This design comes from an exercise in tuning for small area and a short achievable clock period on the open sky130 flow, not from production work. The RTL was checked by simulation tests, not by an equivalence proof against the original design. Some runs may be left out. An edit can pass the tests and still lose a function that they never use. No activity file was given, so power comes from the tool's default toggle rates.

==> flow/design.v <==
module PE_lb (
    input  wire        clk,
    input  wire        rst,
    input  wire        load,
    input  wire        sel_x0,
    input  wire [15:0] x0,
    input  wire [15:0] x2,
    output reg  [15:0] lb
);
    always @(posedge clk or posedge rst) begin
        if (rst)       lb <= 16'd0;
        else if (load) lb <= sel_x0 ? x0 : x2;
    end
endmodule
module sub_array (
    input  wire         clk,
    input  wire         rst,
    input  wire [1:0]   dataflow_sel,
    input  wire         stationary_sel,
    input  wire [63:0]  array_ifmap_in,
    input  wire [63:0]  array_weight_in,
    input  wire [127:0] array_psum_in_v,
    input  wire [127:0] array_psum_in_h,
    output wire [63:0]  array_ifmap_out,
    output wire [63:0]  array_weight_out,
    output wire [127:0] array_psum_out_v,
    output wire [127:0] array_psum_out_h
);
    wire m_os  = (dataflow_sel == 2'b10);
    wire m_clr = (dataflow_sel == 2'b11);
    wire m_mac = ~dataflow_sel[1];
    wire ld_x0 = (dataflow_sel == 2'b00);
    reg [3:0] v0, v2;
    reg       mac_d;
    reg [3:1] pv;
    always @(posedge clk or posedge rst) begin
        if (rst) begin
            v0 <= 4'd0;
            v2 <= 4'd0;
            mac_d <= 1'b0;
            pv <= 3'd0;
        end else begin
            v0 <= {4{m_os}} & {v0[2:0], 1'b1};
            v2 <= {4{~m_clr}} & {v2[2:0], 1'b1};
            mac_d <= m_mac;
            pv <= {3{m_mac}} & {pv[2:1], 1'b1};
        end
    end
    reg  [255:0] d0;             
    reg  [255:0] d2;             
    wire [255:0] x0, x2, lb;     
    always @(posedge clk) begin
        d0 <= x0;
        d2 <= x2;
    end
    genvar r, c;
    generate
        for (r = 0; r < 4; r = r + 1) begin: row
            for (c = 0; c < 4; c = c + 1) begin: col
                if (c == 0) begin: w0
                    assign x0[16*(4*(r)+(c)) +: 16] = array_ifmap_in[16*r +: 16];
                end else begin: wn
                    assign x0[16*(4*(r)+(c)) +: 16] = d0[16*(4*(r)+(c-1)) +: 16] & {16{v0[c-1]}};
                end
                if (r == 0) begin: n0
                    assign x2[16*(4*(r)+(c)) +: 16] = array_weight_in[16*c +: 16];
                end else begin: nn
                    assign x2[16*(4*(r)+(c)) +: 16] = d2[16*(4*(r-1)+(c)) +: 16] & {16{v2[r-1]}};
                end
                PE_lb u_lb (
                    .clk(clk), .rst(rst), .load(stationary_sel), .sel_x0(ld_x0),
                    .x0(x0[16*(4*(r)+(c)) +: 16]), .x2(x2[16*(4*(r)+(c)) +: 16]), .lb(lb[16*(4*(r)+(c)) +: 16])
                );
            end
        end
        for (c = 0; c < 4; c = c + 1) begin: pcol
            reg [15:0] a1;
            reg [17:0] s3;
            reg [31:0] pd1, pd2, pd3;
            reg [31:0] o1;
            wire [16:0] a2n = (mac_d ? {1'b0, a1} : 17'd0) + {1'b0, lb[16*(4*(1)+(c)) +: 16]};
            reg  [16:0] a2;
            wire [15:0] lb3n = stationary_sel ? (ld_x0 ? x0[16*(4*(3)+(c)) +: 16] : x2[16*(4*(3)+(c)) +: 16]) : lb[16*(4*(3)+(c)) +: 16];
            wire [17:0] s3n = (mac_d ? {1'b0, a2} : 17'd0) + {1'b0, lb[16*(4*(2)+(c)) +: 16]};
            wire [17:0] s3m = (m_mac ? s3n : 18'd0) + {2'b0, lb3n};
            wire [31:0] prod = x2[16*(4*(3)+(c)) +: 16] * s3 + (pd3 & {32{pv[3]}});
            always @(posedge clk) begin
                a1  <= lb[16*(4*(0)+(c)) +: 16];
                a2  <= a2n;
                s3  <= s3m;
                pd1 <= array_psum_in_v[32*c +: 32];
                pd2 <= pd1;
                pd3 <= pd2;
            end
            always @(posedge clk or posedge rst) begin
                if (rst) o1 <= 32'd0;
                else     o1 <= m_mac ? prod : 32'd0;
            end
            assign array_psum_out_v[32*c +: 32] = o1;
            assign array_weight_out[16*c +: 16] = d2[16*(4*(3)+(c)) +: 16] & {16{v2[3]}};
        end
        for (r = 0; r < 4; r = r + 1) begin: orow
            assign array_ifmap_out[16*r +: 16] = d0[16*(4*(r)+(3)) +: 16] & {16{v0[3]}};
        end
    endgenerate
    assign array_psum_out_h = array_psum_in_h;
endmodule
module resa_subarray (
    input  wire         clk,
    input  wire         rst,
    input  wire [1:0]   dataflow_sel,
    input  wire         stationary_sel,
    input  wire [63:0]  array_ifmap_in,
    input  wire [63:0]  array_weight_in,
    input  wire [127:0] array_psum_in_v,
    input  wire [127:0] array_psum_in_h,
    output wire [63:0]  array_ifmap_out,
    output wire [63:0]  array_weight_out,
    output wire [127:0] array_psum_out_v,
    output wire [127:0] array_psum_out_h
);
    sub_array u_array (
        .clk(clk),
        .rst(rst),
        .dataflow_sel(dataflow_sel),
        .stationary_sel(stationary_sel),
        .array_ifmap_in(array_ifmap_in),
        .array_weight_in(array_weight_in),
        .array_psum_in_v(array_psum_in_v),
        .array_psum_in_h(array_psum_in_h),
        .array_ifmap_out(array_ifmap_out),
        .array_weight_out(array_weight_out),
        .array_psum_out_v(array_psum_out_v),
        .array_psum_out_h(array_psum_out_h)
    );
endmodule
==> flow/run.sh <==
#!/bin/bash
# synth_recipe.tcl (not shown) runs the flow's synth.tcl, then flattens the netlist and writes it again
# the make line also repeats each setting of config.mk as NAME=value (left out here)
make -C /OpenROAD-flow-scripts/flow DESIGN_CONFIG=/design/flow/config.mk WORK_HOME=/design/flow/orfs CLKGATE_MAP_FILE= SYNTH_SCRIPT=/design/flow/synth_recipe.tcl finish
==> flow/config.mk <==
export PLATFORM = sky130hd
export DESIGN_NAME = resa_subarray
export DESIGN_NICKNAME = resa_subarray
export VERILOG_FILES = /design/flow/design.v
export SDC_FILE = /design/flow/constraint.sdc
export NUM_CORES = 4
export LEC_CHECK = 0
export CAP_MARGIN = 20
export CORE_MARGIN = 2
export CORE_UTILIZATION = 40
export PLACE_DENSITY = 0.6
export SLEW_MARGIN = 20
==> flow/constraint.sdc <==
create_clock -name core_clock -period 10.0 [get_ports {clk}]
set_input_delay 2.0000 -clock core_clock [delete_from_list [all_inputs] [get_ports {clk}]]
set_output_delay 2.0000 -clock core_clock [all_outputs]
set_load 0.01 [all_outputs]
Fig. 1: run 1, signal wires on met4
Scale: 1 px per um. Supply wires on this layer in grey.
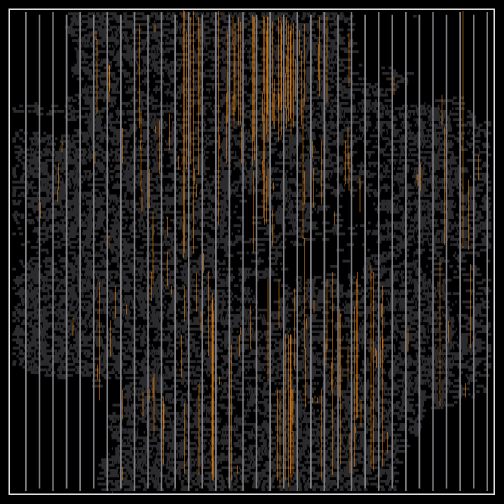
124 nets have wire on it. The wires run mostly vertical.
via count: 63.99k
final wirelength: 275.4 mm

Fig. 2: run 1, routing congestion
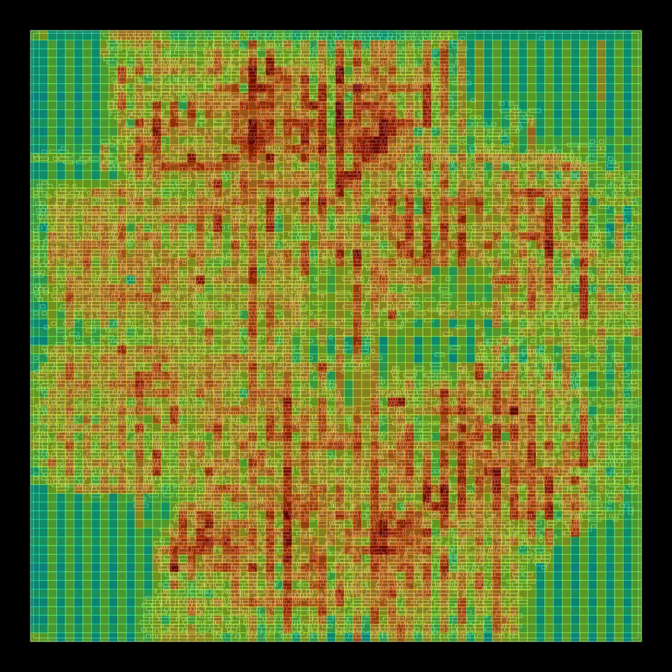
layer with the highest usage: met2
WL/cell: 21.65 um
GR met3 Demand/Resource: 3.813%
M2 GR Usage: 35.14%
fin util: 45.77%

==> flow_metrics.py, run 1 <==
metrics = {
    "run_status": {
        "status": "complete, no violations",
    },
    "placement": {
        "portBuffers": 516,
        "dp_hpwl_mm": 211.2,
    },
    "layout": {
        "layout.nets": 11510,
        "largest_class": "multi-input gates",
        "nNonClkInverters": 1407,
        "clock_area_share_pct": 5.604,
        "multi_input_comb_cells": 5900,
        "n_sequential_cell": 1495,
        "num-nonclk-buffers": 579,
        "design_area_um2": 104900,
        "seq_share_pct": 30.43,
        "fill_cells": 21730,
        "multi_input_area_um2": 52280,
        "clock_buffers": 221,
    },
    "power": {
        "p_leak_nw": 51.44,
        "switching_power_mw": 8.076,
        "netSwitchingFraction_pct": 37.25,
        "internal_power_mw": 13.60,
        "ir_drop_mv": 0.1461,
        "combinationalPowerShare_pct": 34.3,
    },
    "detailed_routing": {
        "firstDrtPassIters": 6,
        "drcViolationCount": 0,
        "ant_nets": 0,
    },
    "synthesis": {
        "post-synth-top-area-cell": "dfxtp_1",
        "synthArstFlopShare_pct": 26.42,
        "synth.cell_area_um2": 92010,
        "syn_inst": 9353,
        "synth_top_area_share_pct": 23.93,
    },
    "global_route": {
        "grt_pass1_vias": 66350,
        "grt_first_pass_wirelength_mm": 417.8,
        "antenna_found_initial": 33,
        "grt_max_degree": 147,
        "grt_usage_pct": 23.55,
    },
    "worst_setup_path": {
        "path_class": "flip-flop to flip-flop",
        "worstPathMaxFanout": 72,
        "crit_path_cell_trace": "buf_4 -> and2_0 -> nand2_1 -> fa_1 -> fa_1 -> fa_1 -> inv_1 -> ha_1 -> fa_1 -> inv_1 -> fa_1 -> inv_1 -> ha_1 -> a21oi_1 -> nor4b_1 -> o21ai_0 -> a211oi_1 -> o211ai_1 -> o211ai_1 -> o21ai_0 -> xnor2_1 -> nor2_1",
        "start_kind": "flip-flop",
        "slowest_delay_ns": 0.95,
        "cp-end-kind": "flip-flop",
        "reg2reg_slack_ns": 1.45,
        "critical_path.startpoint": "u_array.v2[2]$_DFF_PP0_",
    },
    "clocking": {
        "root_buffer": "clkbuf_16",
        "cts_inserted_buffers": 161,
        "hold_buffers": 0,
        "cts_tree": "built",
    },
    "floorplanning": {
        "design.die.area_um2": 233900,
        "die_w_um": 483.6,
        "core_um2": 229200,
        "start_util_pct": 40.14,
    },
    "job": {
        "max_cap_violations": 0,
    },
    "min_path": {
        "whs_path_depth": 0,
        "hold_path.class": "flip-flop to flip-flop",
    },
    "sta": {
        "finalClockSkew_ns": 0.04583,
    },
}
Fig. 3: run 1, metal 1
Scale: 1 px per um. Supply wires on this layer in grey.
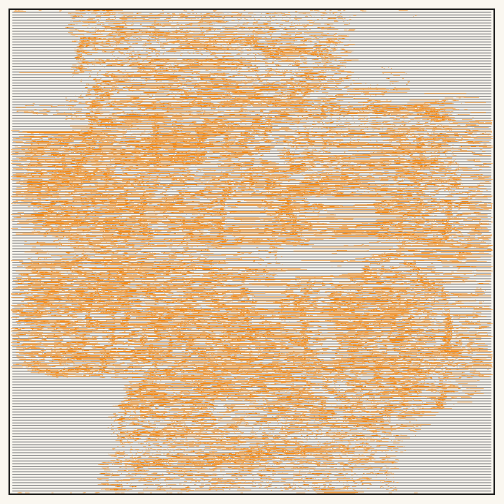
The layer carries 127 mm of wire. The wires run mostly horizontal. The layer holds 46% of the routed length.
met1 Use GR: 33.77%

==> run 1: sequential cells by signal, indices dropped and copies added (netlist names) <==
name and cells:
u_array.pcol.a2 68, u_array.d0 256, u_array.v2 4, u_array.pv 3, u_array.pcol.pd1 128, u_array.pcol.o1 128, u_array.d2 256, u_array.v0 4
u_array.pcol.pd2 128, u_array.pcol.pd3 128, u_array.pcol.a1 64, u_array.pcol.s3 72, u_array.row.col.u_lb.lb 256
==> run 1: metrics by stage <==
stage | worst slack (ns) | cells | power (mW)
final | 1.446 | 12720 | 21.68
after global routing | 0.9990 | 12720 | 23.13
after CTS | 1.627 | 12710 | 21.80
after detailed placement | 1.668 | 12410 | 15.25
after global placement | 1.838 | 12410 | 15.13
after floorplan | 2.684 | 9353 | 12.66
==> run 1: cells in the mapped netlist, types with 42 or more instances <==
library cell	number
inv_1	1407
dfxtp_1	1100
fa_1	1020
nand2_1	910
and2_1	684
ha_1	560
nor2_1	541
and3_1	533
a21oi_1	402
dfrtp_1	395
clkbuf_1	392
mux2i_1	228
xnor2_1	197
o21ai_0	131
buf_4	128
a21o_1	96
xor2_1	70
nor2b_1	49
nor3_1	49
a211oi_1	44
nand3_1	43
a31oi_1	42
==> run 1: logic make-up (layout without fill, tap and decap cells) <==
group / Yosys count / after routing / share of synthesized area (%)
compound gates: 914 / 914 / 6.214
mux: 229 / 229 / 2.493
fa+ha+maj: 1580 / 1580 / 29.81
other cells: 0 / 13 / 0
xor+xnor: 267 / 267 / 2.542
flops: 1495 / 1495 / 34.68
simple gates: 2910 / 2910 / 15.75
buf+inv: 1958 / 2288 / 8.513
==> run 1: cells in the final DEF, fill, tap and decap left out, types with 197 or more instances in the layout <==
cell,count
inv_1,1405
and3_1,533
fa_1,1020
a21oi_1,402
nor2_1,540
dfrtp_1,388
clkdlybuf4s50_1,514
ha_1,560
mux2i_1,228
and2_1,687
nand2_1,910
xnor2_1,197
dfxtp_1,1100
==> run 1: per-layer routing <==
layer / global-route usage, % / vias up / share of wire (%) / routed length [um]
li1: - / 29520 / - / -
met1: 33.77 / 31910 / 46 / 127200
met2: 35.14 / 2152 / 43 / 118800
met3: 3.813 / 410 / 6.3 / 17320
met4: 9.926 / 6 / 4.4 / 12000
met5: 0.3266 / - / 0.029 / 80
Fig. 4: run 1, signal wires on met2
Scale: 1 px per um.
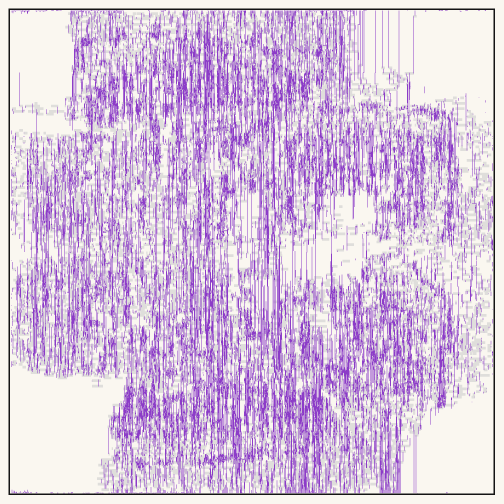

==> run 2: a larger rewrite; changed files in full <==
==> flow/design.v <==
module mac_cs (
    input  wire [15:0] a,
    input  wire [17:0] b,
    input  wire [31:0] p,
    output wire [31:0] x,
    output wire [31:0] y
);
    wire pp0_0 = a[0] & b[0];
    wire pp0_1 = a[0] & b[1];
    wire pp0_2 = a[0] & b[2];
    wire pp0_3 = a[0] & b[3];
    wire pp0_4 = a[0] & b[4];
    wire pp0_5 = a[0] & b[5];
    wire pp0_6 = a[0] & b[6];
    wire pp0_7 = a[0] & b[7];
    wire pp0_8 = a[0] & b[8];
    wire pp0_9 = a[0] & b[9];
    wire pp0_10 = a[0] & b[10];
    wire pp0_11 = a[0] & b[11];
    wire pp0_12 = a[0] & b[12];
    wire pp0_13 = a[0] & b[13];
    wire pp0_14 = a[0] & b[14];
    wire pp0_15 = a[0] & b[15];
    wire pp0_16 = a[0] & b[16];
    wire pp0_17 = a[0] & b[17];
    wire pp1_0 = a[1] & b[0];
    wire pp1_1 = a[1] & b[1];
    wire pp1_2 = a[1] & b[2];
    wire pp1_3 = a[1] & b[3];
    wire pp1_4 = a[1] & b[4];
    wire pp1_5 = a[1] & b[5];
    wire pp1_6 = a[1] & b[6];
    wire pp1_7 = a[1] & b[7];
    wire pp1_8 = a[1] & b[8];
    wire pp1_9 = a[1] & b[9];
    wire pp1_10 = a[1] & b[10];
    wire pp1_11 = a[1] & b[11];
    wire pp1_12 = a[1] & b[12];
    wire pp1_13 = a[1] & b[13];
    wire pp1_14 = a[1] & b[14];
    wire pp1_15 = a[1] & b[15];
    wire pp1_16 = a[1] & b[16];
    wire pp1_17 = a[1] & b[17];
    wire pp2_0 = a[2] & b[0];
    wire pp2_1 = a[2] & b[1];
    wire pp2_2 = a[2] & b[2];
    wire pp2_3 = a[2] & b[3];
    wire pp2_4 = a[2] & b[4];
    wire pp2_5 = a[2] & b[5];
    wire pp2_6 = a[2] & b[6];
    wire pp2_7 = a[2] & b[7];
    wire pp2_8 = a[2] & b[8];
    wire pp2_9 = a[2] & b[9];
    wire pp2_10 = a[2] & b[10];
    wire pp2_11 = a[2] & b[11];
    wire pp2_12 = a[2] & b[12];
    wire pp2_13 = a[2] & b[13];
    wire pp2_14 = a[2] & b[14];
    wire pp2_15 = a[2] & b[15];
    wire pp2_16 = a[2] & b[16];
    wire pp2_17 = a[2] & b[17];
    wire pp3_0 = a[3] & b[0];
    wire pp3_1 = a[3] & b[1];
    wire pp3_2 = a[3] & b[2];
    wire pp3_3 = a[3] & b[3];
    wire pp3_4 = a[3] & b[4];
    wire pp3_5 = a[3] & b[5];
    wire pp3_6 = a[3] & b[6];
    wire pp3_7 = a[3] & b[7];
    wire pp3_8 = a[3] & b[8];
    wire pp3_9 = a[3] & b[9];
    wire pp3_10 = a[3] & b[10];
    wire pp3_11 = a[3] & b[11];
    wire pp3_12 = a[3] & b[12];
    wire pp3_13 = a[3] & b[13];
    wire pp3_14 = a[3] & b[14];
    wire pp3_15 = a[3] & b[15];
    wire pp3_16 = a[3] & b[16];
    wire pp3_17 = a[3] & b[17];
    wire pp4_0 = a[4] & b[0];
    wire pp4_1 = a[4] & b[1];
    wire pp4_2 = a[4] & b[2];
    wire pp4_3 = a[4] & b[3];
    wire pp4_4 = a[4] & b[4];
    wire pp4_5 = a[4] & b[5];
    wire pp4_6 = a[4] & b[6];
    wire pp4_7 = a[4] & b[7];
    wire pp4_8 = a[4] & b[8];
    wire pp4_9 = a[4] & b[9];
    wire pp4_10 = a[4] & b[10];
    wire pp4_11 = a[4] & b[11];
    wire pp4_12 = a[4] & b[12];
    wire pp4_13 = a[4] & b[13];
    wire pp4_14 = a[4] & b[14];
    wire pp4_15 = a[4] & b[15];
    wire pp4_16 = a[4] & b[16];
    wire pp4_17 = a[4] & b[17];
    wire pp5_0 = a[5] & b[0];
    wire pp5_1 = a[5] & b[1];
    wire pp5_2 = a[5] & b[2];
    wire pp5_3 = a[5] & b[3];
    wire pp5_4 = a[5] & b[4];
    wire pp5_5 = a[5] & b[5];
    wire pp5_6 = a[5] & b[6];
    wire pp5_7 = a[5] & b[7];
    wire pp5_8 = a[5] & b[8];
    wire pp5_9 = a[5] & b[9];
    wire pp5_10 = a[5] & b[10];
    wire pp5_11 = a[5] & b[11];
    wire pp5_12 = a[5] & b[12];
    wire pp5_13 = a[5] & b[13];
    wire pp5_14 = a[5] & b[14];
    wire pp5_15 = a[5] & b[15];
    wire pp5_16 = a[5] & b[16];
    wire pp5_17 = a[5] & b[17];
    wire pp6_0 = a[6] & b[0];
    wire pp6_1 = a[6] & b[1];
    wire pp6_2 = a[6] & b[2];
    wire pp6_3 = a[6] & b[3];
    wire pp6_4 = a[6] & b[4];
    wire pp6_5 = a[6] & b[5];
    wire pp6_6 = a[6] & b[6];
    wire pp6_7 = a[6] & b[7];
    wire pp6_8 = a[6] & b[8];
    wire pp6_9 = a[6] & b[9];
    wire pp6_10 = a[6] & b[10];
    wire pp6_11 = a[6] & b[11];
    wire pp6_12 = a[6] & b[12];
    wire pp6_13 = a[6] & b[13];
    wire pp6_14 = a[6] & b[14];
    wire pp6_15 = a[6] & b[15];
    wire pp6_16 = a[6] & b[16];
    wire pp6_17 = a[6] & b[17];
    wire pp7_0 = a[7] & b[0];
    wire pp7_1 = a[7] & b[1];
    wire pp7_2 = a[7] & b[2];
    wire pp7_3 = a[7] & b[3];
    wire pp7_4 = a[7] & b[4];
    wire pp7_5 = a[7] & b[5];
    wire pp7_6 = a[7] & b[6];
    wire pp7_7 = a[7] & b[7];
    wire pp7_8 = a[7] & b[8];
    wire pp7_9 = a[7] & b[9];
    wire pp7_10 = a[7] & b[10];
    wire pp7_11 = a[7] & b[11];
    wire pp7_12 = a[7] & b[12];
    wire pp7_13 = a[7] & b[13];
    wire pp7_14 = a[7] & b[14];
    wire pp7_15 = a[7] & b[15];
    wire pp7_16 = a[7] & b[16];
    wire pp7_17 = a[7] & b[17];
    wire pp8_0 = a[8] & b[0];
    wire pp8_1 = a[8] & b[1];
    wire pp8_2 = a[8] & b[2];
    wire pp8_3 = a[8] & b[3];
    wire pp8_4 = a[8] & b[4];
    wire pp8_5 = a[8] & b[5];
    wire pp8_6 = a[8] & b[6];
    wire pp8_7 = a[8] & b[7];
    wire pp8_8 = a[8] & b[8];
    wire pp8_9 = a[8] & b[9];
    wire pp8_10 = a[8] & b[10];
    wire pp8_11 = a[8] & b[11];
    wire pp8_12 = a[8] & b[12];
    wire pp8_13 = a[8] & b[13];
    wire pp8_14 = a[8] & b[14];
    wire pp8_15 = a[8] & b[15];
    wire pp8_16 = a[8] & b[16];
    wire pp8_17 = a[8] & b[17];
    wire pp9_0 = a[9] & b[0];
    wire pp9_1 = a[9] & b[1];
    wire pp9_2 = a[9] & b[2];
    wire pp9_3 = a[9] & b[3];
    wire pp9_4 = a[9] & b[4];
    wire pp9_5 = a[9] & b[5];
    wire pp9_6 = a[9] & b[6];
    wire pp9_7 = a[9] & b[7];
    wire pp9_8 = a[9] & b[8];
    wire pp9_9 = a[9] & b[9];
    wire pp9_10 = a[9] & b[10];
    wire pp9_11 = a[9] & b[11];
    wire pp9_12 = a[9] & b[12];
    wire pp9_13 = a[9] & b[13];
    wire pp9_14 = a[9] & b[14];
    wire pp9_15 = a[9] & b[15];
    wire pp9_16 = a[9] & b[16];
    wire pp9_17 = a[9] & b[17];
    wire pp10_0 = a[10] & b[0];
    wire pp10_1 = a[10] & b[1];
    wire pp10_2 = a[10] & b[2];
    wire pp10_3 = a[10] & b[3];
    wire pp10_4 = a[10] & b[4];
    wire pp10_5 = a[10] & b[5];
    wire pp10_6 = a[10] & b[6];
    wire pp10_7 = a[10] & b[7];
    wire pp10_8 = a[10] & b[8];
    wire pp10_9 = a[10] & b[9];
    wire pp10_10 = a[10] & b[10];
    wire pp10_11 = a[10] & b[11];
    wire pp10_12 = a[10] & b[12];
    wire pp10_13 = a[10] & b[13];
    wire pp10_14 = a[10] & b[14];
    wire pp10_15 = a[10] & b[15];
    wire pp10_16 = a[10] & b[16];
    wire pp10_17 = a[10] & b[17];
    wire pp11_0 = a[11] & b[0];
    wire pp11_1 = a[11] & b[1];
    wire pp11_2 = a[11] & b[2];
    wire pp11_3 = a[11] & b[3];
    wire pp11_4 = a[11] & b[4];
    wire pp11_5 = a[11] & b[5];
    wire pp11_6 = a[11] & b[6];
    wire pp11_7 = a[11] & b[7];
    wire pp11_8 = a[11] & b[8];
    wire pp11_9 = a[11] & b[9];
    wire pp11_10 = a[11] & b[10];
    wire pp11_11 = a[11] & b[11];
    wire pp11_12 = a[11] & b[12];
    wire pp11_13 = a[11] & b[13];
    wire pp11_14 = a[11] & b[14];
    wire pp11_15 = a[11] & b[15];
    wire pp11_16 = a[11] & b[16];
    wire pp11_17 = a[11] & b[17];
    wire pp12_0 = a[12] & b[0];
    wire pp12_1 = a[12] & b[1];
    wire pp12_2 = a[12] & b[2];
    wire pp12_3 = a[12] & b[3];
    wire pp12_4 = a[12] & b[4];
    wire pp12_5 = a[12] & b[5];
    wire pp12_6 = a[12] & b[6];
    wire pp12_7 = a[12] & b[7];
    wire pp12_8 = a[12] & b[8];
    wire pp12_9 = a[12] & b[9];
    wire pp12_10 = a[12] & b[10];
    wire pp12_11 = a[12] & b[11];
    wire pp12_12 = a[12] & b[12];
    wire pp12_13 = a[12] & b[13];
    wire pp12_14 = a[12] & b[14];
    wire pp12_15 = a[12] & b[15];
    wire pp12_16 = a[12] & b[16];
    wire pp12_17 = a[12] & b[17];
    wire pp13_0 = a[13] & b[0];
    wire pp13_1 = a[13] & b[1];
    wire pp13_2 = a[13] & b[2];
    wire pp13_3 = a[13] & b[3];
    wire pp13_4 = a[13] & b[4];
    wire pp13_5 = a[13] & b[5];
    wire pp13_6 = a[13] & b[6];
    wire pp13_7 = a[13] & b[7];
    wire pp13_8 = a[13] & b[8];
    wire pp13_9 = a[13] & b[9];
    wire pp13_10 = a[13] & b[10];
    wire pp13_11 = a[13] & b[11];
    wire pp13_12 = a[13] & b[12];
    wire pp13_13 = a[13] & b[13];
    wire pp13_14 = a[13] & b[14];
    wire pp13_15 = a[13] & b[15];
    wire pp13_16 = a[13] & b[16];
    wire pp13_17 = a[13] & b[17];
    wire pp14_0 = a[14] & b[0];
    wire pp14_1 = a[14] & b[1];
    wire pp14_2 = a[14] & b[2];
    wire pp14_3 = a[14] & b[3];
    wire pp14_4 = a[14] & b[4];
    wire pp14_5 = a[14] & b[5];
    wire pp14_6 = a[14] & b[6];
    wire pp14_7 = a[14] & b[7];
    wire pp14_8 = a[14] & b[8];
    wire pp14_9 = a[14] & b[9];
    wire pp14_10 = a[14] & b[10];
    wire pp14_11 = a[14] & b[11];
    wire pp14_12 = a[14] & b[12];
    wire pp14_13 = a[14] & b[13];
    wire pp14_14 = a[14] & b[14];
    wire pp14_15 = a[14] & b[15];
    wire pp14_16 = a[14] & b[16];
    wire pp14_17 = a[14] & b[17];
    wire pp15_0 = a[15] & b[0];
    wire pp15_1 = a[15] & b[1];
    wire pp15_2 = a[15] & b[2];
    wire pp15_3 = a[15] & b[3];
    wire pp15_4 = a[15] & b[4];
    wire pp15_5 = a[15] & b[5];
    wire pp15_6 = a[15] & b[6];
    wire pp15_7 = a[15] & b[7];
    wire pp15_8 = a[15] & b[8];
    wire pp15_9 = a[15] & b[9];
    wire pp15_10 = a[15] & b[10];
    wire pp15_11 = a[15] & b[11];
    wire pp15_12 = a[15] & b[12];
    wire pp15_13 = a[15] & b[13];
    wire pp15_14 = a[15] & b[14];
    wire pp15_15 = a[15] & b[15];
    wire pp15_16 = a[15] & b[16];
    wire t1 = pp0_12 ^ pp1_11;
    wire t2 = pp0_12 & pp1_11;
    wire t3 = pp0_13 ^ pp1_12 ^ pp2_11;
    wire t4 = (pp0_13 & pp1_12) | (pp0_13 & pp2_11) | (pp1_12 & pp2_11);
    wire t5 = pp3_10 ^ pp4_9;
    wire t6 = pp3_10 & pp4_9;
    wire t7 = pp0_14 ^ pp1_13 ^ pp2_12;
    wire t8 = (pp0_14 & pp1_13) | (pp0_14 & pp2_12) | (pp1_13 & pp2_12);
    wire t9 = pp3_11 ^ pp4_10 ^ pp5_9;
    wire t10 = (pp3_11 & pp4_10) | (pp3_11 & pp5_9) | (pp4_10 & pp5_9);
    wire t11 = pp6_8 ^ pp7_7;
    wire t12 = pp6_8 & pp7_7;
    wire t13 = pp0_15 ^ pp1_14 ^ pp2_13;
    wire t14 = (pp0_15 & pp1_14) | (pp0_15 & pp2_13) | (pp1_14 & pp2_13);
    wire t15 = pp3_12 ^ pp4_11 ^ pp5_10;
    wire t16 = (pp3_12 & pp4_11) | (pp3_12 & pp5_10) | (pp4_11 & pp5_10);
    wire t17 = pp6_9 ^ pp7_8 ^ pp8_7;
    wire t18 = (pp6_9 & pp7_8) | (pp6_9 & pp8_7) | (pp7_8 & pp8_7);
    wire t19 = pp9_6 ^ pp10_5;
    wire t20 = pp9_6 & pp10_5;
    wire t21 = pp0_16 ^ pp1_15 ^ pp2_14;
    wire t22 = (pp0_16 & pp1_15) | (pp0_16 & pp2_14) | (pp1_15 & pp2_14);
    wire t23 = pp3_13 ^ pp4_12 ^ pp5_11;
    wire t24 = (pp3_13 & pp4_12) | (pp3_13 & pp5_11) | (pp4_12 & pp5_11);
    wire t25 = pp6_10 ^ pp7_9 ^ pp8_8;
    wire t26 = (pp6_10 & pp7_9) | (pp6_10 & pp8_8) | (pp7_9 & pp8_8);
    wire t27 = pp9_7 ^ pp10_6 ^ pp11_5;
    wire t28 = (pp9_7 & pp10_6) | (pp9_7 & pp11_5) | (pp10_6 & pp11_5);
    wire t29 = pp0_17 ^ pp1_16 ^ pp2_15;
    wire t30 = (pp0_17 & pp1_16) | (pp0_17 & pp2_15) | (pp1_16 & pp2_15);
    wire t31 = pp3_14 ^ pp4_13 ^ pp5_12;
    wire t32 = (pp3_14 & pp4_13) | (pp3_14 & pp5_12) | (pp4_13 & pp5_12);
    wire t33 = pp6_11 ^ pp7_10 ^ pp8_9;
    wire t34 = (pp6_11 & pp7_10) | (pp6_11 & pp8_9) | (pp7_10 & pp8_9);
    wire t35 = pp9_8 ^ pp10_7 ^ pp11_6;
    wire t36 = (pp9_8 & pp10_7) | (pp9_8 & pp11_6) | (pp10_7 & pp11_6);
    wire t37 = pp1_17 ^ pp2_16 ^ pp3_15;
    wire t38 = (pp1_17 & pp2_16) | (pp1_17 & pp3_15) | (pp2_16 & pp3_15);
    wire t39 = pp4_14 ^ pp5_13 ^ pp6_12;
    wire t40 = (pp4_14 & pp5_13) | (pp4_14 & pp6_12) | (pp5_13 & pp6_12);
    wire t41 = pp7_11 ^ pp8_10 ^ pp9_9;
    wire t42 = (pp7_11 & pp8_10) | (pp7_11 & pp9_9) | (pp8_10 & pp9_9);
    wire t43 = pp10_8 ^ pp11_7;
    wire t44 = pp10_8 & pp11_7;
    wire t45 = pp2_17 ^ pp3_16 ^ pp4_15;
    wire t46 = (pp2_17 & pp3_16) | (pp2_17 & pp4_15) | (pp3_16 & pp4_15);
    wire t47 = pp5_14 ^ pp6_13 ^ pp7_12;
    wire t48 = (pp5_14 & pp6_13) | (pp5_14 & pp7_12) | (pp6_13 & pp7_12);
    wire t49 = pp8_11 ^ pp9_10 ^ pp10_9;
    wire t50 = (pp8_11 & pp9_10) | (pp8_11 & pp10_9) | (pp9_10 & pp10_9);
    wire t51 = pp3_17 ^ pp4_16 ^ pp5_15;
    wire t52 = (pp3_17 & pp4_16) | (pp3_17 & pp5_15) | (pp4_16 & pp5_15);
    wire t53 = pp6_14 ^ pp7_13 ^ pp8_12;
    wire t54 = (pp6_14 & pp7_13) | (pp6_14 & pp8_12) | (pp7_13 & pp8_12);
    wire t55 = pp4_17 ^ pp5_16 ^ pp6_15;
    wire t56 = (pp4_17 & pp5_16) | (pp4_17 & pp6_15) | (pp5_16 & pp6_15);
    wire t57 = pp0_8 ^ pp1_7;
    wire t58 = pp0_8 & pp1_7;
    wire t59 = pp0_9 ^ pp1_8 ^ pp2_7;
    wire t60 = (pp0_9 & pp1_8) | (pp0_9 & pp2_7) | (pp1_8 & pp2_7);
    wire t61 = pp3_6 ^ pp4_5;
    wire t62 = pp3_6 & pp4_5;
    wire t63 = pp0_10 ^ pp1_9 ^ pp2_8;
    wire t64 = (pp0_10 & pp1_9) | (pp0_10 & pp2_8) | (pp1_9 & pp2_8);
    wire t65 = pp3_7 ^ pp4_6 ^ pp5_5;
    wire t66 = (pp3_7 & pp4_6) | (pp3_7 & pp5_5) | (pp4_6 & pp5_5);
    wire t67 = pp6_4 ^ pp7_3;
    wire t68 = pp6_4 & pp7_3;
    wire t69 = pp0_11 ^ pp1_10 ^ pp2_9;
    wire t70 = (pp0_11 & pp1_10) | (pp0_11 & pp2_9) | (pp1_10 & pp2_9);
    wire t71 = pp3_8 ^ pp4_7 ^ pp5_6;
    wire t72 = (pp3_8 & pp4_7) | (pp3_8 & pp5_6) | (pp4_7 & pp5_6);
    wire t73 = pp6_5 ^ pp7_4 ^ pp8_3;
    wire t74 = (pp6_5 & pp7_4) | (pp6_5 & pp8_3) | (pp7_4 & pp8_3);
    wire t75 = pp9_2 ^ pp10_1;
    wire t76 = pp9_2 & pp10_1;
    wire t77 = t1 ^ pp2_10 ^ pp3_9;
    wire t78 = (t1 & pp2_10) | (t1 & pp3_9) | (pp2_10 & pp3_9);
    wire t79 = pp4_8 ^ pp5_7 ^ pp6_6;
    wire t80 = (pp4_8 & pp5_7) | (pp4_8 & pp6_6) | (pp5_7 & pp6_6);
    wire t81 = pp7_5 ^ pp8_4 ^ pp9_3;
    wire t82 = (pp7_5 & pp8_4) | (pp7_5 & pp9_3) | (pp8_4 & pp9_3);
    wire t83 = pp10_2 ^ pp11_1 ^ pp12_0;
    wire t84 = (pp10_2 & pp11_1) | (pp10_2 & pp12_0) | (pp11_1 & pp12_0);
    wire t85 = t2 ^ t3 ^ t5;
    wire t86 = (t2 & t3) | (t2 & t5) | (t3 & t5);
    wire t87 = pp5_8 ^ pp6_7 ^ pp7_6;
    wire t88 = (pp5_8 & pp6_7) | (pp5_8 & pp7_6) | (pp6_7 & pp7_6);
    wire t89 = pp8_5 ^ pp9_4 ^ pp10_3;
    wire t90 = (pp8_5 & pp9_4) | (pp8_5 & pp10_3) | (pp9_4 & pp10_3);
    wire t91 = pp11_2 ^ pp12_1 ^ pp13_0;
    wire t92 = (pp11_2 & pp12_1) | (pp11_2 & pp13_0) | (pp12_1 & pp13_0);
    wire t93 = t4 ^ t6 ^ t7;
    wire t94 = (t4 & t6) | (t4 & t7) | (t6 & t7);
    wire t95 = t9 ^ t11 ^ pp8_6;
    wire t96 = (t9 & t11) | (t9 & pp8_6) | (t11 & pp8_6);
    wire t97 = pp9_5 ^ pp10_4 ^ pp11_3;
    wire t98 = (pp9_5 & pp10_4) | (pp9_5 & pp11_3) | (pp10_4 & pp11_3);
    wire t99 = pp12_2 ^ pp13_1 ^ pp14_0;
    wire t100 = (pp12_2 & pp13_1) | (pp12_2 & pp14_0) | (pp13_1 & pp14_0);
    wire t101 = t8 ^ t10 ^ t12;
    wire t102 = (t8 & t10) | (t8 & t12) | (t10 & t12);
    wire t103 = t13 ^ t15 ^ t17;
    wire t104 = (t13 & t15) | (t13 & t17) | (t15 & t17);
    wire t105 = t19 ^ pp11_4 ^ pp12_3;
    wire t106 = (t19 & pp11_4) | (t19 & pp12_3) | (pp11_4 & pp12_3);
    wire t107 = pp13_2 ^ pp14_1 ^ pp15_0;
    wire t108 = (pp13_2 & pp14_1) | (pp13_2 & pp15_0) | (pp14_1 & pp15_0);
    wire t109 = t14 ^ t16 ^ t18;
    wire t110 = (t14 & t16) | (t14 & t18) | (t16 & t18);
    wire t111 = t20 ^ t21 ^ t23;
    wire t112 = (t20 & t21) | (t20 & t23) | (t21 & t23);
    wire t113 = t25 ^ t27 ^ pp12_4;
    wire t114 = (t25 & t27) | (t25 & pp12_4) | (t27 & pp12_4);
    wire t115 = pp13_3 ^ pp14_2 ^ pp15_1;
    wire t116 = (pp13_3 & pp14_2) | (pp13_3 & pp15_1) | (pp14_2 & pp15_1);
    wire t117 = t22 ^ t24 ^ t26;
    wire t118 = (t22 & t24) | (t22 & t26) | (t24 & t26);
    wire t119 = t28 ^ t29 ^ t31;
    wire t120 = (t28 & t29) | (t28 & t31) | (t29 & t31);
    wire t121 = t33 ^ t35 ^ pp12_5;
    wire t122 = (t33 & t35) | (t33 & pp12_5) | (t35 & pp12_5);
    wire t123 = pp13_4 ^ pp14_3 ^ pp15_2;
    wire t124 = (pp13_4 & pp14_3) | (pp13_4 & pp15_2) | (pp14_3 & pp15_2);
    wire t125 = t30 ^ t32 ^ t34;
    wire t126 = (t30 & t32) | (t30 & t34) | (t32 & t34);
    wire t127 = t36 ^ t37 ^ t39;
    wire t128 = (t36 & t37) | (t36 & t39) | (t37 & t39);
    wire t129 = t41 ^ t43 ^ pp12_6;
    wire t130 = (t41 & t43) | (t41 & pp12_6) | (t43 & pp12_6);
    wire t131 = pp13_5 ^ pp14_4 ^ pp15_3;
    wire t132 = (pp13_5 & pp14_4) | (pp13_5 & pp15_3) | (pp14_4 & pp15_3);
    wire t133 = t38 ^ t40 ^ t42;
    wire t134 = (t38 & t40) | (t38 & t42) | (t40 & t42);
    wire t135 = t44 ^ t45 ^ t47;
    wire t136 = (t44 & t45) | (t44 & t47) | (t45 & t47);
    wire t137 = t49 ^ pp11_8 ^ pp12_7;
    wire t138 = (t49 & pp11_8) | (t49 & pp12_7) | (pp11_8 & pp12_7);
    wire t139 = pp13_6 ^ pp14_5 ^ pp15_4;
    wire t140 = (pp13_6 & pp14_5) | (pp13_6 & pp15_4) | (pp14_5 & pp15_4);
    wire t141 = t46 ^ t48 ^ t50;
    wire t142 = (t46 & t48) | (t46 & t50) | (t48 & t50);
    wire t143 = t51 ^ t53 ^ pp9_11;
    wire t144 = (t51 & t53) | (t51 & pp9_11) | (t53 & pp9_11);
    wire t145 = pp10_10 ^ pp11_9 ^ pp12_8;
    wire t146 = (pp10_10 & pp11_9) | (pp10_10 & pp12_8) | (pp11_9 & pp12_8);
    wire t147 = pp13_7 ^ pp14_6 ^ pp15_5;
    wire t148 = (pp13_7 & pp14_6) | (pp13_7 & pp15_5) | (pp14_6 & pp15_5);
    wire t149 = t52 ^ t54 ^ t55;
    wire t150 = (t52 & t54) | (t52 & t55) | (t54 & t55);
    wire t151 = pp7_14 ^ pp8_13 ^ pp9_12;
    wire t152 = (pp7_14 & pp8_13) | (pp7_14 & pp9_12) | (pp8_13 & pp9_12);
    wire t153 = pp10_11 ^ pp11_10 ^ pp12_9;
    wire t154 = (pp10_11 & pp11_10) | (pp10_11 & pp12_9) | (pp11_10 & pp12_9);
    wire t155 = pp13_8 ^ pp14_7 ^ pp15_6;
    wire t156 = (pp13_8 & pp14_7) | (pp13_8 & pp15_6) | (pp14_7 & pp15_6);
    wire t157 = t56 ^ pp5_17 ^ pp6_16;
    wire t158 = (t56 & pp5_17) | (t56 & pp6_16) | (pp5_17 & pp6_16);
    wire t159 = pp7_15 ^ pp8_14 ^ pp9_13;
    wire t160 = (pp7_15 & pp8_14) | (pp7_15 & pp9_13) | (pp8_14 & pp9_13);
    wire t161 = pp10_12 ^ pp11_11 ^ pp12_10;
    wire t162 = (pp10_12 & pp11_11) | (pp10_12 & pp12_10) | (pp11_11 & pp12_10);
    wire t163 = pp13_9 ^ pp14_8 ^ pp15_7;
    wire t164 = (pp13_9 & pp14_8) | (pp13_9 & pp15_7) | (pp14_8 & pp15_7);
    wire t165 = pp6_17 ^ pp7_16 ^ pp8_15;
    wire t166 = (pp6_17 & pp7_16) | (pp6_17 & pp8_15) | (pp7_16 & pp8_15);
    wire t167 = pp9_14 ^ pp10_13 ^ pp11_12;
    wire t168 = (pp9_14 & pp10_13) | (pp9_14 & pp11_12) | (pp10_13 & pp11_12);
    wire t169 = pp12_11 ^ pp13_10 ^ pp14_9;
    wire t170 = (pp12_11 & pp13_10) | (pp12_11 & pp14_9) | (pp13_10 & pp14_9);
    wire t171 = pp7_17 ^ pp8_16 ^ pp9_15;
    wire t172 = (pp7_17 & pp8_16) | (pp7_17 & pp9_15) | (pp8_16 & pp9_15);
    wire t173 = pp10_14 ^ pp11_13 ^ pp12_12;
    wire t174 = (pp10_14 & pp11_13) | (pp10_14 & pp12_12) | (pp11_13 & pp12_12);
    wire t175 = pp8_17 ^ pp9_16 ^ pp10_15;
    wire t176 = (pp8_17 & pp9_16) | (pp8_17 & pp10_15) | (pp9_16 & pp10_15);
    wire t177 = pp0_5 ^ pp1_4;
    wire t178 = pp0_5 & pp1_4;
    wire t179 = pp0_6 ^ pp1_5 ^ pp2_4;
    wire t180 = (pp0_6 & pp1_5) | (pp0_6 & pp2_4) | (pp1_5 & pp2_4);
    wire t181 = pp3_3 ^ pp4_2;
    wire t182 = pp3_3 & pp4_2;
    wire t183 = pp0_7 ^ pp1_6 ^ pp2_5;
    wire t184 = (pp0_7 & pp1_6) | (pp0_7 & pp2_5) | (pp1_6 & pp2_5);
    wire t185 = pp3_4 ^ pp4_3 ^ pp5_2;
    wire t186 = (pp3_4 & pp4_3) | (pp3_4 & pp5_2) | (pp4_3 & pp5_2);
    wire t187 = pp6_1 ^ pp7_0;
    wire t188 = pp6_1 & pp7_0;
    wire t189 = t57 ^ pp2_6 ^ pp3_5;
    wire t190 = (t57 & pp2_6) | (t57 & pp3_5) | (pp2_6 & pp3_5);
    wire t191 = pp4_4 ^ pp5_3 ^ pp6_2;
    wire t192 = (pp4_4 & pp5_3) | (pp4_4 & pp6_2) | (pp5_3 & pp6_2);
    wire t193 = pp7_1 ^ pp8_0 ^ p[8];
    wire t194 = (pp7_1 & pp8_0) | (pp7_1 & p[8]) | (pp8_0 & p[8]);
    wire t195 = t58 ^ t59 ^ t61;
    wire t196 = (t58 & t59) | (t58 & t61) | (t59 & t61);
    wire t197 = pp5_4 ^ pp6_3 ^ pp7_2;
    wire t198 = (pp5_4 & pp6_3) | (pp5_4 & pp7_2) | (pp6_3 & pp7_2);
    wire t199 = pp8_1 ^ pp9_0 ^ p[9];
    wire t200 = (pp8_1 & pp9_0) | (pp8_1 & p[9]) | (pp9_0 & p[9]);
    wire t201 = t60 ^ t62 ^ t63;
    wire t202 = (t60 & t62) | (t60 & t63) | (t62 & t63);
    wire t203 = t65 ^ t67 ^ pp8_2;
    wire t204 = (t65 & t67) | (t65 & pp8_2) | (t67 & pp8_2);
    wire t205 = pp9_1 ^ pp10_0 ^ p[10];
    wire t206 = (pp9_1 & pp10_0) | (pp9_1 & p[10]) | (pp10_0 & p[10]);
    wire t207 = t64 ^ t66 ^ t68;
    wire t208 = (t64 & t66) | (t64 & t68) | (t66 & t68);
    wire t209 = t69 ^ t71 ^ t73;
    wire t210 = (t69 & t71) | (t69 & t73) | (t71 & t73);
    wire t211 = t75 ^ pp11_0 ^ p[11];
    wire t212 = (t75 & pp11_0) | (t75 & p[11]) | (pp11_0 & p[11]);
    wire t213 = t70 ^ t72 ^ t74;
    wire t214 = (t70 & t72) | (t70 & t74) | (t72 & t74);
    wire t215 = t76 ^ t77 ^ t79;
    wire t216 = (t76 & t77) | (t76 & t79) | (t77 & t79);
    wire t217 = t81 ^ t83 ^ p[12];
    wire t218 = (t81 & t83) | (t81 & p[12]) | (t83 & p[12]);
    wire t219 = t78 ^ t80 ^ t82;
    wire t220 = (t78 & t80) | (t78 & t82) | (t80 & t82);
    wire t221 = t84 ^ t85 ^ t87;
    wire t222 = (t84 & t85) | (t84 & t87) | (t85 & t87);
    wire t223 = t89 ^ t91 ^ p[13];
    wire t224 = (t89 & t91) | (t89 & p[13]) | (t91 & p[13]);
    wire t225 = t86 ^ t88 ^ t90;
    wire t226 = (t86 & t88) | (t86 & t90) | (t88 & t90);
    wire t227 = t92 ^ t93 ^ t95;
    wire t228 = (t92 & t93) | (t92 & t95) | (t93 & t95);
    wire t229 = t97 ^ t99 ^ p[14];
    wire t230 = (t97 & t99) | (t97 & p[14]) | (t99 & p[14]);
    wire t231 = t94 ^ t96 ^ t98;
    wire t232 = (t94 & t96) | (t94 & t98) | (t96 & t98);
    wire t233 = t100 ^ t101 ^ t103;
    wire t234 = (t100 & t101) | (t100 & t103) | (t101 & t103);
    wire t235 = t105 ^ t107 ^ p[15];
    wire t236 = (t105 & t107) | (t105 & p[15]) | (t107 & p[15]);
    wire t237 = t102 ^ t104 ^ t106;
    wire t238 = (t102 & t104) | (t102 & t106) | (t104 & t106);
    wire t239 = t108 ^ t109 ^ t111;
    wire t240 = (t108 & t109) | (t108 & t111) | (t109 & t111);
    wire t241 = t113 ^ t115 ^ p[16];
    wire t242 = (t113 & t115) | (t113 & p[16]) | (t115 & p[16]);
    wire t243 = t110 ^ t112 ^ t114;
    wire t244 = (t110 & t112) | (t110 & t114) | (t112 & t114);
    wire t245 = t116 ^ t117 ^ t119;
    wire t246 = (t116 & t117) | (t116 & t119) | (t117 & t119);
    wire t247 = t121 ^ t123 ^ p[17];
    wire t248 = (t121 & t123) | (t121 & p[17]) | (t123 & p[17]);
    wire t249 = t118 ^ t120 ^ t122;
    wire t250 = (t118 & t120) | (t118 & t122) | (t120 & t122);
    wire t251 = t124 ^ t125 ^ t127;
    wire t252 = (t124 & t125) | (t124 & t127) | (t125 & t127);
    wire t253 = t129 ^ t131 ^ p[18];
    wire t254 = (t129 & t131) | (t129 & p[18]) | (t131 & p[18]);
    wire t255 = t126 ^ t128 ^ t130;
    wire t256 = (t126 & t128) | (t126 & t130) | (t128 & t130);
    wire t257 = t132 ^ t133 ^ t135;
    wire t258 = (t132 & t133) | (t132 & t135) | (t133 & t135);
    wire t259 = t137 ^ t139 ^ p[19];
    wire t260 = (t137 & t139) | (t137 & p[19]) | (t139 & p[19]);
    wire t261 = t134 ^ t136 ^ t138;
    wire t262 = (t134 & t136) | (t134 & t138) | (t136 & t138);
    wire t263 = t140 ^ t141 ^ t143;
    wire t264 = (t140 & t141) | (t140 & t143) | (t141 & t143);
    wire t265 = t145 ^ t147 ^ p[20];
    wire t266 = (t145 & t147) | (t145 & p[20]) | (t147 & p[20]);
    wire t267 = t142 ^ t144 ^ t146;
    wire t268 = (t142 & t144) | (t142 & t146) | (t144 & t146);
    wire t269 = t148 ^ t149 ^ t151;
    wire t270 = (t148 & t149) | (t148 & t151) | (t149 & t151);
    wire t271 = t153 ^ t155 ^ p[21];
    wire t272 = (t153 & t155) | (t153 & p[21]) | (t155 & p[21]);
    wire t273 = t150 ^ t152 ^ t154;
    wire t274 = (t150 & t152) | (t150 & t154) | (t152 & t154);
    wire t275 = t156 ^ t157 ^ t159;
    wire t276 = (t156 & t157) | (t156 & t159) | (t157 & t159);
    wire t277 = t161 ^ t163 ^ p[22];
    wire t278 = (t161 & t163) | (t161 & p[22]) | (t163 & p[22]);
    wire t279 = t158 ^ t160 ^ t162;
    wire t280 = (t158 & t160) | (t158 & t162) | (t160 & t162);
    wire t281 = t164 ^ t165 ^ t167;
    wire t282 = (t164 & t165) | (t164 & t167) | (t165 & t167);
    wire t283 = t169 ^ pp15_8 ^ p[23];
    wire t284 = (t169 & pp15_8) | (t169 & p[23]) | (pp15_8 & p[23]);
    wire t285 = t166 ^ t168 ^ t170;
    wire t286 = (t166 & t168) | (t166 & t170) | (t168 & t170);
    wire t287 = t171 ^ t173 ^ pp13_11;
    wire t288 = (t171 & t173) | (t171 & pp13_11) | (t173 & pp13_11);
    wire t289 = pp14_10 ^ pp15_9 ^ p[24];
    wire t290 = (pp14_10 & pp15_9) | (pp14_10 & p[24]) | (pp15_9 & p[24]);
    wire t291 = t172 ^ t174 ^ t175;
    wire t292 = (t172 & t174) | (t172 & t175) | (t174 & t175);
    wire t293 = pp11_14 ^ pp12_13 ^ pp13_12;
    wire t294 = (pp11_14 & pp12_13) | (pp11_14 & pp13_12) | (pp12_13 & pp13_12);
    wire t295 = pp14_11 ^ pp15_10 ^ p[25];
    wire t296 = (pp14_11 & pp15_10) | (pp14_11 & p[25]) | (pp15_10 & p[25]);
    wire t297 = t176 ^ pp9_17 ^ pp10_16;
    wire t298 = (t176 & pp9_17) | (t176 & pp10_16) | (pp9_17 & pp10_16);
    wire t299 = pp11_15 ^ pp12_14 ^ pp13_13;
    wire t300 = (pp11_15 & pp12_14) | (pp11_15 & pp13_13) | (pp12_14 & pp13_13);
    wire t301 = pp14_12 ^ pp15_11 ^ p[26];
    wire t302 = (pp14_12 & pp15_11) | (pp14_12 & p[26]) | (pp15_11 & p[26]);
    wire t303 = pp10_17 ^ pp11_16 ^ pp12_15;
    wire t304 = (pp10_17 & pp11_16) | (pp10_17 & pp12_15) | (pp11_16 & pp12_15);
    wire t305 = pp13_14 ^ pp14_13 ^ pp15_12;
    wire t306 = (pp13_14 & pp14_13) | (pp13_14 & pp15_12) | (pp14_13 & pp15_12);
    wire t307 = pp11_17 ^ pp12_16 ^ pp13_15;
    wire t308 = (pp11_17 & pp12_16) | (pp11_17 & pp13_15) | (pp12_16 & pp13_15);
    wire t309 = pp0_3 ^ pp1_2;
    wire t310 = pp0_3 & pp1_2;
    wire t311 = pp0_4 ^ pp1_3 ^ pp2_2;
    wire t312 = (pp0_4 & pp1_3) | (pp0_4 & pp2_2) | (pp1_3 & pp2_2);
    wire t313 = pp3_1 ^ pp4_0;
    wire t314 = pp3_1 & pp4_0;
    wire t315 = t177 ^ pp2_3 ^ pp3_2;
    wire t316 = (t177 & pp2_3) | (t177 & pp3_2) | (pp2_3 & pp3_2);
    wire t317 = pp4_1 ^ pp5_0 ^ p[5];
    wire t318 = (pp4_1 & pp5_0) | (pp4_1 & p[5]) | (pp5_0 & p[5]);
    wire t319 = t178 ^ t179 ^ t181;
    wire t320 = (t178 & t179) | (t178 & t181) | (t179 & t181);
    wire t321 = pp5_1 ^ pp6_0 ^ p[6];
    wire t322 = (pp5_1 & pp6_0) | (pp5_1 & p[6]) | (pp6_0 & p[6]);
    wire t323 = t180 ^ t182 ^ t183;
    wire t324 = (t180 & t182) | (t180 & t183) | (t182 & t183);
    wire t325 = t185 ^ t187 ^ p[7];
    wire t326 = (t185 & t187) | (t185 & p[7]) | (t187 & p[7]);
    wire t327 = t184 ^ t186 ^ t188;
    wire t328 = (t184 & t186) | (t184 & t188) | (t186 & t188);
    wire t329 = t189 ^ t191 ^ t193;
    wire t330 = (t189 & t191) | (t189 & t193) | (t191 & t193);
    wire t331 = t190 ^ t192 ^ t194;
    wire t332 = (t190 & t192) | (t190 & t194) | (t192 & t194);
    wire t333 = t195 ^ t197 ^ t199;
    wire t334 = (t195 & t197) | (t195 & t199) | (t197 & t199);
    wire t335 = t196 ^ t198 ^ t200;
    wire t336 = (t196 & t198) | (t196 & t200) | (t198 & t200);
    wire t337 = t201 ^ t203 ^ t205;
    wire t338 = (t201 & t203) | (t201 & t205) | (t203 & t205);
    wire t339 = t202 ^ t204 ^ t206;
    wire t340 = (t202 & t204) | (t202 & t206) | (t204 & t206);
    wire t341 = t207 ^ t209 ^ t211;
    wire t342 = (t207 & t209) | (t207 & t211) | (t209 & t211);
    wire t343 = t208 ^ t210 ^ t212;
    wire t344 = (t208 & t210) | (t208 & t212) | (t210 & t212);
    wire t345 = t213 ^ t215 ^ t217;
    wire t346 = (t213 & t215) | (t213 & t217) | (t215 & t217);
    wire t347 = t214 ^ t216 ^ t218;
    wire t348 = (t214 & t216) | (t214 & t218) | (t216 & t218);
    wire t349 = t219 ^ t221 ^ t223;
    wire t350 = (t219 & t221) | (t219 & t223) | (t221 & t223);
    wire t351 = t220 ^ t222 ^ t224;
    wire t352 = (t220 & t222) | (t220 & t224) | (t222 & t224);
    wire t353 = t225 ^ t227 ^ t229;
    wire t354 = (t225 & t227) | (t225 & t229) | (t227 & t229);
    wire t355 = t226 ^ t228 ^ t230;
    wire t356 = (t226 & t228) | (t226 & t230) | (t228 & t230);
    wire t357 = t231 ^ t233 ^ t235;
    wire t358 = (t231 & t233) | (t231 & t235) | (t233 & t235);
    wire t359 = t232 ^ t234 ^ t236;
    wire t360 = (t232 & t234) | (t232 & t236) | (t234 & t236);
    wire t361 = t237 ^ t239 ^ t241;
    wire t362 = (t237 & t239) | (t237 & t241) | (t239 & t241);
    wire t363 = t238 ^ t240 ^ t242;
    wire t364 = (t238 & t240) | (t238 & t242) | (t240 & t242);
    wire t365 = t243 ^ t245 ^ t247;
    wire t366 = (t243 & t245) | (t243 & t247) | (t245 & t247);
    wire t367 = t244 ^ t246 ^ t248;
    wire t368 = (t244 & t246) | (t244 & t248) | (t246 & t248);
    wire t369 = t249 ^ t251 ^ t253;
    wire t370 = (t249 & t251) | (t249 & t253) | (t251 & t253);
    wire t371 = t250 ^ t252 ^ t254;
    wire t372 = (t250 & t252) | (t250 & t254) | (t252 & t254);
    wire t373 = t255 ^ t257 ^ t259;
    wire t374 = (t255 & t257) | (t255 & t259) | (t257 & t259);
    wire t375 = t256 ^ t258 ^ t260;
    wire t376 = (t256 & t258) | (t256 & t260) | (t258 & t260);
    wire t377 = t261 ^ t263 ^ t265;
    wire t378 = (t261 & t263) | (t261 & t265) | (t263 & t265);
    wire t379 = t262 ^ t264 ^ t266;
    wire t380 = (t262 & t264) | (t262 & t266) | (t264 & t266);
    wire t381 = t267 ^ t269 ^ t271;
    wire t382 = (t267 & t269) | (t267 & t271) | (t269 & t271);
    wire t383 = t268 ^ t270 ^ t272;
    wire t384 = (t268 & t270) | (t268 & t272) | (t270 & t272);
    wire t385 = t273 ^ t275 ^ t277;
    wire t386 = (t273 & t275) | (t273 & t277) | (t275 & t277);
    wire t387 = t274 ^ t276 ^ t278;
    wire t388 = (t274 & t276) | (t274 & t278) | (t276 & t278);
    wire t389 = t279 ^ t281 ^ t283;
    wire t390 = (t279 & t281) | (t279 & t283) | (t281 & t283);
    wire t391 = t280 ^ t282 ^ t284;
    wire t392 = (t280 & t282) | (t280 & t284) | (t282 & t284);
    wire t393 = t285 ^ t287 ^ t289;
    wire t394 = (t285 & t287) | (t285 & t289) | (t287 & t289);
    wire t395 = t286 ^ t288 ^ t290;
    wire t396 = (t286 & t288) | (t286 & t290) | (t288 & t290);
    wire t397 = t291 ^ t293 ^ t295;
    wire t398 = (t291 & t293) | (t291 & t295) | (t293 & t295);
    wire t399 = t292 ^ t294 ^ t296;
    wire t400 = (t292 & t294) | (t292 & t296) | (t294 & t296);
    wire t401 = t297 ^ t299 ^ t301;
    wire t402 = (t297 & t299) | (t297 & t301) | (t299 & t301);
    wire t403 = t298 ^ t300 ^ t302;
    wire t404 = (t298 & t300) | (t298 & t302) | (t300 & t302);
    wire t405 = t303 ^ t305 ^ p[27];
    wire t406 = (t303 & t305) | (t303 & p[27]) | (t305 & p[27]);
    wire t407 = t304 ^ t306 ^ t307;
    wire t408 = (t304 & t306) | (t304 & t307) | (t306 & t307);
    wire t409 = pp14_14 ^ pp15_13 ^ p[28];
    wire t410 = (pp14_14 & pp15_13) | (pp14_14 & p[28]) | (pp15_13 & p[28]);
    wire t411 = t308 ^ pp12_17 ^ pp13_16;
    wire t412 = (t308 & pp12_17) | (t308 & pp13_16) | (pp12_17 & pp13_16);
    wire t413 = pp14_15 ^ pp15_14 ^ p[29];
    wire t414 = (pp14_15 & pp15_14) | (pp14_15 & p[29]) | (pp15_14 & p[29]);
    wire t415 = pp13_17 ^ pp14_16 ^ pp15_15;
    wire t416 = (pp13_17 & pp14_16) | (pp13_17 & pp15_15) | (pp14_16 & pp15_15);
    wire t417 = pp0_2 ^ pp1_1;
    wire t418 = pp0_2 & pp1_1;
    wire t419 = t309 ^ pp2_1 ^ pp3_0;
    wire t420 = (t309 & pp2_1) | (t309 & pp3_0) | (pp2_1 & pp3_0);
    wire t421 = t310 ^ t311 ^ t313;
    wire t422 = (t310 & t311) | (t310 & t313) | (t311 & t313);
    wire t423 = t312 ^ t314 ^ t315;
    wire t424 = (t312 & t314) | (t312 & t315) | (t314 & t315);
    wire t425 = t316 ^ t318 ^ t319;
    wire t426 = (t316 & t318) | (t316 & t319) | (t318 & t319);
    wire t427 = t320 ^ t322 ^ t323;
    wire t428 = (t320 & t322) | (t320 & t323) | (t322 & t323);
    wire t429 = t324 ^ t326 ^ t327;
    wire t430 = (t324 & t326) | (t324 & t327) | (t326 & t327);
    wire t431 = t328 ^ t330 ^ t331;
    wire t432 = (t328 & t330) | (t328 & t331) | (t330 & t331);
    wire t433 = t332 ^ t334 ^ t335;
    wire t434 = (t332 & t334) | (t332 & t335) | (t334 & t335);
    wire t435 = t336 ^ t338 ^ t339;
    wire t436 = (t336 & t338) | (t336 & t339) | (t338 & t339);
    wire t437 = t340 ^ t342 ^ t343;
    wire t438 = (t340 & t342) | (t340 & t343) | (t342 & t343);
    wire t439 = t344 ^ t346 ^ t347;
    wire t440 = (t344 & t346) | (t344 & t347) | (t346 & t347);
    wire t441 = t348 ^ t350 ^ t351;
    wire t442 = (t348 & t350) | (t348 & t351) | (t350 & t351);
    wire t443 = t352 ^ t354 ^ t355;
    wire t444 = (t352 & t354) | (t352 & t355) | (t354 & t355);
    wire t445 = t356 ^ t358 ^ t359;
    wire t446 = (t356 & t358) | (t356 & t359) | (t358 & t359);
    wire t447 = t360 ^ t362 ^ t363;
    wire t448 = (t360 & t362) | (t360 & t363) | (t362 & t363);
    wire t449 = t364 ^ t366 ^ t367;
    wire t450 = (t364 & t366) | (t364 & t367) | (t366 & t367);
    wire t451 = t368 ^ t370 ^ t371;
    wire t452 = (t368 & t370) | (t368 & t371) | (t370 & t371);
    wire t453 = t372 ^ t374 ^ t375;
    wire t454 = (t372 & t374) | (t372 & t375) | (t374 & t375);
    wire t455 = t376 ^ t378 ^ t379;
    wire t456 = (t376 & t378) | (t376 & t379) | (t378 & t379);
    wire t457 = t380 ^ t382 ^ t383;
    wire t458 = (t380 & t382) | (t380 & t383) | (t382 & t383);
    wire t459 = t384 ^ t386 ^ t387;
    wire t460 = (t384 & t386) | (t384 & t387) | (t386 & t387);
    wire t461 = t388 ^ t390 ^ t391;
    wire t462 = (t388 & t390) | (t388 & t391) | (t390 & t391);
    wire t463 = t392 ^ t394 ^ t395;
    wire t464 = (t392 & t394) | (t392 & t395) | (t394 & t395);
    wire t465 = t396 ^ t398 ^ t399;
    wire t466 = (t396 & t398) | (t396 & t399) | (t398 & t399);
    wire t467 = t400 ^ t402 ^ t403;
    wire t468 = (t400 & t402) | (t400 & t403) | (t402 & t403);
    wire t469 = t404 ^ t406 ^ t407;
    wire t470 = (t404 & t406) | (t404 & t407) | (t406 & t407);
    wire t471 = t408 ^ t410 ^ t411;
    wire t472 = (t408 & t410) | (t408 & t411) | (t410 & t411);
    wire t473 = t412 ^ t414 ^ t415;
    wire t474 = (t412 & t414) | (t412 & t415) | (t414 & t415);
    wire t475 = t416 ^ pp14_17 ^ pp15_16;
    wire t476 = (t416 & pp14_17) | (t416 & pp15_16) | (pp14_17 & pp15_16);
    wire t477 = pp0_1 ^ pp1_0;
    wire t478 = pp0_1 & pp1_0;
    wire t479 = t417 ^ pp2_0 ^ p[2];
    wire t480 = (t417 & pp2_0) | (t417 & p[2]) | (pp2_0 & p[2]);
    wire t481 = t418 ^ t419 ^ p[3];
    wire t482 = (t418 & t419) | (t418 & p[3]) | (t419 & p[3]);
    wire t483 = t420 ^ t421 ^ p[4];
    wire t484 = (t420 & t421) | (t420 & p[4]) | (t421 & p[4]);
    wire t485 = t422 ^ t423 ^ t317;
    wire t486 = (t422 & t423) | (t422 & t317) | (t423 & t317);
    wire t487 = t424 ^ t425 ^ t321;
    wire t488 = (t424 & t425) | (t424 & t321) | (t425 & t321);
    wire t489 = t426 ^ t427 ^ t325;
    wire t490 = (t426 & t427) | (t426 & t325) | (t427 & t325);
    wire t491 = t428 ^ t429 ^ t329;
    wire t492 = (t428 & t429) | (t428 & t329) | (t429 & t329);
    wire t493 = t430 ^ t431 ^ t333;
    wire t494 = (t430 & t431) | (t430 & t333) | (t431 & t333);
    wire t495 = t432 ^ t433 ^ t337;
    wire t496 = (t432 & t433) | (t432 & t337) | (t433 & t337);
    wire t497 = t434 ^ t435 ^ t341;
    wire t498 = (t434 & t435) | (t434 & t341) | (t435 & t341);
    wire t499 = t436 ^ t437 ^ t345;
    wire t500 = (t436 & t437) | (t436 & t345) | (t437 & t345);
    wire t501 = t438 ^ t439 ^ t349;
    wire t502 = (t438 & t439) | (t438 & t349) | (t439 & t349);
    wire t503 = t440 ^ t441 ^ t353;
    wire t504 = (t440 & t441) | (t440 & t353) | (t441 & t353);
    wire t505 = t442 ^ t443 ^ t357;
    wire t506 = (t442 & t443) | (t442 & t357) | (t443 & t357);
    wire t507 = t444 ^ t445 ^ t361;
    wire t508 = (t444 & t445) | (t444 & t361) | (t445 & t361);
    wire t509 = t446 ^ t447 ^ t365;
    wire t510 = (t446 & t447) | (t446 & t365) | (t447 & t365);
    wire t511 = t448 ^ t449 ^ t369;
    wire t512 = (t448 & t449) | (t448 & t369) | (t449 & t369);
    wire t513 = t450 ^ t451 ^ t373;
    wire t514 = (t450 & t451) | (t450 & t373) | (t451 & t373);
    wire t515 = t452 ^ t453 ^ t377;
    wire t516 = (t452 & t453) | (t452 & t377) | (t453 & t377);
    wire t517 = t454 ^ t455 ^ t381;
    wire t518 = (t454 & t455) | (t454 & t381) | (t455 & t381);
    wire t519 = t456 ^ t457 ^ t385;
    wire t520 = (t456 & t457) | (t456 & t385) | (t457 & t385);
    wire t521 = t458 ^ t459 ^ t389;
    wire t522 = (t458 & t459) | (t458 & t389) | (t459 & t389);
    wire t523 = t460 ^ t461 ^ t393;
    wire t524 = (t460 & t461) | (t460 & t393) | (t461 & t393);
    wire t525 = t462 ^ t463 ^ t397;
    wire t526 = (t462 & t463) | (t462 & t397) | (t463 & t397);
    wire t527 = t464 ^ t465 ^ t401;
    wire t528 = (t464 & t465) | (t464 & t401) | (t465 & t401);
    wire t529 = t466 ^ t467 ^ t405;
    wire t530 = (t466 & t467) | (t466 & t405) | (t467 & t405);
    wire t531 = t468 ^ t469 ^ t409;
    wire t532 = (t468 & t469) | (t468 & t409) | (t469 & t409);
    wire t533 = t470 ^ t471 ^ t413;
    wire t534 = (t470 & t471) | (t470 & t413) | (t471 & t413);
    wire t535 = t472 ^ t473 ^ p[30];
    wire t536 = (t472 & t473) | (t472 & p[30]) | (t473 & p[30]);
    wire t537 = t474 ^ t475 ^ p[31];
    wire t538 = (t474 & t475) | (t474 & p[31]) | (t475 & p[31]);
    assign x[0] = pp0_0;
    assign x[1] = t477;
    assign x[2] = t478;
    assign x[3] = t480;
    assign x[4] = t482;
    assign x[5] = t484;
    assign x[6] = t486;
    assign x[7] = t488;
    assign x[8] = t490;
    assign x[9] = t492;
    assign x[10] = t494;
    assign x[11] = t496;
    assign x[12] = t498;
    assign x[13] = t500;
    assign x[14] = t502;
    assign x[15] = t504;
    assign x[16] = t506;
    assign x[17] = t508;
    assign x[18] = t510;
    assign x[19] = t512;
    assign x[20] = t514;
    assign x[21] = t516;
    assign x[22] = t518;
    assign x[23] = t520;
    assign x[24] = t522;
    assign x[25] = t524;
    assign x[26] = t526;
    assign x[27] = t528;
    assign x[28] = t530;
    assign x[29] = t532;
    assign x[30] = t534;
    assign x[31] = t536;
    assign y[0] = p[0];
    assign y[1] = p[1];
    assign y[2] = t479;
    assign y[3] = t481;
    assign y[4] = t483;
    assign y[5] = t485;
    assign y[6] = t487;
    assign y[7] = t489;
    assign y[8] = t491;
    assign y[9] = t493;
    assign y[10] = t495;
    assign y[11] = t497;
    assign y[12] = t499;
    assign y[13] = t501;
    assign y[14] = t503;
    assign y[15] = t505;
    assign y[16] = t507;
    assign y[17] = t509;
    assign y[18] = t511;
    assign y[19] = t513;
    assign y[20] = t515;
    assign y[21] = t517;
    assign y[22] = t519;
    assign y[23] = t521;
    assign y[24] = t523;
    assign y[25] = t525;
    assign y[26] = t527;
    assign y[27] = t529;
    assign y[28] = t531;
    assign y[29] = t533;
    assign y[30] = t535;
    assign y[31] = t537;
endmodule
module sub_array (
    input  wire         clk,
    input  wire         rst,
    input  wire [1:0]   dataflow_sel,
    input  wire         stationary_sel,
    input  wire [63:0]  array_ifmap_in,
    input  wire [63:0]  array_weight_in,
    input  wire [127:0] array_psum_in_v,
    input  wire [127:0] array_psum_in_h,
    output wire [63:0]  array_ifmap_out,
    output wire [63:0]  array_weight_out,
    output wire [127:0] array_psum_out_v,
    output wire [127:0] array_psum_out_h
);
    wire m_os  = (dataflow_sel == 2'b10);
    wire m_clr = (dataflow_sel == 2'b11);
    wire m_mac = ~dataflow_sel[1];
    wire ld_x0 = (dataflow_sel == 2'b00);
    reg [3:0] v0, v2;
    reg       mac_d;
    reg [2:1] pv;
    wire [3:0] v0i = {v0[2:0], 1'b1};    
    always @(posedge clk or posedge rst) begin
        if (rst) begin
            v0 <= 4'd0;
            v2 <= 4'd0;
            mac_d <= 1'b0;
            pv <= 2'd0;
        end else begin
            v0 <= {4{m_os}} & v0i;
            v2 <= {4{~m_clr}} & {v2[2:0], 1'b1};
            mac_d <= m_mac;
            pv <= {2{m_mac}} & {pv[1], 1'b1};
        end
    end
    reg  [255:0] d0;             
    reg  [255:0] d2;             
    wire [255:0] x0, x2;         
    reg  [255:0] lb;             
    wire [255:0] lbn;            
    always @(posedge clk) begin
        d0 <= x0;
        d2 <= x2;
    end
    always @(posedge clk or posedge rst) begin
        if (rst) lb <= 256'd0;
        else     lb <= lbn;
    end
    genvar r, c;
    generate
        for (r = 0; r < 4; r = r + 1) begin: row
            for (c = 0; c < 4; c = c + 1) begin: col
                wire x0_ok = v0i[c];
                wire x2_ok;
                if (c == 0) begin: w0
                    assign x0[16*(4*(r)+(c)) +: 16] = array_ifmap_in[16*r +: 16];
                end else begin: wn
                    assign x0[16*(4*(r)+(c)) +: 16] = d0[16*(4*(r)+(c-1)) +: 16];
                end
                if (r == 0) begin: n0
                    assign x2[16*(4*(r)+(c)) +: 16] = array_weight_in[16*c +: 16];
                    assign x2_ok = 1'b1;
                end else begin: nn
                    assign x2[16*(4*(r)+(c)) +: 16] = d2[16*(4*(r-1)+(c)) +: 16];
                    assign x2_ok = v2[r-1];
                end
                wire ld_zero = ld_x0 ? ~x0_ok : ~x2_ok;
                assign lbn[16*(4*(r)+(c)) +: 16] = stationary_sel ?
                    ((ld_x0 ? x0[16*(4*(r)+(c)) +: 16] : x2[16*(4*(r)+(c)) +: 16]) & {16{~ld_zero}}) :
                    lb[16*(4*(r)+(c)) +: 16];
            end
        end
        for (c = 0; c < 4; c = c + 1) begin: pcol
            reg  [15:0] a1;              
            reg  [16:0] a2;              
            reg  [17:0] s3;              
            reg  [31:0] pd1, pd2, pd3;   
            reg  [31:0] ox, oy;          
            wire [16:0] a2n = (mac_d ? {1'b0, a1} : 17'd0) + {1'b0, lb[16*(4*(1)+(c)) +: 16]};
            wire [17:0] s3n = (mac_d ? {1'b0, a2} : 18'd0) + {2'b0, lb[16*(4*(2)+(c)) +: 16]};
            wire [15:0] x0_3 = x0[16*(4*(3)+(c)) +: 16] & {16{v0i[c]}};
            wire [15:0] x2_3 = x2[16*(4*(3)+(c)) +: 16] & {16{v2[2]}};
            wire [17:0] s_keep = s3n + {2'b0, lb[16*(4*(3)+(c)) +: 16]};
            wire [17:0] s_x0   = s3n + {2'b0, x0_3};
            wire [17:0] s_x2   = s3n + {2'b0, x2_3};
            wire [17:0] s3m = m_mac ?
                (stationary_sel ? (dataflow_sel[0] ? s_x2 : s_x0) : s_keep) :
                (stationary_sel ? {2'b0, x2_3} : {2'b0, lb[16*(4*(3)+(c)) +: 16]});
            wire w3_ok = ~m_clr & v2[1];
            wire [31:0] mx, my;
            mac_cs u_mac (.a(d2[16*(4*(2)+(c)) +: 16]), .b(s3), .p(pd3), .x(mx), .y(my));
            always @(posedge clk) begin
                a1  <= lb[16*(4*(0)+(c)) +: 16];
                a2  <= a2n;
                s3  <= s3m & {18{w3_ok}};
                pd1 <= array_psum_in_v[32*c +: 32];
                pd2 <= pd1;
                pd3 <= pd2 & {32{m_mac & pv[2]}};
            end
            always @(posedge clk or posedge rst) begin
                if (rst) begin
                    ox <= 32'd0;
                    oy <= 32'd0;
                end else begin
                    ox <= mx & {32{m_mac}};
                    oy <= my & {32{m_mac}};
                end
            end
            assign array_psum_out_v[32*c +: 32] = ox + oy;
            assign array_weight_out[16*c +: 16] = d2[16*(4*(3)+(c)) +: 16] & {16{v2[3]}};
        end
        for (r = 0; r < 4; r = r + 1) begin: orow
            assign array_ifmap_out[16*r +: 16] = d0[16*(4*(r)+(3)) +: 16] & {16{v0[3]}};
        end
    endgenerate
    assign array_psum_out_h = array_psum_in_h;
endmodule
module resa_subarray (
    input  wire         clk,
    input  wire         rst,
    input  wire [1:0]   dataflow_sel,
    input  wire         stationary_sel,
    input  wire [63:0]  array_ifmap_in,
    input  wire [63:0]  array_weight_in,
    input  wire [127:0] array_psum_in_v,
    input  wire [127:0] array_psum_in_h,
    output wire [63:0]  array_ifmap_out,
    output wire [63:0]  array_weight_out,
    output wire [127:0] array_psum_out_v,
    output wire [127:0] array_psum_out_h
);
    sub_array u_array (
        .clk(clk),
        .rst(rst),
        .dataflow_sel(dataflow_sel),
        .stationary_sel(stationary_sel),
        .array_ifmap_in(array_ifmap_in),
        .array_weight_in(array_weight_in),
        .array_psum_in_v(array_psum_in_v),
        .array_psum_in_h(array_psum_in_h),
        .array_ifmap_out(array_ifmap_out),
        .array_weight_out(array_weight_out),
        .array_psum_out_v(array_psum_out_v),
        .array_psum_out_h(array_psum_out_h)
    );
endmodule
==> flow/config.mk <==
export PLATFORM = sky130hd
export DESIGN_NAME = resa_subarray
export DESIGN_NICKNAME = resa_subarray
export VERILOG_FILES = /design/flow/design.v
export SDC_FILE = /design/flow/constraint.sdc
export NUM_CORES = 4
export LEC_CHECK = 0
export CAP_MARGIN = 20
export CORE_MARGIN = 2
export CORE_UTILIZATION = 55
export PLACE_DENSITY = 0.65
export SETUP_SLACK_MARGIN = 5.0
export SLEW_MARGIN = 20
Fig. 5: run 2, signal wires on met2
Scale: 1 px per um.
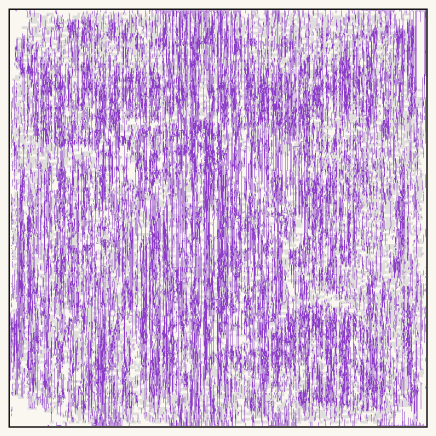
The layer carries 129 mm of wire. The longest straight run is 148 um. 9616 nets have wire on it.
final wirelength: 273.3 mm
via count: 64.92k

Fig. 6: run 2, routing congestion
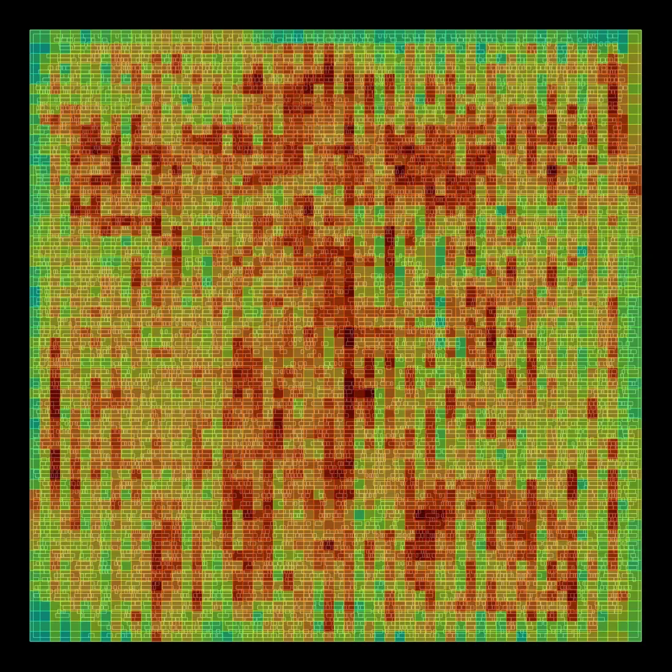
GR met3 Demand/Resource: 4.559%
met1 Use GR: 41.47%
WL/cell: 23.00 um
GRT Resource Usage Total: 31.81%

==> flow_metrics.py, run 2 <==
metrics = {
    "synthesis": {
        "synth.cell_area_um2": 93430,
        "synthArstFlopShare_pct": 32.18,
        "post-synth-top-area-cell": "dfxtp_1",
        "synth_most_common_cell": "inv_1",
        "synth_ff_type": "dfxtp_1",
        "synth_top_area_share_pct": 23.57,
        "syn_inst": 9159,
        "synth_common_cells": "inv_1 (1181), and2_1 (1152), dfxtp_1 (1100), fa_1 (1020), nand2_1 (753)",
    },
    "worst_setup_path": {
        "path_class": "flip-flop to output port",
        "crit_path_cell_trace": "ha_1 -> a211o_1 -> a2111oi_4 -> o21bai_2 -> a31oi_4 -> o21ai_2 -> a41oi_2 -> a21oi_4 -> a211o_1 -> a21oi_2 -> xnor2_2 -> buf_2",
        "slowest_delay_ns": 0.38,
        "worstPathMaxFanout": 4,
        "cp-end-kind": "output port",
        "cp.arrival_ns": 3.89,
        "reg2reg_slack_ns": 5.07,
    },
    "layout": {
        "postLayoutCoreUtil_pct": 63.70,
        "final_cell_mix": "inv_1 (1176), and2_1 (1149), dfxtp_1 (1098), fa_1 (1016), nand2_1 (748)",
        "fill_cells": 13760,
        "final_common_cell": "inv_1",
        "layout.nets": 11290,
    },
    "power": {
        "ir_drop_mv": 0.1719,
        "netSwitchingFraction_pct": 35.17,
        "internal_power_mw": 14.81,
        "p_leak_nw": 49.91,
        "switching_power_mw": 8.035,
        "combinationalPowerShare_pct": 36.2,
        "pg_clk_mw": 6.71,
    },
    "global_route": {
        "antenna_found_initial": 13,
        "grt_first_pass_wirelength_mm": 416.1,
        "grt_pass1_vias": 68500,
        "grt_max_degree": 138,
    },
    "min_path": {
        "hold_path.class": "flip-flop to flip-flop",
        "whs_path_depth": 0,
        "holdPathEnd": "u_array.pcol[0].pd2[22]$_DFF_P_",
    },
    "placement": {
        "portBuffers": 516,
        "dp_hpwl_mm": 200.2,
    },
    "floorplanning": {
        "die_w_um": 416.2,
        "core_um2": 169100,
        "start_util_pct": 55.25,
    },
    "clocking": {
        "cts_setup_buffers": 53,
        "root_buffer": "clkbuf_16",
        "cts_tree": "built",
        "cts_inserted_buffers": 170,
        "hold_buffers": 0,
    },
    "run_status": {
        "status": "complete, no violations",
    },
    "job": {
        "max_cap_violations": 0,
    },
    "detailed_routing": {
        "drcViolationCount": 0,
        "ant_nets": 0,
    },
    "sta": {
        "finalClockSkew_ns": 0.06407,
    },
}
Fig. 7: run 2, signal wires on met4
Scale: 1 px per um. Supply wires on this layer in grey.
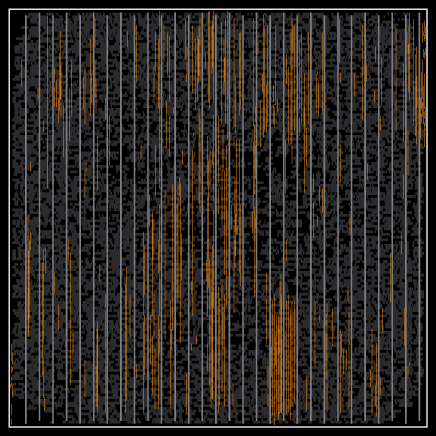
The wires run mostly vertical. The longest straight run is 177 um.

## run 2: cell types whose count changed after synthesis, sizes merged, moves of 84 or more
cell   before   now
and3      533    33
nor2      541   319
mux2i     228   144
and2      711  1152
inv      1407  1182
a21oi     405   285
dfrtp     395   522
ha        560   380
nor2b      49   287
nand2     910   753
nand3      43   142
o22ai       3    97
## run 2: logic make-up (layout without fill, tap and decap cells)
kind of cell             count (synthesis)  count (layout)  share of synthesized area (%)
AO/OA/AOI/OAI                         1136            1136                          7.872
XOR/XNOR                               278             278                          2.606
adder cells (fa/ha/maj)               1400            1400                          26.95
buffers and inverters                 1724            2212                          7.441
flip-flops                            1622            1622                          37.55
multiplexers                           145             145                          1.555
other                                    0              17                              0
AND/OR/NAND/NOR                       2854            2855                          16.03
## run 2: worst max-delay path by stage
stage	start	endpoint	slack [ns]	cells after the start
floorplan	rst	u_array.lb[0]$_DFFE_PP0P_	0.91	1
global placement	dataflow_sel[0]	u_array.pcol[3].s3[17]$_DFF_P_	3.30	17
detailed placement	dataflow_sel[0]	u_array.pcol[3].s3[17]$_DFF_P_	3.28	17
CTS	u_array.pcol[1].oy[1]$_DFF_PP0_	array_psum_out_v[61]	4.05	12
global route	u_array.pcol[1].oy[1]$_DFF_PP0_	array_psum_out_v[59]	3.94	12
finish	u_array.pcol[1].oy[1]$_DFF_PP0_	array_psum_out_v[61]	4.11	12
## run 2: through the flow
step	instances	area (um^2)	setup slack, ns	power [mW]	hold slack [ns]
final	11880	107700	4.111	22.85	0.3207
after global routing	11870	107700	3.937	24.39	0.3269
after CTS	11820	106900	4.052	22.90	0.3249
after detailed placement	11440	99690	3.277	16.24	0.3121
after global placement	11440	99680	3.303	16.06	0.3095
after floorplan	9159	93530	0.9078	13.36	0.3096
## run 2: layer usage
layer | GRT usage, % | part of all wire [%]
met3 | 4.559 | 5.8
met1 | 41.47 | 41
met4 | 16.66 | 5.9
met2 | 51.79 | 47
met5 | 0 | 0
## run 2: area by class of cell
class	instances	area (um^2)	share of cell area, %
Antenna cell	17	42.54	0.03949
Clock buffer	246	5009	4.650
Clock inverter	75	1099	1.020
Inverter	1183	4447	4.128
Multi-Input combinational cell	5814	52790	49.01
Sequential cell	1622	35090	32.58
Tap cell	2218	2775	2.576
Timing Repair Buffer	708	6456	5.994
Fig. 8: run 2, signal wires on met3
Scale: 1.5 px per um.
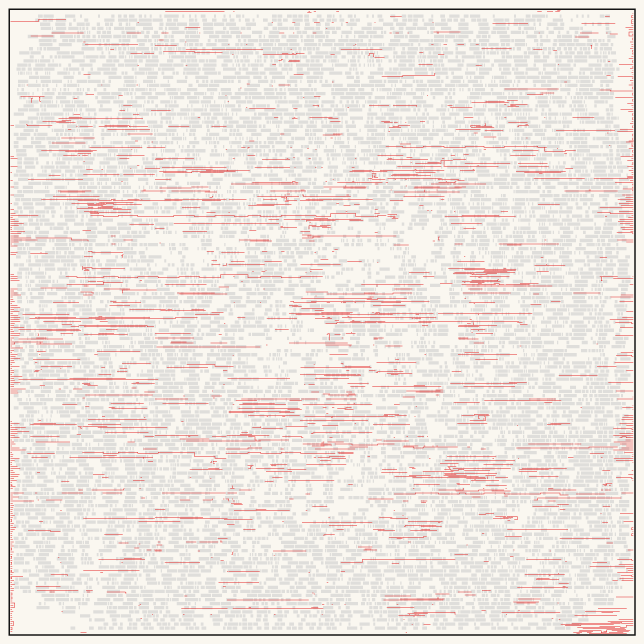

--- run 3 (diff from run 2) ---
--- a/flow/design.v
+++ b/flow/design.v
@@ -977,9 +977,10 @@
             wire [17:0] s3n = (mac_d ? {1'b0, a2} : 18'd0) + {2'b0, lb[16*(4*(2)+(c)) +: 16]};
             wire [15:0] x0_3 = x0[16*(4*(3)+(c)) +: 16] & {16{v0i[c]}};
             wire [15:0] x2_3 = x2[16*(4*(3)+(c)) +: 16] & {16{v2[2]}};
-            wire [17:0] s_keep = s3n + {2'b0, lb[16*(4*(3)+(c)) +: 16]};
-            wire [17:0] s_x0   = s3n + {2'b0, x0_3};
-            wire [17:0] s_x2   = s3n + {2'b0, x2_3};
+            wire [17:0] s_keep, s_x0, s_x2;
+            add18 u_keep (.a(s3n), .b(lb[16*(4*(3)+(c)) +: 16]), .y(s_keep));
+            add18 u_x0   (.a(s3n), .b(x0_3), .y(s_x0));
+            add18 u_x2   (.a(s3n), .b(x2_3), .y(s_x2));
             wire [17:0] s3m = m_mac ?
                 (stationary_sel ? (dataflow_sel[0] ? s_x2 : s_x0) : s_keep) :
                 (stationary_sel ? {2'b0, x2_3} : {2'b0, lb[16*(4*(3)+(c)) +: 16]});
@@ -1003,7 +1004,7 @@
                     oy <= my & {32{m_mac}};
                 end
             end
-            assign array_psum_out_v[32*c +: 32] = ox + oy;
+            add32 u_out (.a(ox), .b(oy), .y(array_psum_out_v[32*c +: 32]));
             assign array_weight_out[16*c +: 16] = d2[16*(4*(3)+(c)) +: 16] & {16{v2[3]}};
         end
         for (r = 0; r < 4; r = r + 1) begin: orow
@@ -1012,6 +1013,20 @@
     endgenerate
     assign array_psum_out_h = array_psum_in_h;
 endmodule
+module add18 (
+    input  wire [17:0] a,
+    input  wire [15:0] b,
+    output wire [17:0] y
+);
+    assign y = a + {2'b0, b};
+endmodule
+module add32 (
+    input  wire [31:0] a,
+    input  wire [31:0] b,
+    output wire [31:0] y
+);
+    assign y = a + b;
+endmodule
 module resa_subarray (
     input  wire         clk,
     input  wire         rst,
--- a/flow/config.mk
+++ b/flow/config.mk
@@ -11,3 +11,4 @@
 export PLACE_DENSITY = 0.65
 export SETUP_SLACK_MARGIN = 5.0
 export SLEW_MARGIN = 20
+export SYNTH_HIERARCHICAL = 1
Fig. 9: run 3, signal wires on met3
Scale: 1.5 px per um.
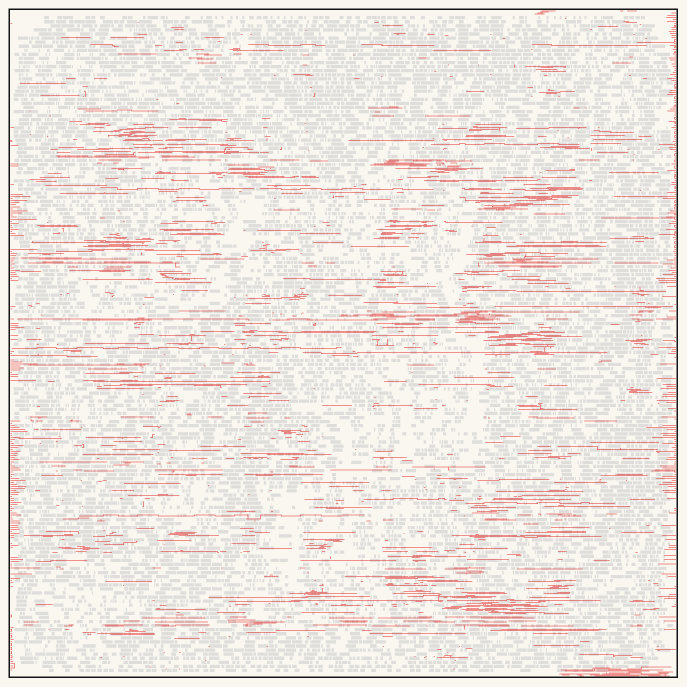
The layer holds 6.5% of the routed length. The wires run mostly horizontal. 1021 nets have wire on it. The longest straight run is 167 um.
GR met3 Demand/Resource: 5.130%
final wirelength: 319.7 mm
via count: 77.48k

Fig. 10: run 3, signal wires on met4
Scale: 1 px per um. Supply wires on this layer in grey.
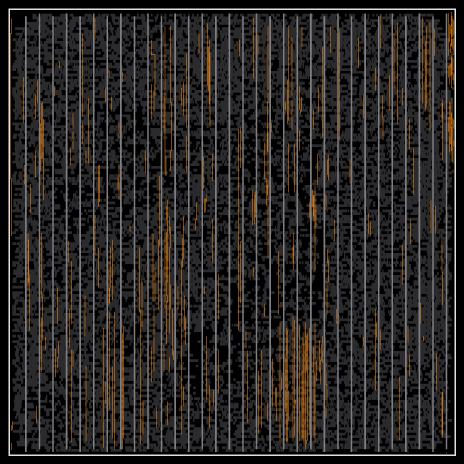
The layer holds 3.7% of the routed length. The longest straight run is 201 um.

Fig. 11: run 3, metal 1
Scale: 1 px per um. Supply wires on this layer in grey.
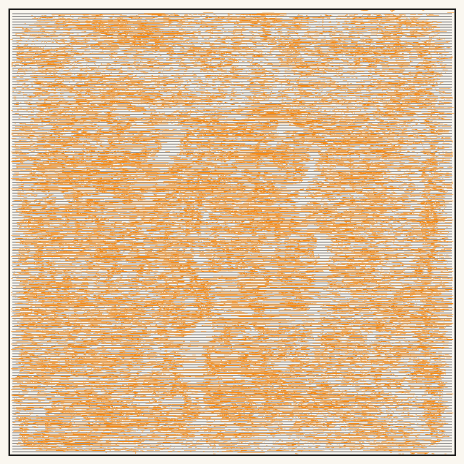
The layer carries 139 mm of wire. The layer holds 44% of the routed length. The wires run mostly horizontal. 11949 nets have wire on it.
met1 Use GR: 44.21%

==> flow_metrics.py, run 3 <==
metrics = {
    "layout": {
        "reg_top3": "u_array.d0: 256 flops, u_array.d2: 256 flops, u_array.lb: 256 flops",
        "design_area_um2": 121000,
        "layout.nets": 12920,
        "final_cell_mix": "inv_1 (1199), and2_1 (1176), dfxtp_1 (1098), fa_1 (1024), nand2_1 (842)",
        "finalNonFillerCells": 13690,
        "postLayoutCoreUtil_pct": 62.84,
        "final_common_cell": "inv_1",
        "synthToLayoutAreaGrowth_pct": 13.45,
    },
    "synthesis": {
        "synth_most_common_cell": "inv_1",
        "synthArstFlopShare_pct": 32.18,
        "synth_ff_type": "dfxtp_1",
        "post-synth-top-area-cell": "dfxtp_1",
        "synth.cell_area_um2": 106700,
        "synth_common_cells": "inv_1 (1201), and2_1 (1181), dfxtp_1 (1100), fa_1 (1028), nand2_1 (850)",
        "syn_inst": 10880,
        "synth_top_area_share_pct": 20.64,
        "ys_types": 94,
    },
    "global_route": {
        "overflow": 0,
        "grt_first_pass_wirelength_mm": 487.8,
        "antenna_found_initial": 16,
        "grt_pass1_vias": 80820,
        "grt_usage_pct": 32.21,
        "grt_max_degree": 183,
    },
    "detailed_routing": {
        "wire_per_inst_um": 23.36,
        "wl_met2_mm": 147.6,
        "ant_nets": 0,
        "top_layer": "met5",
        "route.met3.wl_mm": 20.76,
        "wl_met1_mm": 139.3,
        "firstDrtPassIters": 6,
        "drcViolationCount": 0,
    },
    "worst_setup_path": {
        "worstPathMaxFanout": 3,
        "path_class": "flip-flop to output port",
        "reg2reg_depth": 21,
        "start_kind": "flip-flop",
        "cp-end-kind": "output port",
        "reg2reg_slack_ns": 5.19,
        "cp.arrival_ns": 3.37,
        "reg2reg_from": "u_array.pv[1]$_DFF_PP0_",
    },
    "sta": {
        "fin_ws_ns": 4.631,
        "whs_ns": 0.3057,
        "fmax_ghz": 0.1862,
        "period_minus_slack_ns": 5.369,
        "finalClockSkew_ns": 0.07726,
    },
    "power": {
        "power_mw": 26.08,
        "ir_drop_mv": 0.1687,
        "p_leak_nw": 53.53,
    },
    "placement": {
        "dp_hpwl_mm": 233.0,
        "dp_cells": 13190,
        "portBuffers": 516,
        "place_area_um2": 111000,
        "place_ws_ns": 4.525,
    },
    "floorplanning": {
        "start_util_pct": 55.39,
        "design.die.area_um2": 197500,
        "die_w_um": 444.4,
        "core_um2": 192600,
    },
    "min_path": {
        "whs_path_depth": 0,
        "hold_path.class": "flip-flop to flip-flop",
        "holdPathEnd": "u_array.pcol[3].pd2[6]$_DFF_P_",
    },
    "run_status": {
        "status": "complete, no violations",
    },
    "clocking": {
        "hold_buffers": 0,
        "h-tree-depth": 4,
        "cts_inserted_buffers": 173,
        "cts.sinks": 1622,
        "root_buffer": "clkbuf_16",
        "cts_tree": "built",
    },
    "job": {
        "max_cap_violations": 0,
    },
}
run 3: timing repair:
| item | CTS | global route |
|---|---|---|
| setup buffers | 92 | 63 |
| pin swaps | 161 | 131 |
| gates resized for setup | 651 | 303 |
| setup endpoints to repair | 176 | 131 |
run 3: kinds of logic after synthesis:
group,Yosys count,share of synthesized area [%]
AND/OR/NAND/NOR,3346,16.46
buffers and inverters,2024,8.722
AO/OA/AOI/OAI,1687,10.67
flip-flops,1622,32.89
adder cells (fa/ha/maj),1536,25.25
XOR/XNOR,382,3.136
multiplexers,284,2.871
run 3: routing by layer:
layer / global-route usage [%] / vias up
met5: 0.1465 / -
met4: 11.42 / 2
met3: 5.130 / 631
met2: 51.83 / 2770
met1: 44.21 / 39000
li1: - / 35080
run 3: worst max-delay path by stage:
stage               cells past startpoint                             end                              from
floorplan                               1       u_array.lb[0]$_DFFE_PP0P_                               rst
global placement                       20  u_array.pcol[2].s3[15]$_DFF_P_           u_array.pv[1]$_DFF_PP0_
detailed placement                     20  u_array.pcol[2].s3[15]$_DFF_P_           u_array.pv[1]$_DFF_PP0_
CTS                                     9            array_psum_out_v[95]  u_array.pcol[2].ox[24]$_DFF_PP0_
global route                           10           array_psum_out_v[127]   u_array.pcol[3].oy[1]$_DFF_PP0_
finish                                 10           array_psum_out_v[127]   u_array.pcol[3].oy[1]$_DFF_PP0_
run 3: area by class of cell:
class	instances	area [um^2]
fill	15980	71560
clock inverter	97	1186
antenna	9	22.52
clock buffer	231	5017
multi-input combinational	7235	65160
tap	2526	3161
timing repair buffer	765	6865
sequential	1622	35100
inverter	1201	4512
run 3: worst max-delay path, stage by stage (launching register included):
cell and delay (ns):
dfrtp_1 0.42, ha_4 0.26, a211oi_2 0.25, o21ai_2 0.14, o21bai_4 0.21, a22oi_4 0.13, a311oi_4 0.41, buf_4 0.18
nor4_1 0.04, or3_4 0.34, buf_6 0.13
run 3: modules after synthesis, one instance, submodules excluded, a selection:
module / copies in the design / area (um^2)
sub_array: 1 / 55640
add18: 12 / 905.9
add32: 4 / 1744
mac_cs: 4 / 8295
run 3: power breakdown:
| group | leakage (nW) | internal (mW) | switching [mW] |
|---|---|---|---|
| Sequential | 16.0 | 7.23 | 0.735 |
| Combinational | 34.5 | 4.89 | 6.39 |
| Clock | 3.01 | 3.89 | 2.94 |
Fig. 12: run 3, routing congestion
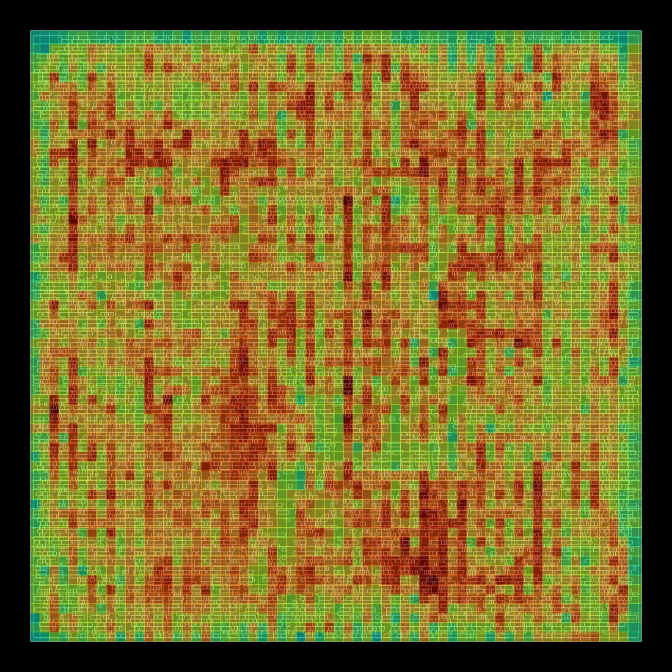

--- run 4 (diff from run 3) ---
--- a/flow/design.v
+++ b/flow/design.v
@@ -2,9 +2,10 @@
     input  wire [15:0] a,
     input  wire [17:0] b,
     input  wire [31:0] p,
-    output wire [31:0] x,
-    output wire [31:0] y
+    output wire [31:0] s,
+    output wire [6:0] g
 );
+    wire [31:0] x, y;
     wire pp0_0 = a[0] & b[0];
     wire pp0_1 = a[0] & b[1];
     wire pp0_2 = a[0] & b[2];
@@ -894,6 +895,14 @@
     assign y[29] = t533;
     assign y[30] = t535;
     assign y[31] = t537;
+    assign {g[0], s[3:0]} = {1'b0, x[3:0]} + {1'b0, y[3:0]};
+    assign {g[1], s[7:4]} = {1'b0, x[7:4]} + {1'b0, y[7:4]};
+    assign {g[2], s[11:8]} = {1'b0, x[11:8]} + {1'b0, y[11:8]};
+    assign {g[3], s[15:12]} = {1'b0, x[15:12]} + {1'b0, y[15:12]};
+    assign {g[4], s[19:16]} = {1'b0, x[19:16]} + {1'b0, y[19:16]};
+    assign {g[5], s[23:20]} = {1'b0, x[23:20]} + {1'b0, y[23:20]};
+    assign {g[6], s[27:24]} = {1'b0, x[27:24]} + {1'b0, y[27:24]};
+    assign s[31:28] = x[31:28] + y[31:28];
 endmodule
 module sub_array (
     input  wire         clk,
@@ -914,41 +923,40 @@
     wire m_mac = ~dataflow_sel[1];
     wire ld_x0 = (dataflow_sel == 2'b00);
     reg [3:0] v0, v2;
-    reg       mac_d;
+    reg       lbv, acc_ok;
     reg [2:1] pv;
     wire [3:0] v0i = {v0[2:0], 1'b1};    
+    wire [3:0] v2i = {v2[2:0], 1'b1};    
+    wire lbv_n = lbv | stationary_sel;
     always @(posedge clk or posedge rst) begin
         if (rst) begin
             v0 <= 4'd0;
             v2 <= 4'd0;
-            mac_d <= 1'b0;
+            lbv <= 1'b0;
+            acc_ok <= 1'b0;
             pv <= 2'd0;
         end else begin
             v0 <= {4{m_os}} & v0i;
-            v2 <= {4{~m_clr}} & {v2[2:0], 1'b1};
-            mac_d <= m_mac;
+            v2 <= {4{~m_clr}} & v2i;
+            lbv <= lbv_n;
+            acc_ok <= m_mac & lbv;
             pv <= {2{m_mac}} & {pv[1], 1'b1};
         end
     end
     reg  [255:0] d0;             
     reg  [255:0] d2;             
-    wire [255:0] x0, x2;         
     reg  [255:0] lb;             
+    wire [255:0] x0, x2;         
     wire [255:0] lbn;            
     always @(posedge clk) begin
         d0 <= x0;
         d2 <= x2;
-    end
-    always @(posedge clk or posedge rst) begin
-        if (rst) lb <= 256'd0;
-        else     lb <= lbn;
+        lb <= lbn;
     end
     genvar r, c;
     generate
         for (r = 0; r < 4; r = r + 1) begin: row
             for (c = 0; c < 4; c = c + 1) begin: col
-                wire x0_ok = v0i[c];
-                wire x2_ok;
                 if (c == 0) begin: w0
                     assign x0[16*(4*(r)+(c)) +: 16] = array_ifmap_in[16*r +: 16];
                 end else begin: wn
@@ -956,12 +964,10 @@
                 end
                 if (r == 0) begin: n0
                     assign x2[16*(4*(r)+(c)) +: 16] = array_weight_in[16*c +: 16];
-                    assign x2_ok = 1'b1;
                 end else begin: nn
                     assign x2[16*(4*(r)+(c)) +: 16] = d2[16*(4*(r-1)+(c)) +: 16];
-                    assign x2_ok = v2[r-1];
                 end
-                wire ld_zero = ld_x0 ? ~x0_ok : ~x2_ok;
+                wire ld_zero = ld_x0 ? ~v0i[c] : ~v2i[r];
                 assign lbn[16*(4*(r)+(c)) +: 16] = stationary_sel ?
                     ((ld_x0 ? x0[16*(4*(r)+(c)) +: 16] : x2[16*(4*(r)+(c)) +: 16]) & {16{~ld_zero}}) :
                     lb[16*(4*(r)+(c)) +: 16];
@@ -972,39 +978,41 @@
             reg  [16:0] a2;              
             reg  [17:0] s3;              
             reg  [31:0] pd1, pd2, pd3;   
-            reg  [31:0] ox, oy;          
-            wire [16:0] a2n = (mac_d ? {1'b0, a1} : 17'd0) + {1'b0, lb[16*(4*(1)+(c)) +: 16]};
-            wire [17:0] s3n = (mac_d ? {1'b0, a2} : 18'd0) + {2'b0, lb[16*(4*(2)+(c)) +: 16]};
+            reg  [31:0] os;              
+            reg  [6:0]  og;              
+            wire [16:0] a2n = (acc_ok ? {1'b0, a1} : 17'd0) + {1'b0, lb[16*(4*(1)+(c)) +: 16]};
+            wire [17:0] s3n = (acc_ok ? {1'b0, a2} : 18'd0) + {2'b0, lb[16*(4*(2)+(c)) +: 16]};
             wire [15:0] x0_3 = x0[16*(4*(3)+(c)) +: 16] & {16{v0i[c]}};
             wire [15:0] x2_3 = x2[16*(4*(3)+(c)) +: 16] & {16{v2[2]}};
             wire [17:0] s_keep, s_x0, s_x2;
             add18 u_keep (.a(s3n), .b(lb[16*(4*(3)+(c)) +: 16]), .y(s_keep));
             add18 u_x0   (.a(s3n), .b(x0_3), .y(s_x0));
             add18 u_x2   (.a(s3n), .b(x2_3), .y(s_x2));
-            wire [17:0] s3m = m_mac ?
+            wire [17:0] s3m = (m_mac & lbv) ?
                 (stationary_sel ? (dataflow_sel[0] ? s_x2 : s_x0) : s_keep) :
-                (stationary_sel ? {2'b0, x2_3} : {2'b0, lb[16*(4*(3)+(c)) +: 16]});
-            wire w3_ok = ~m_clr & v2[1];
-            wire [31:0] mx, my;
-            mac_cs u_mac (.a(d2[16*(4*(2)+(c)) +: 16]), .b(s3), .p(pd3), .x(mx), .y(my));
+                {2'b0, lbn[16*(4*(3)+(c)) +: 16]};
+            wire s3_ok = ~m_clr & v2[1] & lbv_n;
+            wire [31:0] ms;
+            wire [6:0]  mg;
+            mac_cs u_mac (.a(d2[16*(4*(2)+(c)) +: 16]), .b(s3), .p(pd3), .s(ms), .g(mg));
             always @(posedge clk) begin
                 a1  <= lb[16*(4*(0)+(c)) +: 16];
                 a2  <= a2n;
-                s3  <= s3m & {18{w3_ok}};
+                s3  <= s3m & {18{s3_ok}};
                 pd1 <= array_psum_in_v[32*c +: 32];
                 pd2 <= pd1;
                 pd3 <= pd2 & {32{m_mac & pv[2]}};
             end
             always @(posedge clk or posedge rst) begin
                 if (rst) begin
-                    ox <= 32'd0;
-                    oy <= 32'd0;
+                    os <= 32'd0;
+                    og <= 7'd0;
                 end else begin
-                    ox <= mx & {32{m_mac}};
-                    oy <= my & {32{m_mac}};
+                    os <= ms & {32{m_mac}};
+                    og <= mg & {7{m_mac}};
                 end
             end
-            add32 u_out (.a(ox), .b(oy), .y(array_psum_out_v[32*c +: 32]));
+            cinc u_out (.s(os), .g(og), .y(array_psum_out_v[32*c +: 32]));
             assign array_weight_out[16*c +: 16] = d2[16*(4*(3)+(c)) +: 16] & {16{v2[3]}};
         end
         for (r = 0; r < 4; r = r + 1) begin: orow
@@ -1020,12 +1028,22 @@
 );
     assign y = a + {2'b0, b};
 endmodule
-module add32 (
-    input  wire [31:0] a,
-    input  wire [31:0] b,
+module cinc (
+    input  wire [31:0] s,
+    input  wire [6:0]  g,
     output wire [31:0] y
 );
-    assign y = a + b;
+    wire [7:0] c;    
+    assign c[0] = 1'b0;
+    genvar b;
+    generate
+        for (b = 1; b < 8; b = b + 1) begin: blk
+            assign c[b] = g[b-1] | ((&s[4*b-4 +: 4]) & c[b-1]);
+        end
+        for (b = 0; b < 8; b = b + 1) begin: inc
+            assign y[4*b +: 4] = s[4*b +: 4] + {3'b0, c[b]};
+        end
+    endgenerate
 endmodule
 module resa_subarray (
     input  wire         clk,
--- a/flow/config.mk
+++ b/flow/config.mk
@@ -11,4 +11,3 @@
 export PLACE_DENSITY = 0.65
 export SETUP_SLACK_MARGIN = 5.0
 export SLEW_MARGIN = 20
-export SYNTH_HIERARCHICAL = 1
Fig. 13: run 4, routing congestion
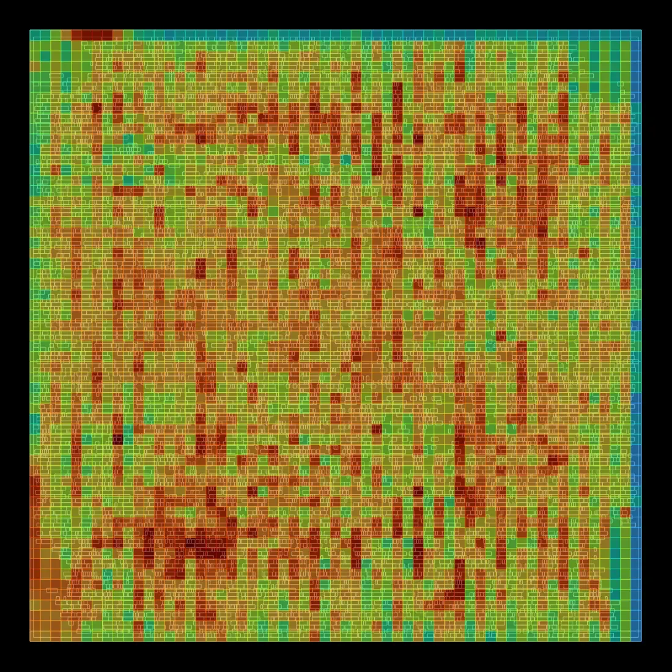
met1 Use GR: 41.47%
GR met3 Demand/Resource: 5.786%

Fig. 14: run 4, metal 1
Scale: 1 px per um. Supply wires on this layer in grey.
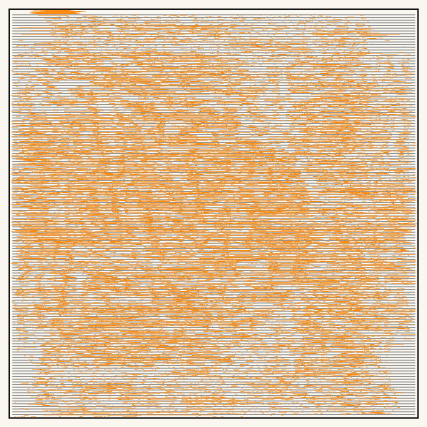
9963 nets have wire on it. The longest straight run is 110 um. The layer carries 107 mm of wire. The layer holds 43% of the routed length. The wires run mostly horizontal.
via count: 60.75k
final wirelength: 250.1 mm

Fig. 15: run 4, signal wires on met3
Scale: 1.5 px per um.
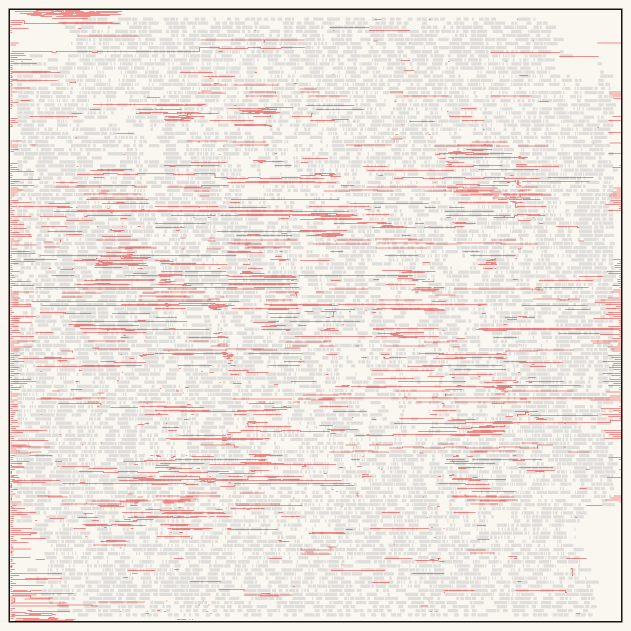
The layer carries 20.4 mm of wire. 962 nets have wire on it. The longest straight run is 199 um. The layer holds 8.2% of the routed length. The wires run mostly horizontal.

==> flow_metrics.py, run 4 <==
metrics = {
    "floorplanning": {
        "design.die.area_um2": 165900,
        "num_tap_cells": 2160,
        "start_util_pct": 55.51,
        "die_w_um": 407.3,
        "core_um2": 161100,
    },
    "worst_setup_path": {
        "reg2reg_slack_ns": 5.13,
        "slowest_delay_ns": 0.37,
        "cp.arrival_ns": 3.35,
        "path_class": "flip-flop to output port",
        "cp-end-kind": "output port",
        "worstPathMaxFanout": 2,
        "crit_top_cell": "a41o_1",
    },
    "layout": {
        "synthToLayoutAreaGrowth_pct": 15.30,
        "n_sequential_cell": 1524,
        "design_area_um2": 103100,
        "nNonClkInverters": 1234,
        "num-nonclk-buffers": 690,
        "multi_input_area_um2": 49640,
        "layout.nets": 10900,
        "multi_input_area_share_pct": 48.14,
        "clock_buffers": 222,
        "final_cell_mix": "inv_1 (1231), and2_1 (1175), dfxtp_1 (1077), fa_1 (1025), nand2_1 (842)",
        "seq_share_pct": 32.53,
        "final_common_cell": "inv_1",
        "finalNonFillerCells": 11350,
        "antennaDiodeCount": 17,
        "fill_cells": 13040,
    },
    "detailed_routing": {
        "drcViolationCount": 0,
        "wire_per_inst_um": 22.04,
    },
    "global_route": {
        "overflow": 0,
        "grt_usage_pct": 29.78,
        "grt_pass1_vias": 62710,
        "grt_first_pass_wirelength_mm": 376.4,
        "antenna_found_initial": 31,
    },
    "sta": {
        "finalClockSkew_ns": 0.05142,
        "period_minus_slack_ns": 5.348,
        "fmax_ghz": 0.1870,
    },
    "placement": {
        "place_area_um2": 95420,
        "dp_cells": 10930,
        "portBuffers": 516,
    },
    "synthesis": {
        "synthArstFlopShare_pct": 11.02,
        "synth_most_common_cell": "inv_1",
        "synth.cell_area_um2": 89440,
        "synth_ff_type": "dfxtp_1",
        "ys_types": 76,
    },
    "min_path": {
        "hold_path.class": "flip-flop to flip-flop",
    },
    "clocking": {
        "cts_tree": "built",
        "root_buffer": "clkbuf_16",
        "cts_inserted_buffers": 160,
    },
    "run_status": {
        "status": "complete, no violations",
    },
    "power": {
        "p_leak_nw": 46.67,
        "power_mw": 23.67,
    },
    "job": {
        "max_cap_violations": 0,
    },
}
==> run 4: worst paths after layout <==
check,cells past startpoint,endpoint,start
setup reg to reg,17,u_array.pcol[2].og[4]$_DFF_PP0_,u_array.d2[161]$_DFF_P_
hold / removal,0,u_array.pcol[0].pd2[22]$_DFF_P_,u_array.pcol[0].pd1[22]$_DFF_P_
setup / recovery,11,array_psum_out_v[30],u_array.pcol[0].os[6]$_DFF_PP0_
min in group asynchronous,2,u_array.pcol[2].os[12]$_DFF_PP0_,rst
hold reg to reg,0,u_array.pcol[0].pd2[22]$_DFF_P_,u_array.pcol[0].pd1[22]$_DFF_P_
max in group asynchronous,3,u_array.pcol[1].os[21]$_DFF_PP0_,rst
==> run 4: power breakdown <==
group	internal (mW)	total [mW]	leakage (nW)	switching, mW
logic	4.62	9.98	30.0	5.36
registers	6.88	7.55	13.9	0.667
clock network	3.50	6.14	2.71	2.64
total	15.0	23.7	46.7	8.66
==> run 4: kinds of logic (layout without fill, tap and decap cells) <==
| family | Yosys count | count (layout) | share of synthesized area [%] |
|---|---|---|---|
| other | 0 | 17 | 0 |
| multiplexers | 49 | 49 | 0.5484 |
| AND/OR/NAND/NOR | 2680 | 2680 | 15.37 |
| flip-flops | 1524 | 1524 | 37.20 |
| adder cells (fa/ha/maj) | 1484 | 1484 | 29.52 |
| AO/OA/AOI/OAI | 927 | 927 | 6.606 |
| XOR/XNOR | 279 | 279 | 2.732 |
| buffers and inverters | 1765 | 2226 | 8.024 |
==> run 4: timing repair <==
action / 4_1_cts / 5_1_grt
gates cloned: 0 / 8
setup buffers: 33 / 56
hold buffers: 0 / 0
gates resized for setup: 402 / 207
pin swaps: 54 / 41
setup endpoints to repair: 168 / 109
==> run 4: layer usage <==
layer / vias up / GRT usage (%) / share of wire, %
met1: 30340 / 41.47 / 43
met2: 2428 / 46.70 / 46
li1: 27540 / - / -
met3: 433 / 5.786 / 8.2
met4: 6 / 10.36 / 3.3
met5: - / 0.05747 / 0.013
==> run 4: metrics by stage <==
step	worst slack, ns	util, %
after floorplan	5.003	-
after global placement	3.882	59.21
after detailed placement	3.865	59.23
after CTS	4.543	63.11
after global routing	4.515	64.00
final	4.652	64.01
Fig. 16: run 4, signal wires on met2
Scale: 1 px per um.
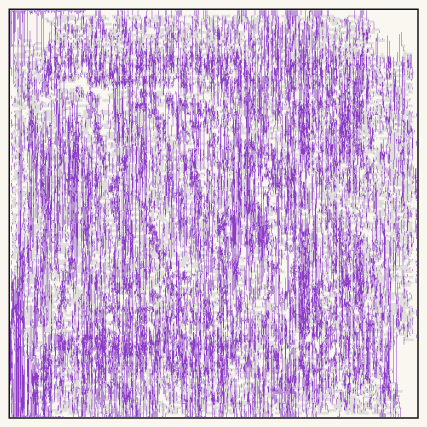

--- run 5 (diff from run 4) ---
--- a/flow/design.v
+++ b/flow/design.v
@@ -953,6 +953,10 @@
         d2 <= x2;
         lb <= lbn;
     end
+    wire sum_ok   = m_mac & lbv;
+    wire sel_keep = sum_ok & ~stationary_sel;
+    wire sel_load = sum_ok & stationary_sel;
+    wire sel_lb   = ~sum_ok;
     genvar r, c;
     generate
         for (r = 0; r < 4; r = r + 1) begin: row
@@ -984,13 +988,10 @@
             wire [17:0] s3n = (acc_ok ? {1'b0, a2} : 18'd0) + {2'b0, lb[16*(4*(2)+(c)) +: 16]};
             wire [15:0] x0_3 = x0[16*(4*(3)+(c)) +: 16] & {16{v0i[c]}};
             wire [15:0] x2_3 = x2[16*(4*(3)+(c)) +: 16] & {16{v2[2]}};
-            wire [17:0] s_keep, s_x0, s_x2;
-            add18 u_keep (.a(s3n), .b(lb[16*(4*(3)+(c)) +: 16]), .y(s_keep));
-            add18 u_x0   (.a(s3n), .b(x0_3), .y(s_x0));
-            add18 u_x2   (.a(s3n), .b(x2_3), .y(s_x2));
-            wire [17:0] s3m = (m_mac & lbv) ?
-                (stationary_sel ? (dataflow_sel[0] ? s_x2 : s_x0) : s_keep) :
-                {2'b0, lbn[16*(4*(3)+(c)) +: 16]};
+            wire [17:0] s_keep = s3n + {2'b0, lb[16*(4*(3)+(c)) +: 16]};
+            wire [17:0] s_load = s3n + {2'b0, ld_x0 ? x0_3 : x2_3};
+            wire [17:0] s3m = ({18{sel_keep}} & s_keep) | ({18{sel_load}} & s_load) |
+                              ({18{sel_lb}} & {2'b0, lbn[16*(4*(3)+(c)) +: 16]});
             wire s3_ok = ~m_clr & v2[1] & lbv_n;
             wire [31:0] ms;
             wire [6:0]  mg;
@@ -1021,27 +1022,50 @@
     endgenerate
     assign array_psum_out_h = array_psum_in_h;
 endmodule
-module add18 (
-    input  wire [17:0] a,
-    input  wire [15:0] b,
-    output wire [17:0] y
-);
-    assign y = a + {2'b0, b};
-endmodule
 module cinc (
     input  wire [31:0] s,
     input  wire [6:0]  g,
     output wire [31:0] y
 );
-    wire [7:0] c;    
-    assign c[0] = 1'b0;
+    wire [6:0] p;
     genvar b;
     generate
-        for (b = 1; b < 8; b = b + 1) begin: blk
-            assign c[b] = g[b-1] | ((&s[4*b-4 +: 4]) & c[b-1]);
+        for (b = 0; b < 7; b = b + 1) begin: bp
+            assign p[b] = &s[4*b +: 4];
+        end
+    endgenerate
+    wire [6:0] g1, p1, g2, p2, c;
+    generate
+        for (b = 0; b < 7; b = b + 1) begin: l1
+            if (b >= 1) begin: a
+                assign g1[b] = g[b] | (p[b] & g[b-1]);
+                assign p1[b] = p[b] & p[b-1];
+            end else begin: z
+                assign g1[b] = g[b];
+                assign p1[b] = p[b];
+            end
         end
-        for (b = 0; b < 8; b = b + 1) begin: inc
-            assign y[4*b +: 4] = s[4*b +: 4] + {3'b0, c[b]};
+        for (b = 0; b < 7; b = b + 1) begin: l2
+            if (b >= 2) begin: a
+                assign g2[b] = g1[b] | (p1[b] & g1[b-2]);
+                assign p2[b] = p1[b] & p1[b-2];
+            end else begin: z
+                assign g2[b] = g1[b];
+                assign p2[b] = p1[b];
+            end
+        end
+        for (b = 0; b < 7; b = b + 1) begin: l3
+            if (b >= 4) begin: a
+                assign c[b] = g2[b] | (p2[b] & g2[b-4]);
+            end else begin: z
+                assign c[b] = g2[b];
+            end
+        end
+    endgenerate
+    assign y[3:0] = s[3:0];
+    generate
+        for (b = 1; b < 8; b = b + 1) begin: inc
+            assign y[4*b +: 4] = s[4*b +: 4] + {3'b0, c[b-1]};
         end
     endgenerate
 endmodule
--- a/flow/config.mk
+++ b/flow/config.mk
@@ -7,7 +7,7 @@
 export LEC_CHECK = 0
 export CAP_MARGIN = 20
 export CORE_MARGIN = 2
-export CORE_UTILIZATION = 55
-export PLACE_DENSITY = 0.65
+export CORE_UTILIZATION = 60
+export PLACE_DENSITY = 0.68
 export SETUP_SLACK_MARGIN = 5.0
 export SLEW_MARGIN = 20
Fig. 17: run 5, signal wires on met2
Scale: 1 px per um.
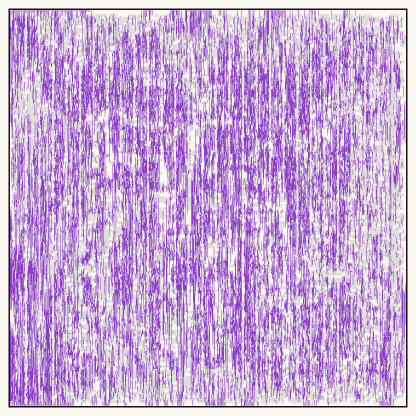
9656 nets have wire on it. The longest straight run is 129 um. The wires run mostly vertical. The layer holds 46% of the routed length.
via count: 64.81k
M2 GR Usage: 54.22%

Fig. 18: run 5, routing congestion
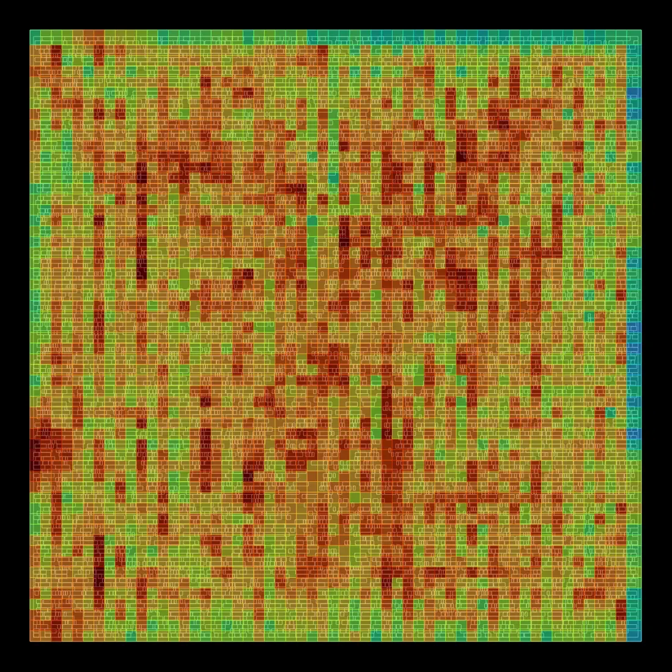
GR met3 Demand/Resource: 6.650%
GRT Resource Usage Total: 33.97%

Fig. 19: run 5, metal 1
Scale: 1 px per um. Supply wires on this layer in grey.
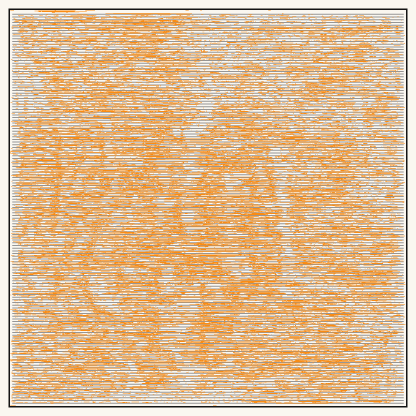
10482 nets have wire on it. The layer carries 111 mm of wire. The wires run mostly horizontal. The longest straight run is 81.9 um.
final wirelength: 268.3 mm
met1 Use GR: 46.04%

==> flow_metrics.py, run 5 <==
metrics = {
    "run_status": {
        "status": "complete, no violations",
    },
    "layout": {
        "final_cell_mix": "inv_1 (1181), and2_1 (1172), dfxtp_1 (1093), nand2_1 (1064), fa_1 (1015)",
        "buffer_area_share_pct": 6.667,
        "nNonClkInverters": 1190,
        "largest_class": "multi-input gates",
        "synthToLayoutAreaGrowth_pct": 15.22,
        "multi_input_comb_cells": 5901,
        "clock_area_share_pct": 5.292,
        "fill_cells": 11590,
        "postLayoutCoreUtil_pct": 69.75,
    },
    "power": {
        "internal_power_mw": 14.68,
        "p_leak_nw": 48.36,
        "power_frac_seq_pct": 32.1,
        "clockPowerShare_pct": 26.7,
        "netSwitchingFraction_pct": 36.60,
        "switching_power_mw": 8.474,
    },
    "placement": {
        "portBuffers": 516,
        "dp_hpwl_mm": 194.7,
    },
    "synthesis": {
        "syn_inst": 9097,
        "synth_top_area_share_pct": 25.28,
        "synth_ff_type": "dfxtp_1",
        "synth.cell_area_um2": 92170,
    },
    "worst_setup_path": {
        "crit_path_cell_trace": "and2_4 -> a41o_1 -> a21o_1 -> a41o_1 -> a21o_1 -> a41o_1 -> a41o_1 -> ha_4 -> ha_4 -> xor2_4 -> buf_6",
        "reg2reg_depth": 16,
        "worstPathMaxFanout": 2,
        "reg2reg_slack_ns": 5.10,
        "reg2reg_from": "u_array.pcol[3].s3[6]$_DFF_P_",
        "start_kind": "flip-flop",
        "cp-end-kind": "output port",
    },
    "global_route": {
        "grt_max_degree": 114,
        "grt_pass1_vias": 67610,
    },
    "clocking": {
        "hold_buffers": 0,
        "cts_resized": 362,
        "cts_inserted_buffers": 157,
        "root_buffer": "clkbuf_16",
        "cts_tree": "built",
        "h-tree-depth": 4,
    },
    "detailed_routing": {
        "drcViolationCount": 0,
        "ant_nets": 0,
        "wire_per_inst_um": 23.07,
    },
    "floorplanning": {
        "core_um2": 152300,
        "num_tap_cells": 2030,
    },
    "sta": {
        "finalClockSkew_ns": 0.07278,
    },
}
-- run 5: cell count changes in the layout (fill, tap and decap cells not counted), sizes merged, moves of 20 or more --
cell	delta
buf	-20
a21oi	+56
a22o	-49
nand2	+221
inv	-51
a22oi	-46
mux2i	-37
mux2	+46
nand3	+61
ha	+64
o22ai	-47
nor2	-41
o21ai	+60
xnor2	+34
-- run 5: cell families after synthesis --
kind of cell | count (synthesis) | synth area share [%]
muxes | 59 | 0.7167
AOI/OAI and AO/OA | 997 | 6.802
and+or+nand+nor | 2974 | 16.32
xor gates and xnor gates | 316 | 3.011
buffers and inverters | 1675 | 7.448
DFF | 1524 | 36.10
adders and majority gates | 1552 | 29.60
-- run 5: power groups by stage --
stage / Combinational (mW) / Clock (mW) / Sequential (mW)
2_1_floorplan: 6.65 / 0 / 7.15
3_3_place_gp: 8.88 / 0 / 7.51
3_5_place_dp: 9.07 / 0 / 7.52
4_1_cts: 9.25 / 6.25 / 7.42
5_1_grt: 10.8 / 6.52 / 7.48
6_report: 9.54 / 6.18 / 7.44
-- run 5: metrics by stage --
step | power, mW | cells | setup slack (ns) | cell area [um^2] | hold slack [ns]
after global placement | 16.39 | 11250 | 3.602 | 98250 | 0.3108
after floorplan | 13.81 | 9097 | 4.981 | 92260 | 0.3096
final | 23.16 | 11630 | 4.666 | 106200 | 0.3096
after global routing | 24.83 | 11630 | 4.584 | 106200 | 0.3080
after CTS | 22.92 | 11570 | 4.659 | 104700 | 0.3022
after detailed placement | 16.58 | 11250 | 3.549 | 98270 | 0.3121
-- run 5: per-layer routing --
layer / global-route usage [%] / vias up / wire length, um
met5: 0.1847 / - / 57
met2: 54.22 / 2936 / 123400
met3: 6.650 / 578 / 23610
met4: 12.95 / 4 / 10360
met1: 46.04 / 32200 / 111000
li1: - / 29090 / -
-- run 5: how the worst max path moves through the flow --
stage                                         start  slack (ns)                             end
finish              u_array.pcol[0].os[5]$_DFF_PP0_        4.67            array_psum_out_v[30]
global placement                    dataflow_sel[0]        3.60  u_array.pcol[2].s3[15]$_DFF_P_
floorplan                           dataflow_sel[1]        4.98  u_array.pcol[2].s3[10]$_DFF_P_
detailed placement                  dataflow_sel[0]        3.55  u_array.pcol[2].s3[15]$_DFF_P_
CTS                 u_array.pcol[0].os[5]$_DFF_PP0_        4.66            array_psum_out_v[30]
global route        u_array.pcol[1].os[6]$_DFF_PP0_        4.58            array_psum_out_v[62]
Fig. 20: run 5, signal wires on met3
Scale: 1.5 px per um.
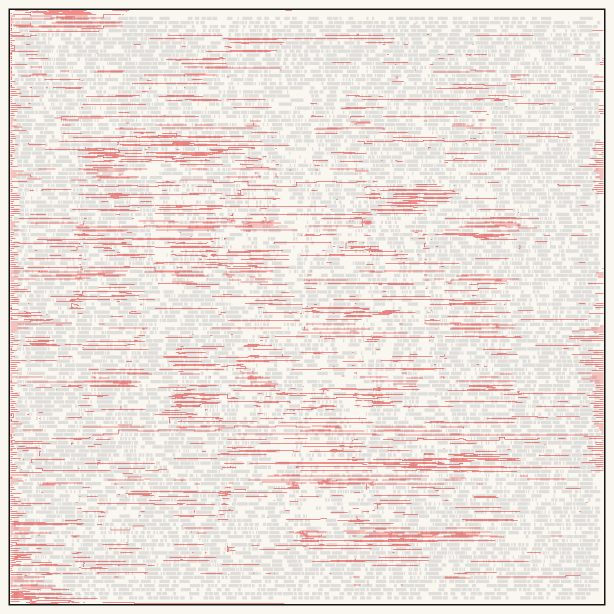

--- run 6 (diff from run 5) ---
--- a/flow/config.mk
+++ b/flow/config.mk
@@ -8,6 +8,8 @@
 export CAP_MARGIN = 20
 export CORE_MARGIN = 2
 export CORE_UTILIZATION = 60
+export CTS_BUF_LIST = sky130_fd_sc_hd__clkbuf_8
+export CTS_CLUSTER_SIZE = 24
 export PLACE_DENSITY = 0.68
 export SETUP_SLACK_MARGIN = 5.0
 export SLEW_MARGIN = 20
Fig. 21: run 6, signal wires on met3
Scale: 1.5 px per um.
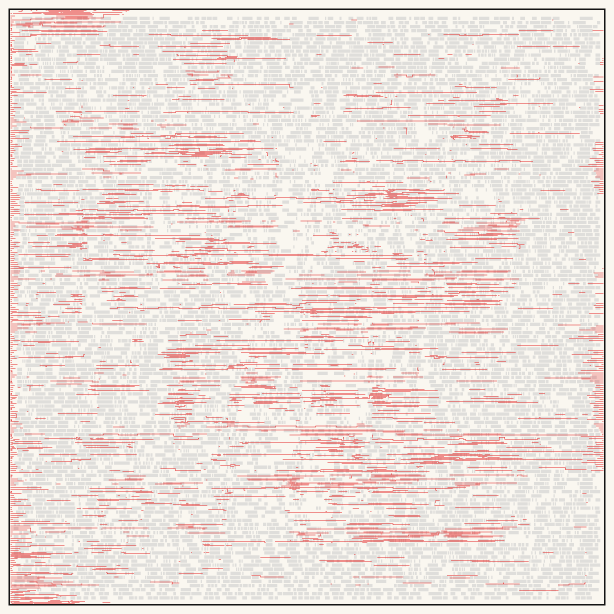
1078 nets have wire on it. The longest straight run is 143 um. The layer carries 24.3 mm of wire. The wires run mostly horizontal. The layer holds 8.9% of the routed length.
GR met3 Demand/Resource: 6.526%
final wirelength: 272.4 mm
via count: 65.35k

Fig. 22: run 6, signal wires on met2
Scale: 1 px per um.
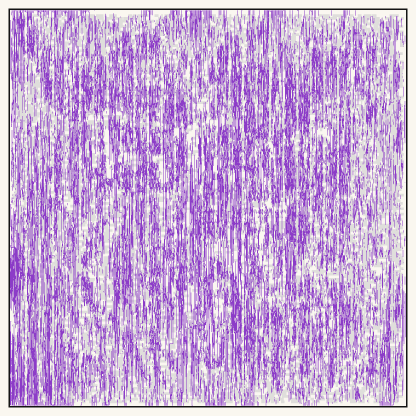
The longest straight run is 145 um. The layer holds 46% of the routed length.
M2 GR Usage: 54.61%

==> flow_metrics.py, run 6 <==
metrics = {
    "worst_setup_path": {
        "worstPathMaxFanout": 2,
        "start_kind": "flip-flop",
        "cp-end-kind": "output port",
        "critical_path.startpoint": "u_array.pcol[0].os[5]$_DFF_PP0_",
        "cp.arrival_ns": 3.52,
        "reg2reg_from": "u_array.d2[186]$_DFF_P_",
        "slowest_delay_ns": 0.39,
    },
    "clocking": {
        "cts.sinks": 1524,
        "cts_tree": "built",
    },
    "run_status": {
        "status": "complete, no violations",
    },
    "placement": {
        "place_area_um2": 98270,
    },
    "synthesis": {
        "synthArstFlopShare_pct": 11.02,
        "synth.cell_area_um2": 92170,
        "synth_common_cells": "inv_1 (1190), and2_1 (1185), dfxtp_1 (1164), nand2_1 (1068), fa_1 (1048)",
        "ys_types": 86,
        "post-synth-top-area-cell": "dfxtp_1",
    },
    "layout": {
        "fill_cells": 11570,
        "final_cell_mix": "inv_1 (1249), and2_1 (1167), dfxtp_1 (1086), nand2_1 (1062), fa_1 (1007)",
        "synthToLayoutAreaGrowth_pct": 15.88,
        "reg_top3": "u_array.d0: 256 flops, u_array.d2: 256 flops, u_array.lb: 256 flops",
        "layout.nets": 11510,
        "finalNonFillerCells": 11820,
        "design_area_um2": 106800,
        "final_common_cell": "inv_1",
    },
    "power": {
        "internal_power_mw": 14.45,
        "netSwitchingFraction_pct": 37.06,
        "switching_power_mw": 8.510,
        "power_frac_seq_pct": 32.5,
        "p_leak_nw": 49.04,
        "ir_drop_mv": 0.1807,
    },
    "detailed_routing": {
        "wl_met2_mm": 124.9,
        "wire_per_inst_um": 23.04,
        "wl_met1_mm": 112.8,
    },
    "sta": {
        "finalClockSkew_ns": 0.09433,
    },
    "global_route": {
        "overflow": 0,
        "antenna_found_initial": 12,
        "grtUsageMet1_pct": 46.29,
        "grt_first_pass_wirelength_mm": 405.3,
        "busiest_layer": "met2",
    },
    "min_path": {
        "hold_path.class": "flip-flop to flip-flop",
    },
    "job": {
        "max_cap_violations": 0,
    },
    "floorplanning": {
        "core_um2": 152300,
    },
}
Fig. 23: run 6, signal wires on met4
Scale: 1 px per um. Supply wires on this layer in grey.
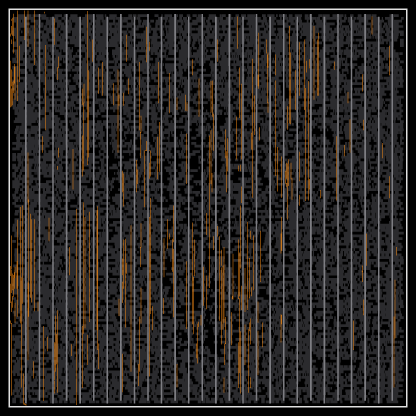
The layer carries 10300 um of wire. The wires run mostly vertical. 200 nets have wire on it. The layer holds 3.8% of the routed length.

run 6: cell counts after synthesis:
No cell type changed its count.
run 6: path summary, 6_finish.rpt:
path | to | slack (ns) | cells after the start
worst max-delay path | array_psum_out_v[30] | 4.48 | 11
worst min-delay path | u_array.pcol[0].a1[5]$_DFF_P_ | 0.32 | 0
worst max register to register | u_array.pcol[3].os[19]$_DFF_PP0_ | 5.08 | 17
worst min register to register | u_array.pcol[0].a1[5]$_DFF_P_ | 0.32 | 0
max in group asynchronous | u_array.pcol[1].og[5]$_DFF_PP0_ | 7.22 | 4
min in group asynchronous | u_array.pcol[1].os[12]$_DFF_PP0_ | 1.57 | 3
run 6: critical path, delay by kind of cell (launching register included):
family | cells | cell delay [ns]
compound gates | 6 | 1.29
xor+xnor | 1 | 0.21
flops | 1 | 0.39
buf+inv | 1 | 0.14
fa+ha+maj | 2 | 0.35
simple gates | 1 | 0.16
run 6: what timing repair did:
action	4_1_cts	5_1_grt
resized for setup	479	306
buffers inserted	26	58
pin swaps	58	92
gates cloned	4	20
setup endpoints to repair	194	120
run 6: kinds of logic (layout without fill, tap and decap cells):
logic type | Yosys count | count (layout) | synth area share (%)
other | 0 | 14 | 0
DFF | 1524 | 1524 | 36.10
adders and majority gates | 1552 | 1552 | 29.60
xor gates and xnor gates | 316 | 316 | 3.011
and+or+nand+nor | 2974 | 2977 | 16.32
AOI/OAI and AO/OA | 997 | 997 | 6.802
muxes | 59 | 59 | 0.7167
buffers and inverters | 1675 | 2353 | 7.448
run 6: area by class of cell:
type,instances,share of cell area (%)
sequential,1524,31.39
timing repair buffer,710,7.004
clock buffer,300,3.866
clock inverter,153,1.359
tap,2030,2.378
antenna,14,0.03280
multi-input combinational,5901,49.79
inverter,1190,4.186
run 6: power by group through the flow:
| stage | sequential (mW) | clock, mW | combinational [mW] |
|---|---|---|---|
| after CTS | 7.42 | 5.98 | 9.29 |
| final | 7.45 | 5.89 | 9.62 |
| after floorplan | 7.15 | 0 | 6.65 |
| after global placement | 7.51 | 0 | 8.88 |
| after global routing | 7.49 | 6.27 | 10.9 |
| after detailed placement | 7.52 | 0 | 9.07 |
run 6: metrics by stage:
stage	worst slack (ns)	power (mW)
2_1_floorplan	4.981	13.81
3_3_place_gp	3.602	16.39
3_5_place_dp	3.549	16.58
4_1_cts	4.457	22.69
5_1_grt	4.368	24.67
6_report	4.484	22.96

-- re-timing with driven ports --
Ports are ideal in the flow. The routed layouts listed here were re-timed in OpenROAD.
Step 1 assumes that a clkbuf_16 drives the clock port and a buf_2 every other input.
Step 2 times the ports against the registers' clock, not the clock port: input delays grow and output delays shrink by t, the midpoint of the rising clock arrivals with the driver on.
Three values: ideal, step 1, step 2; two values: the first two.
run	t (ns)	slack for setup (ns)	hold slack, ns
run 1	0.908	1.446 / 1.446 / 1.446	0.306 / 0.306 / 0.306
run 2	0.926	4.111 / 4.014 / 4.271	0.321 / 0.321 / 0.321
run 3	0.923	4.631 / 4.538 / 4.604	0.306 / 0.306 / 0.306
run 4	0.891	4.652 / 4.565 / 4.262	0.319 / 0.319 / 0.319
run 5	0.873	4.666 / 4.592 / 4.227	0.310 / 0.310 / 0.310
run 6	1.024	4.484 / 4.404 / 4.211	0.319 / 0.319 / 0.319
After both steps setup and hold are still met in every run listed. For run 5, which loses most, drivers alone change the setup slack by -0.074 ns; drivers and shift together by -0.439 ns.
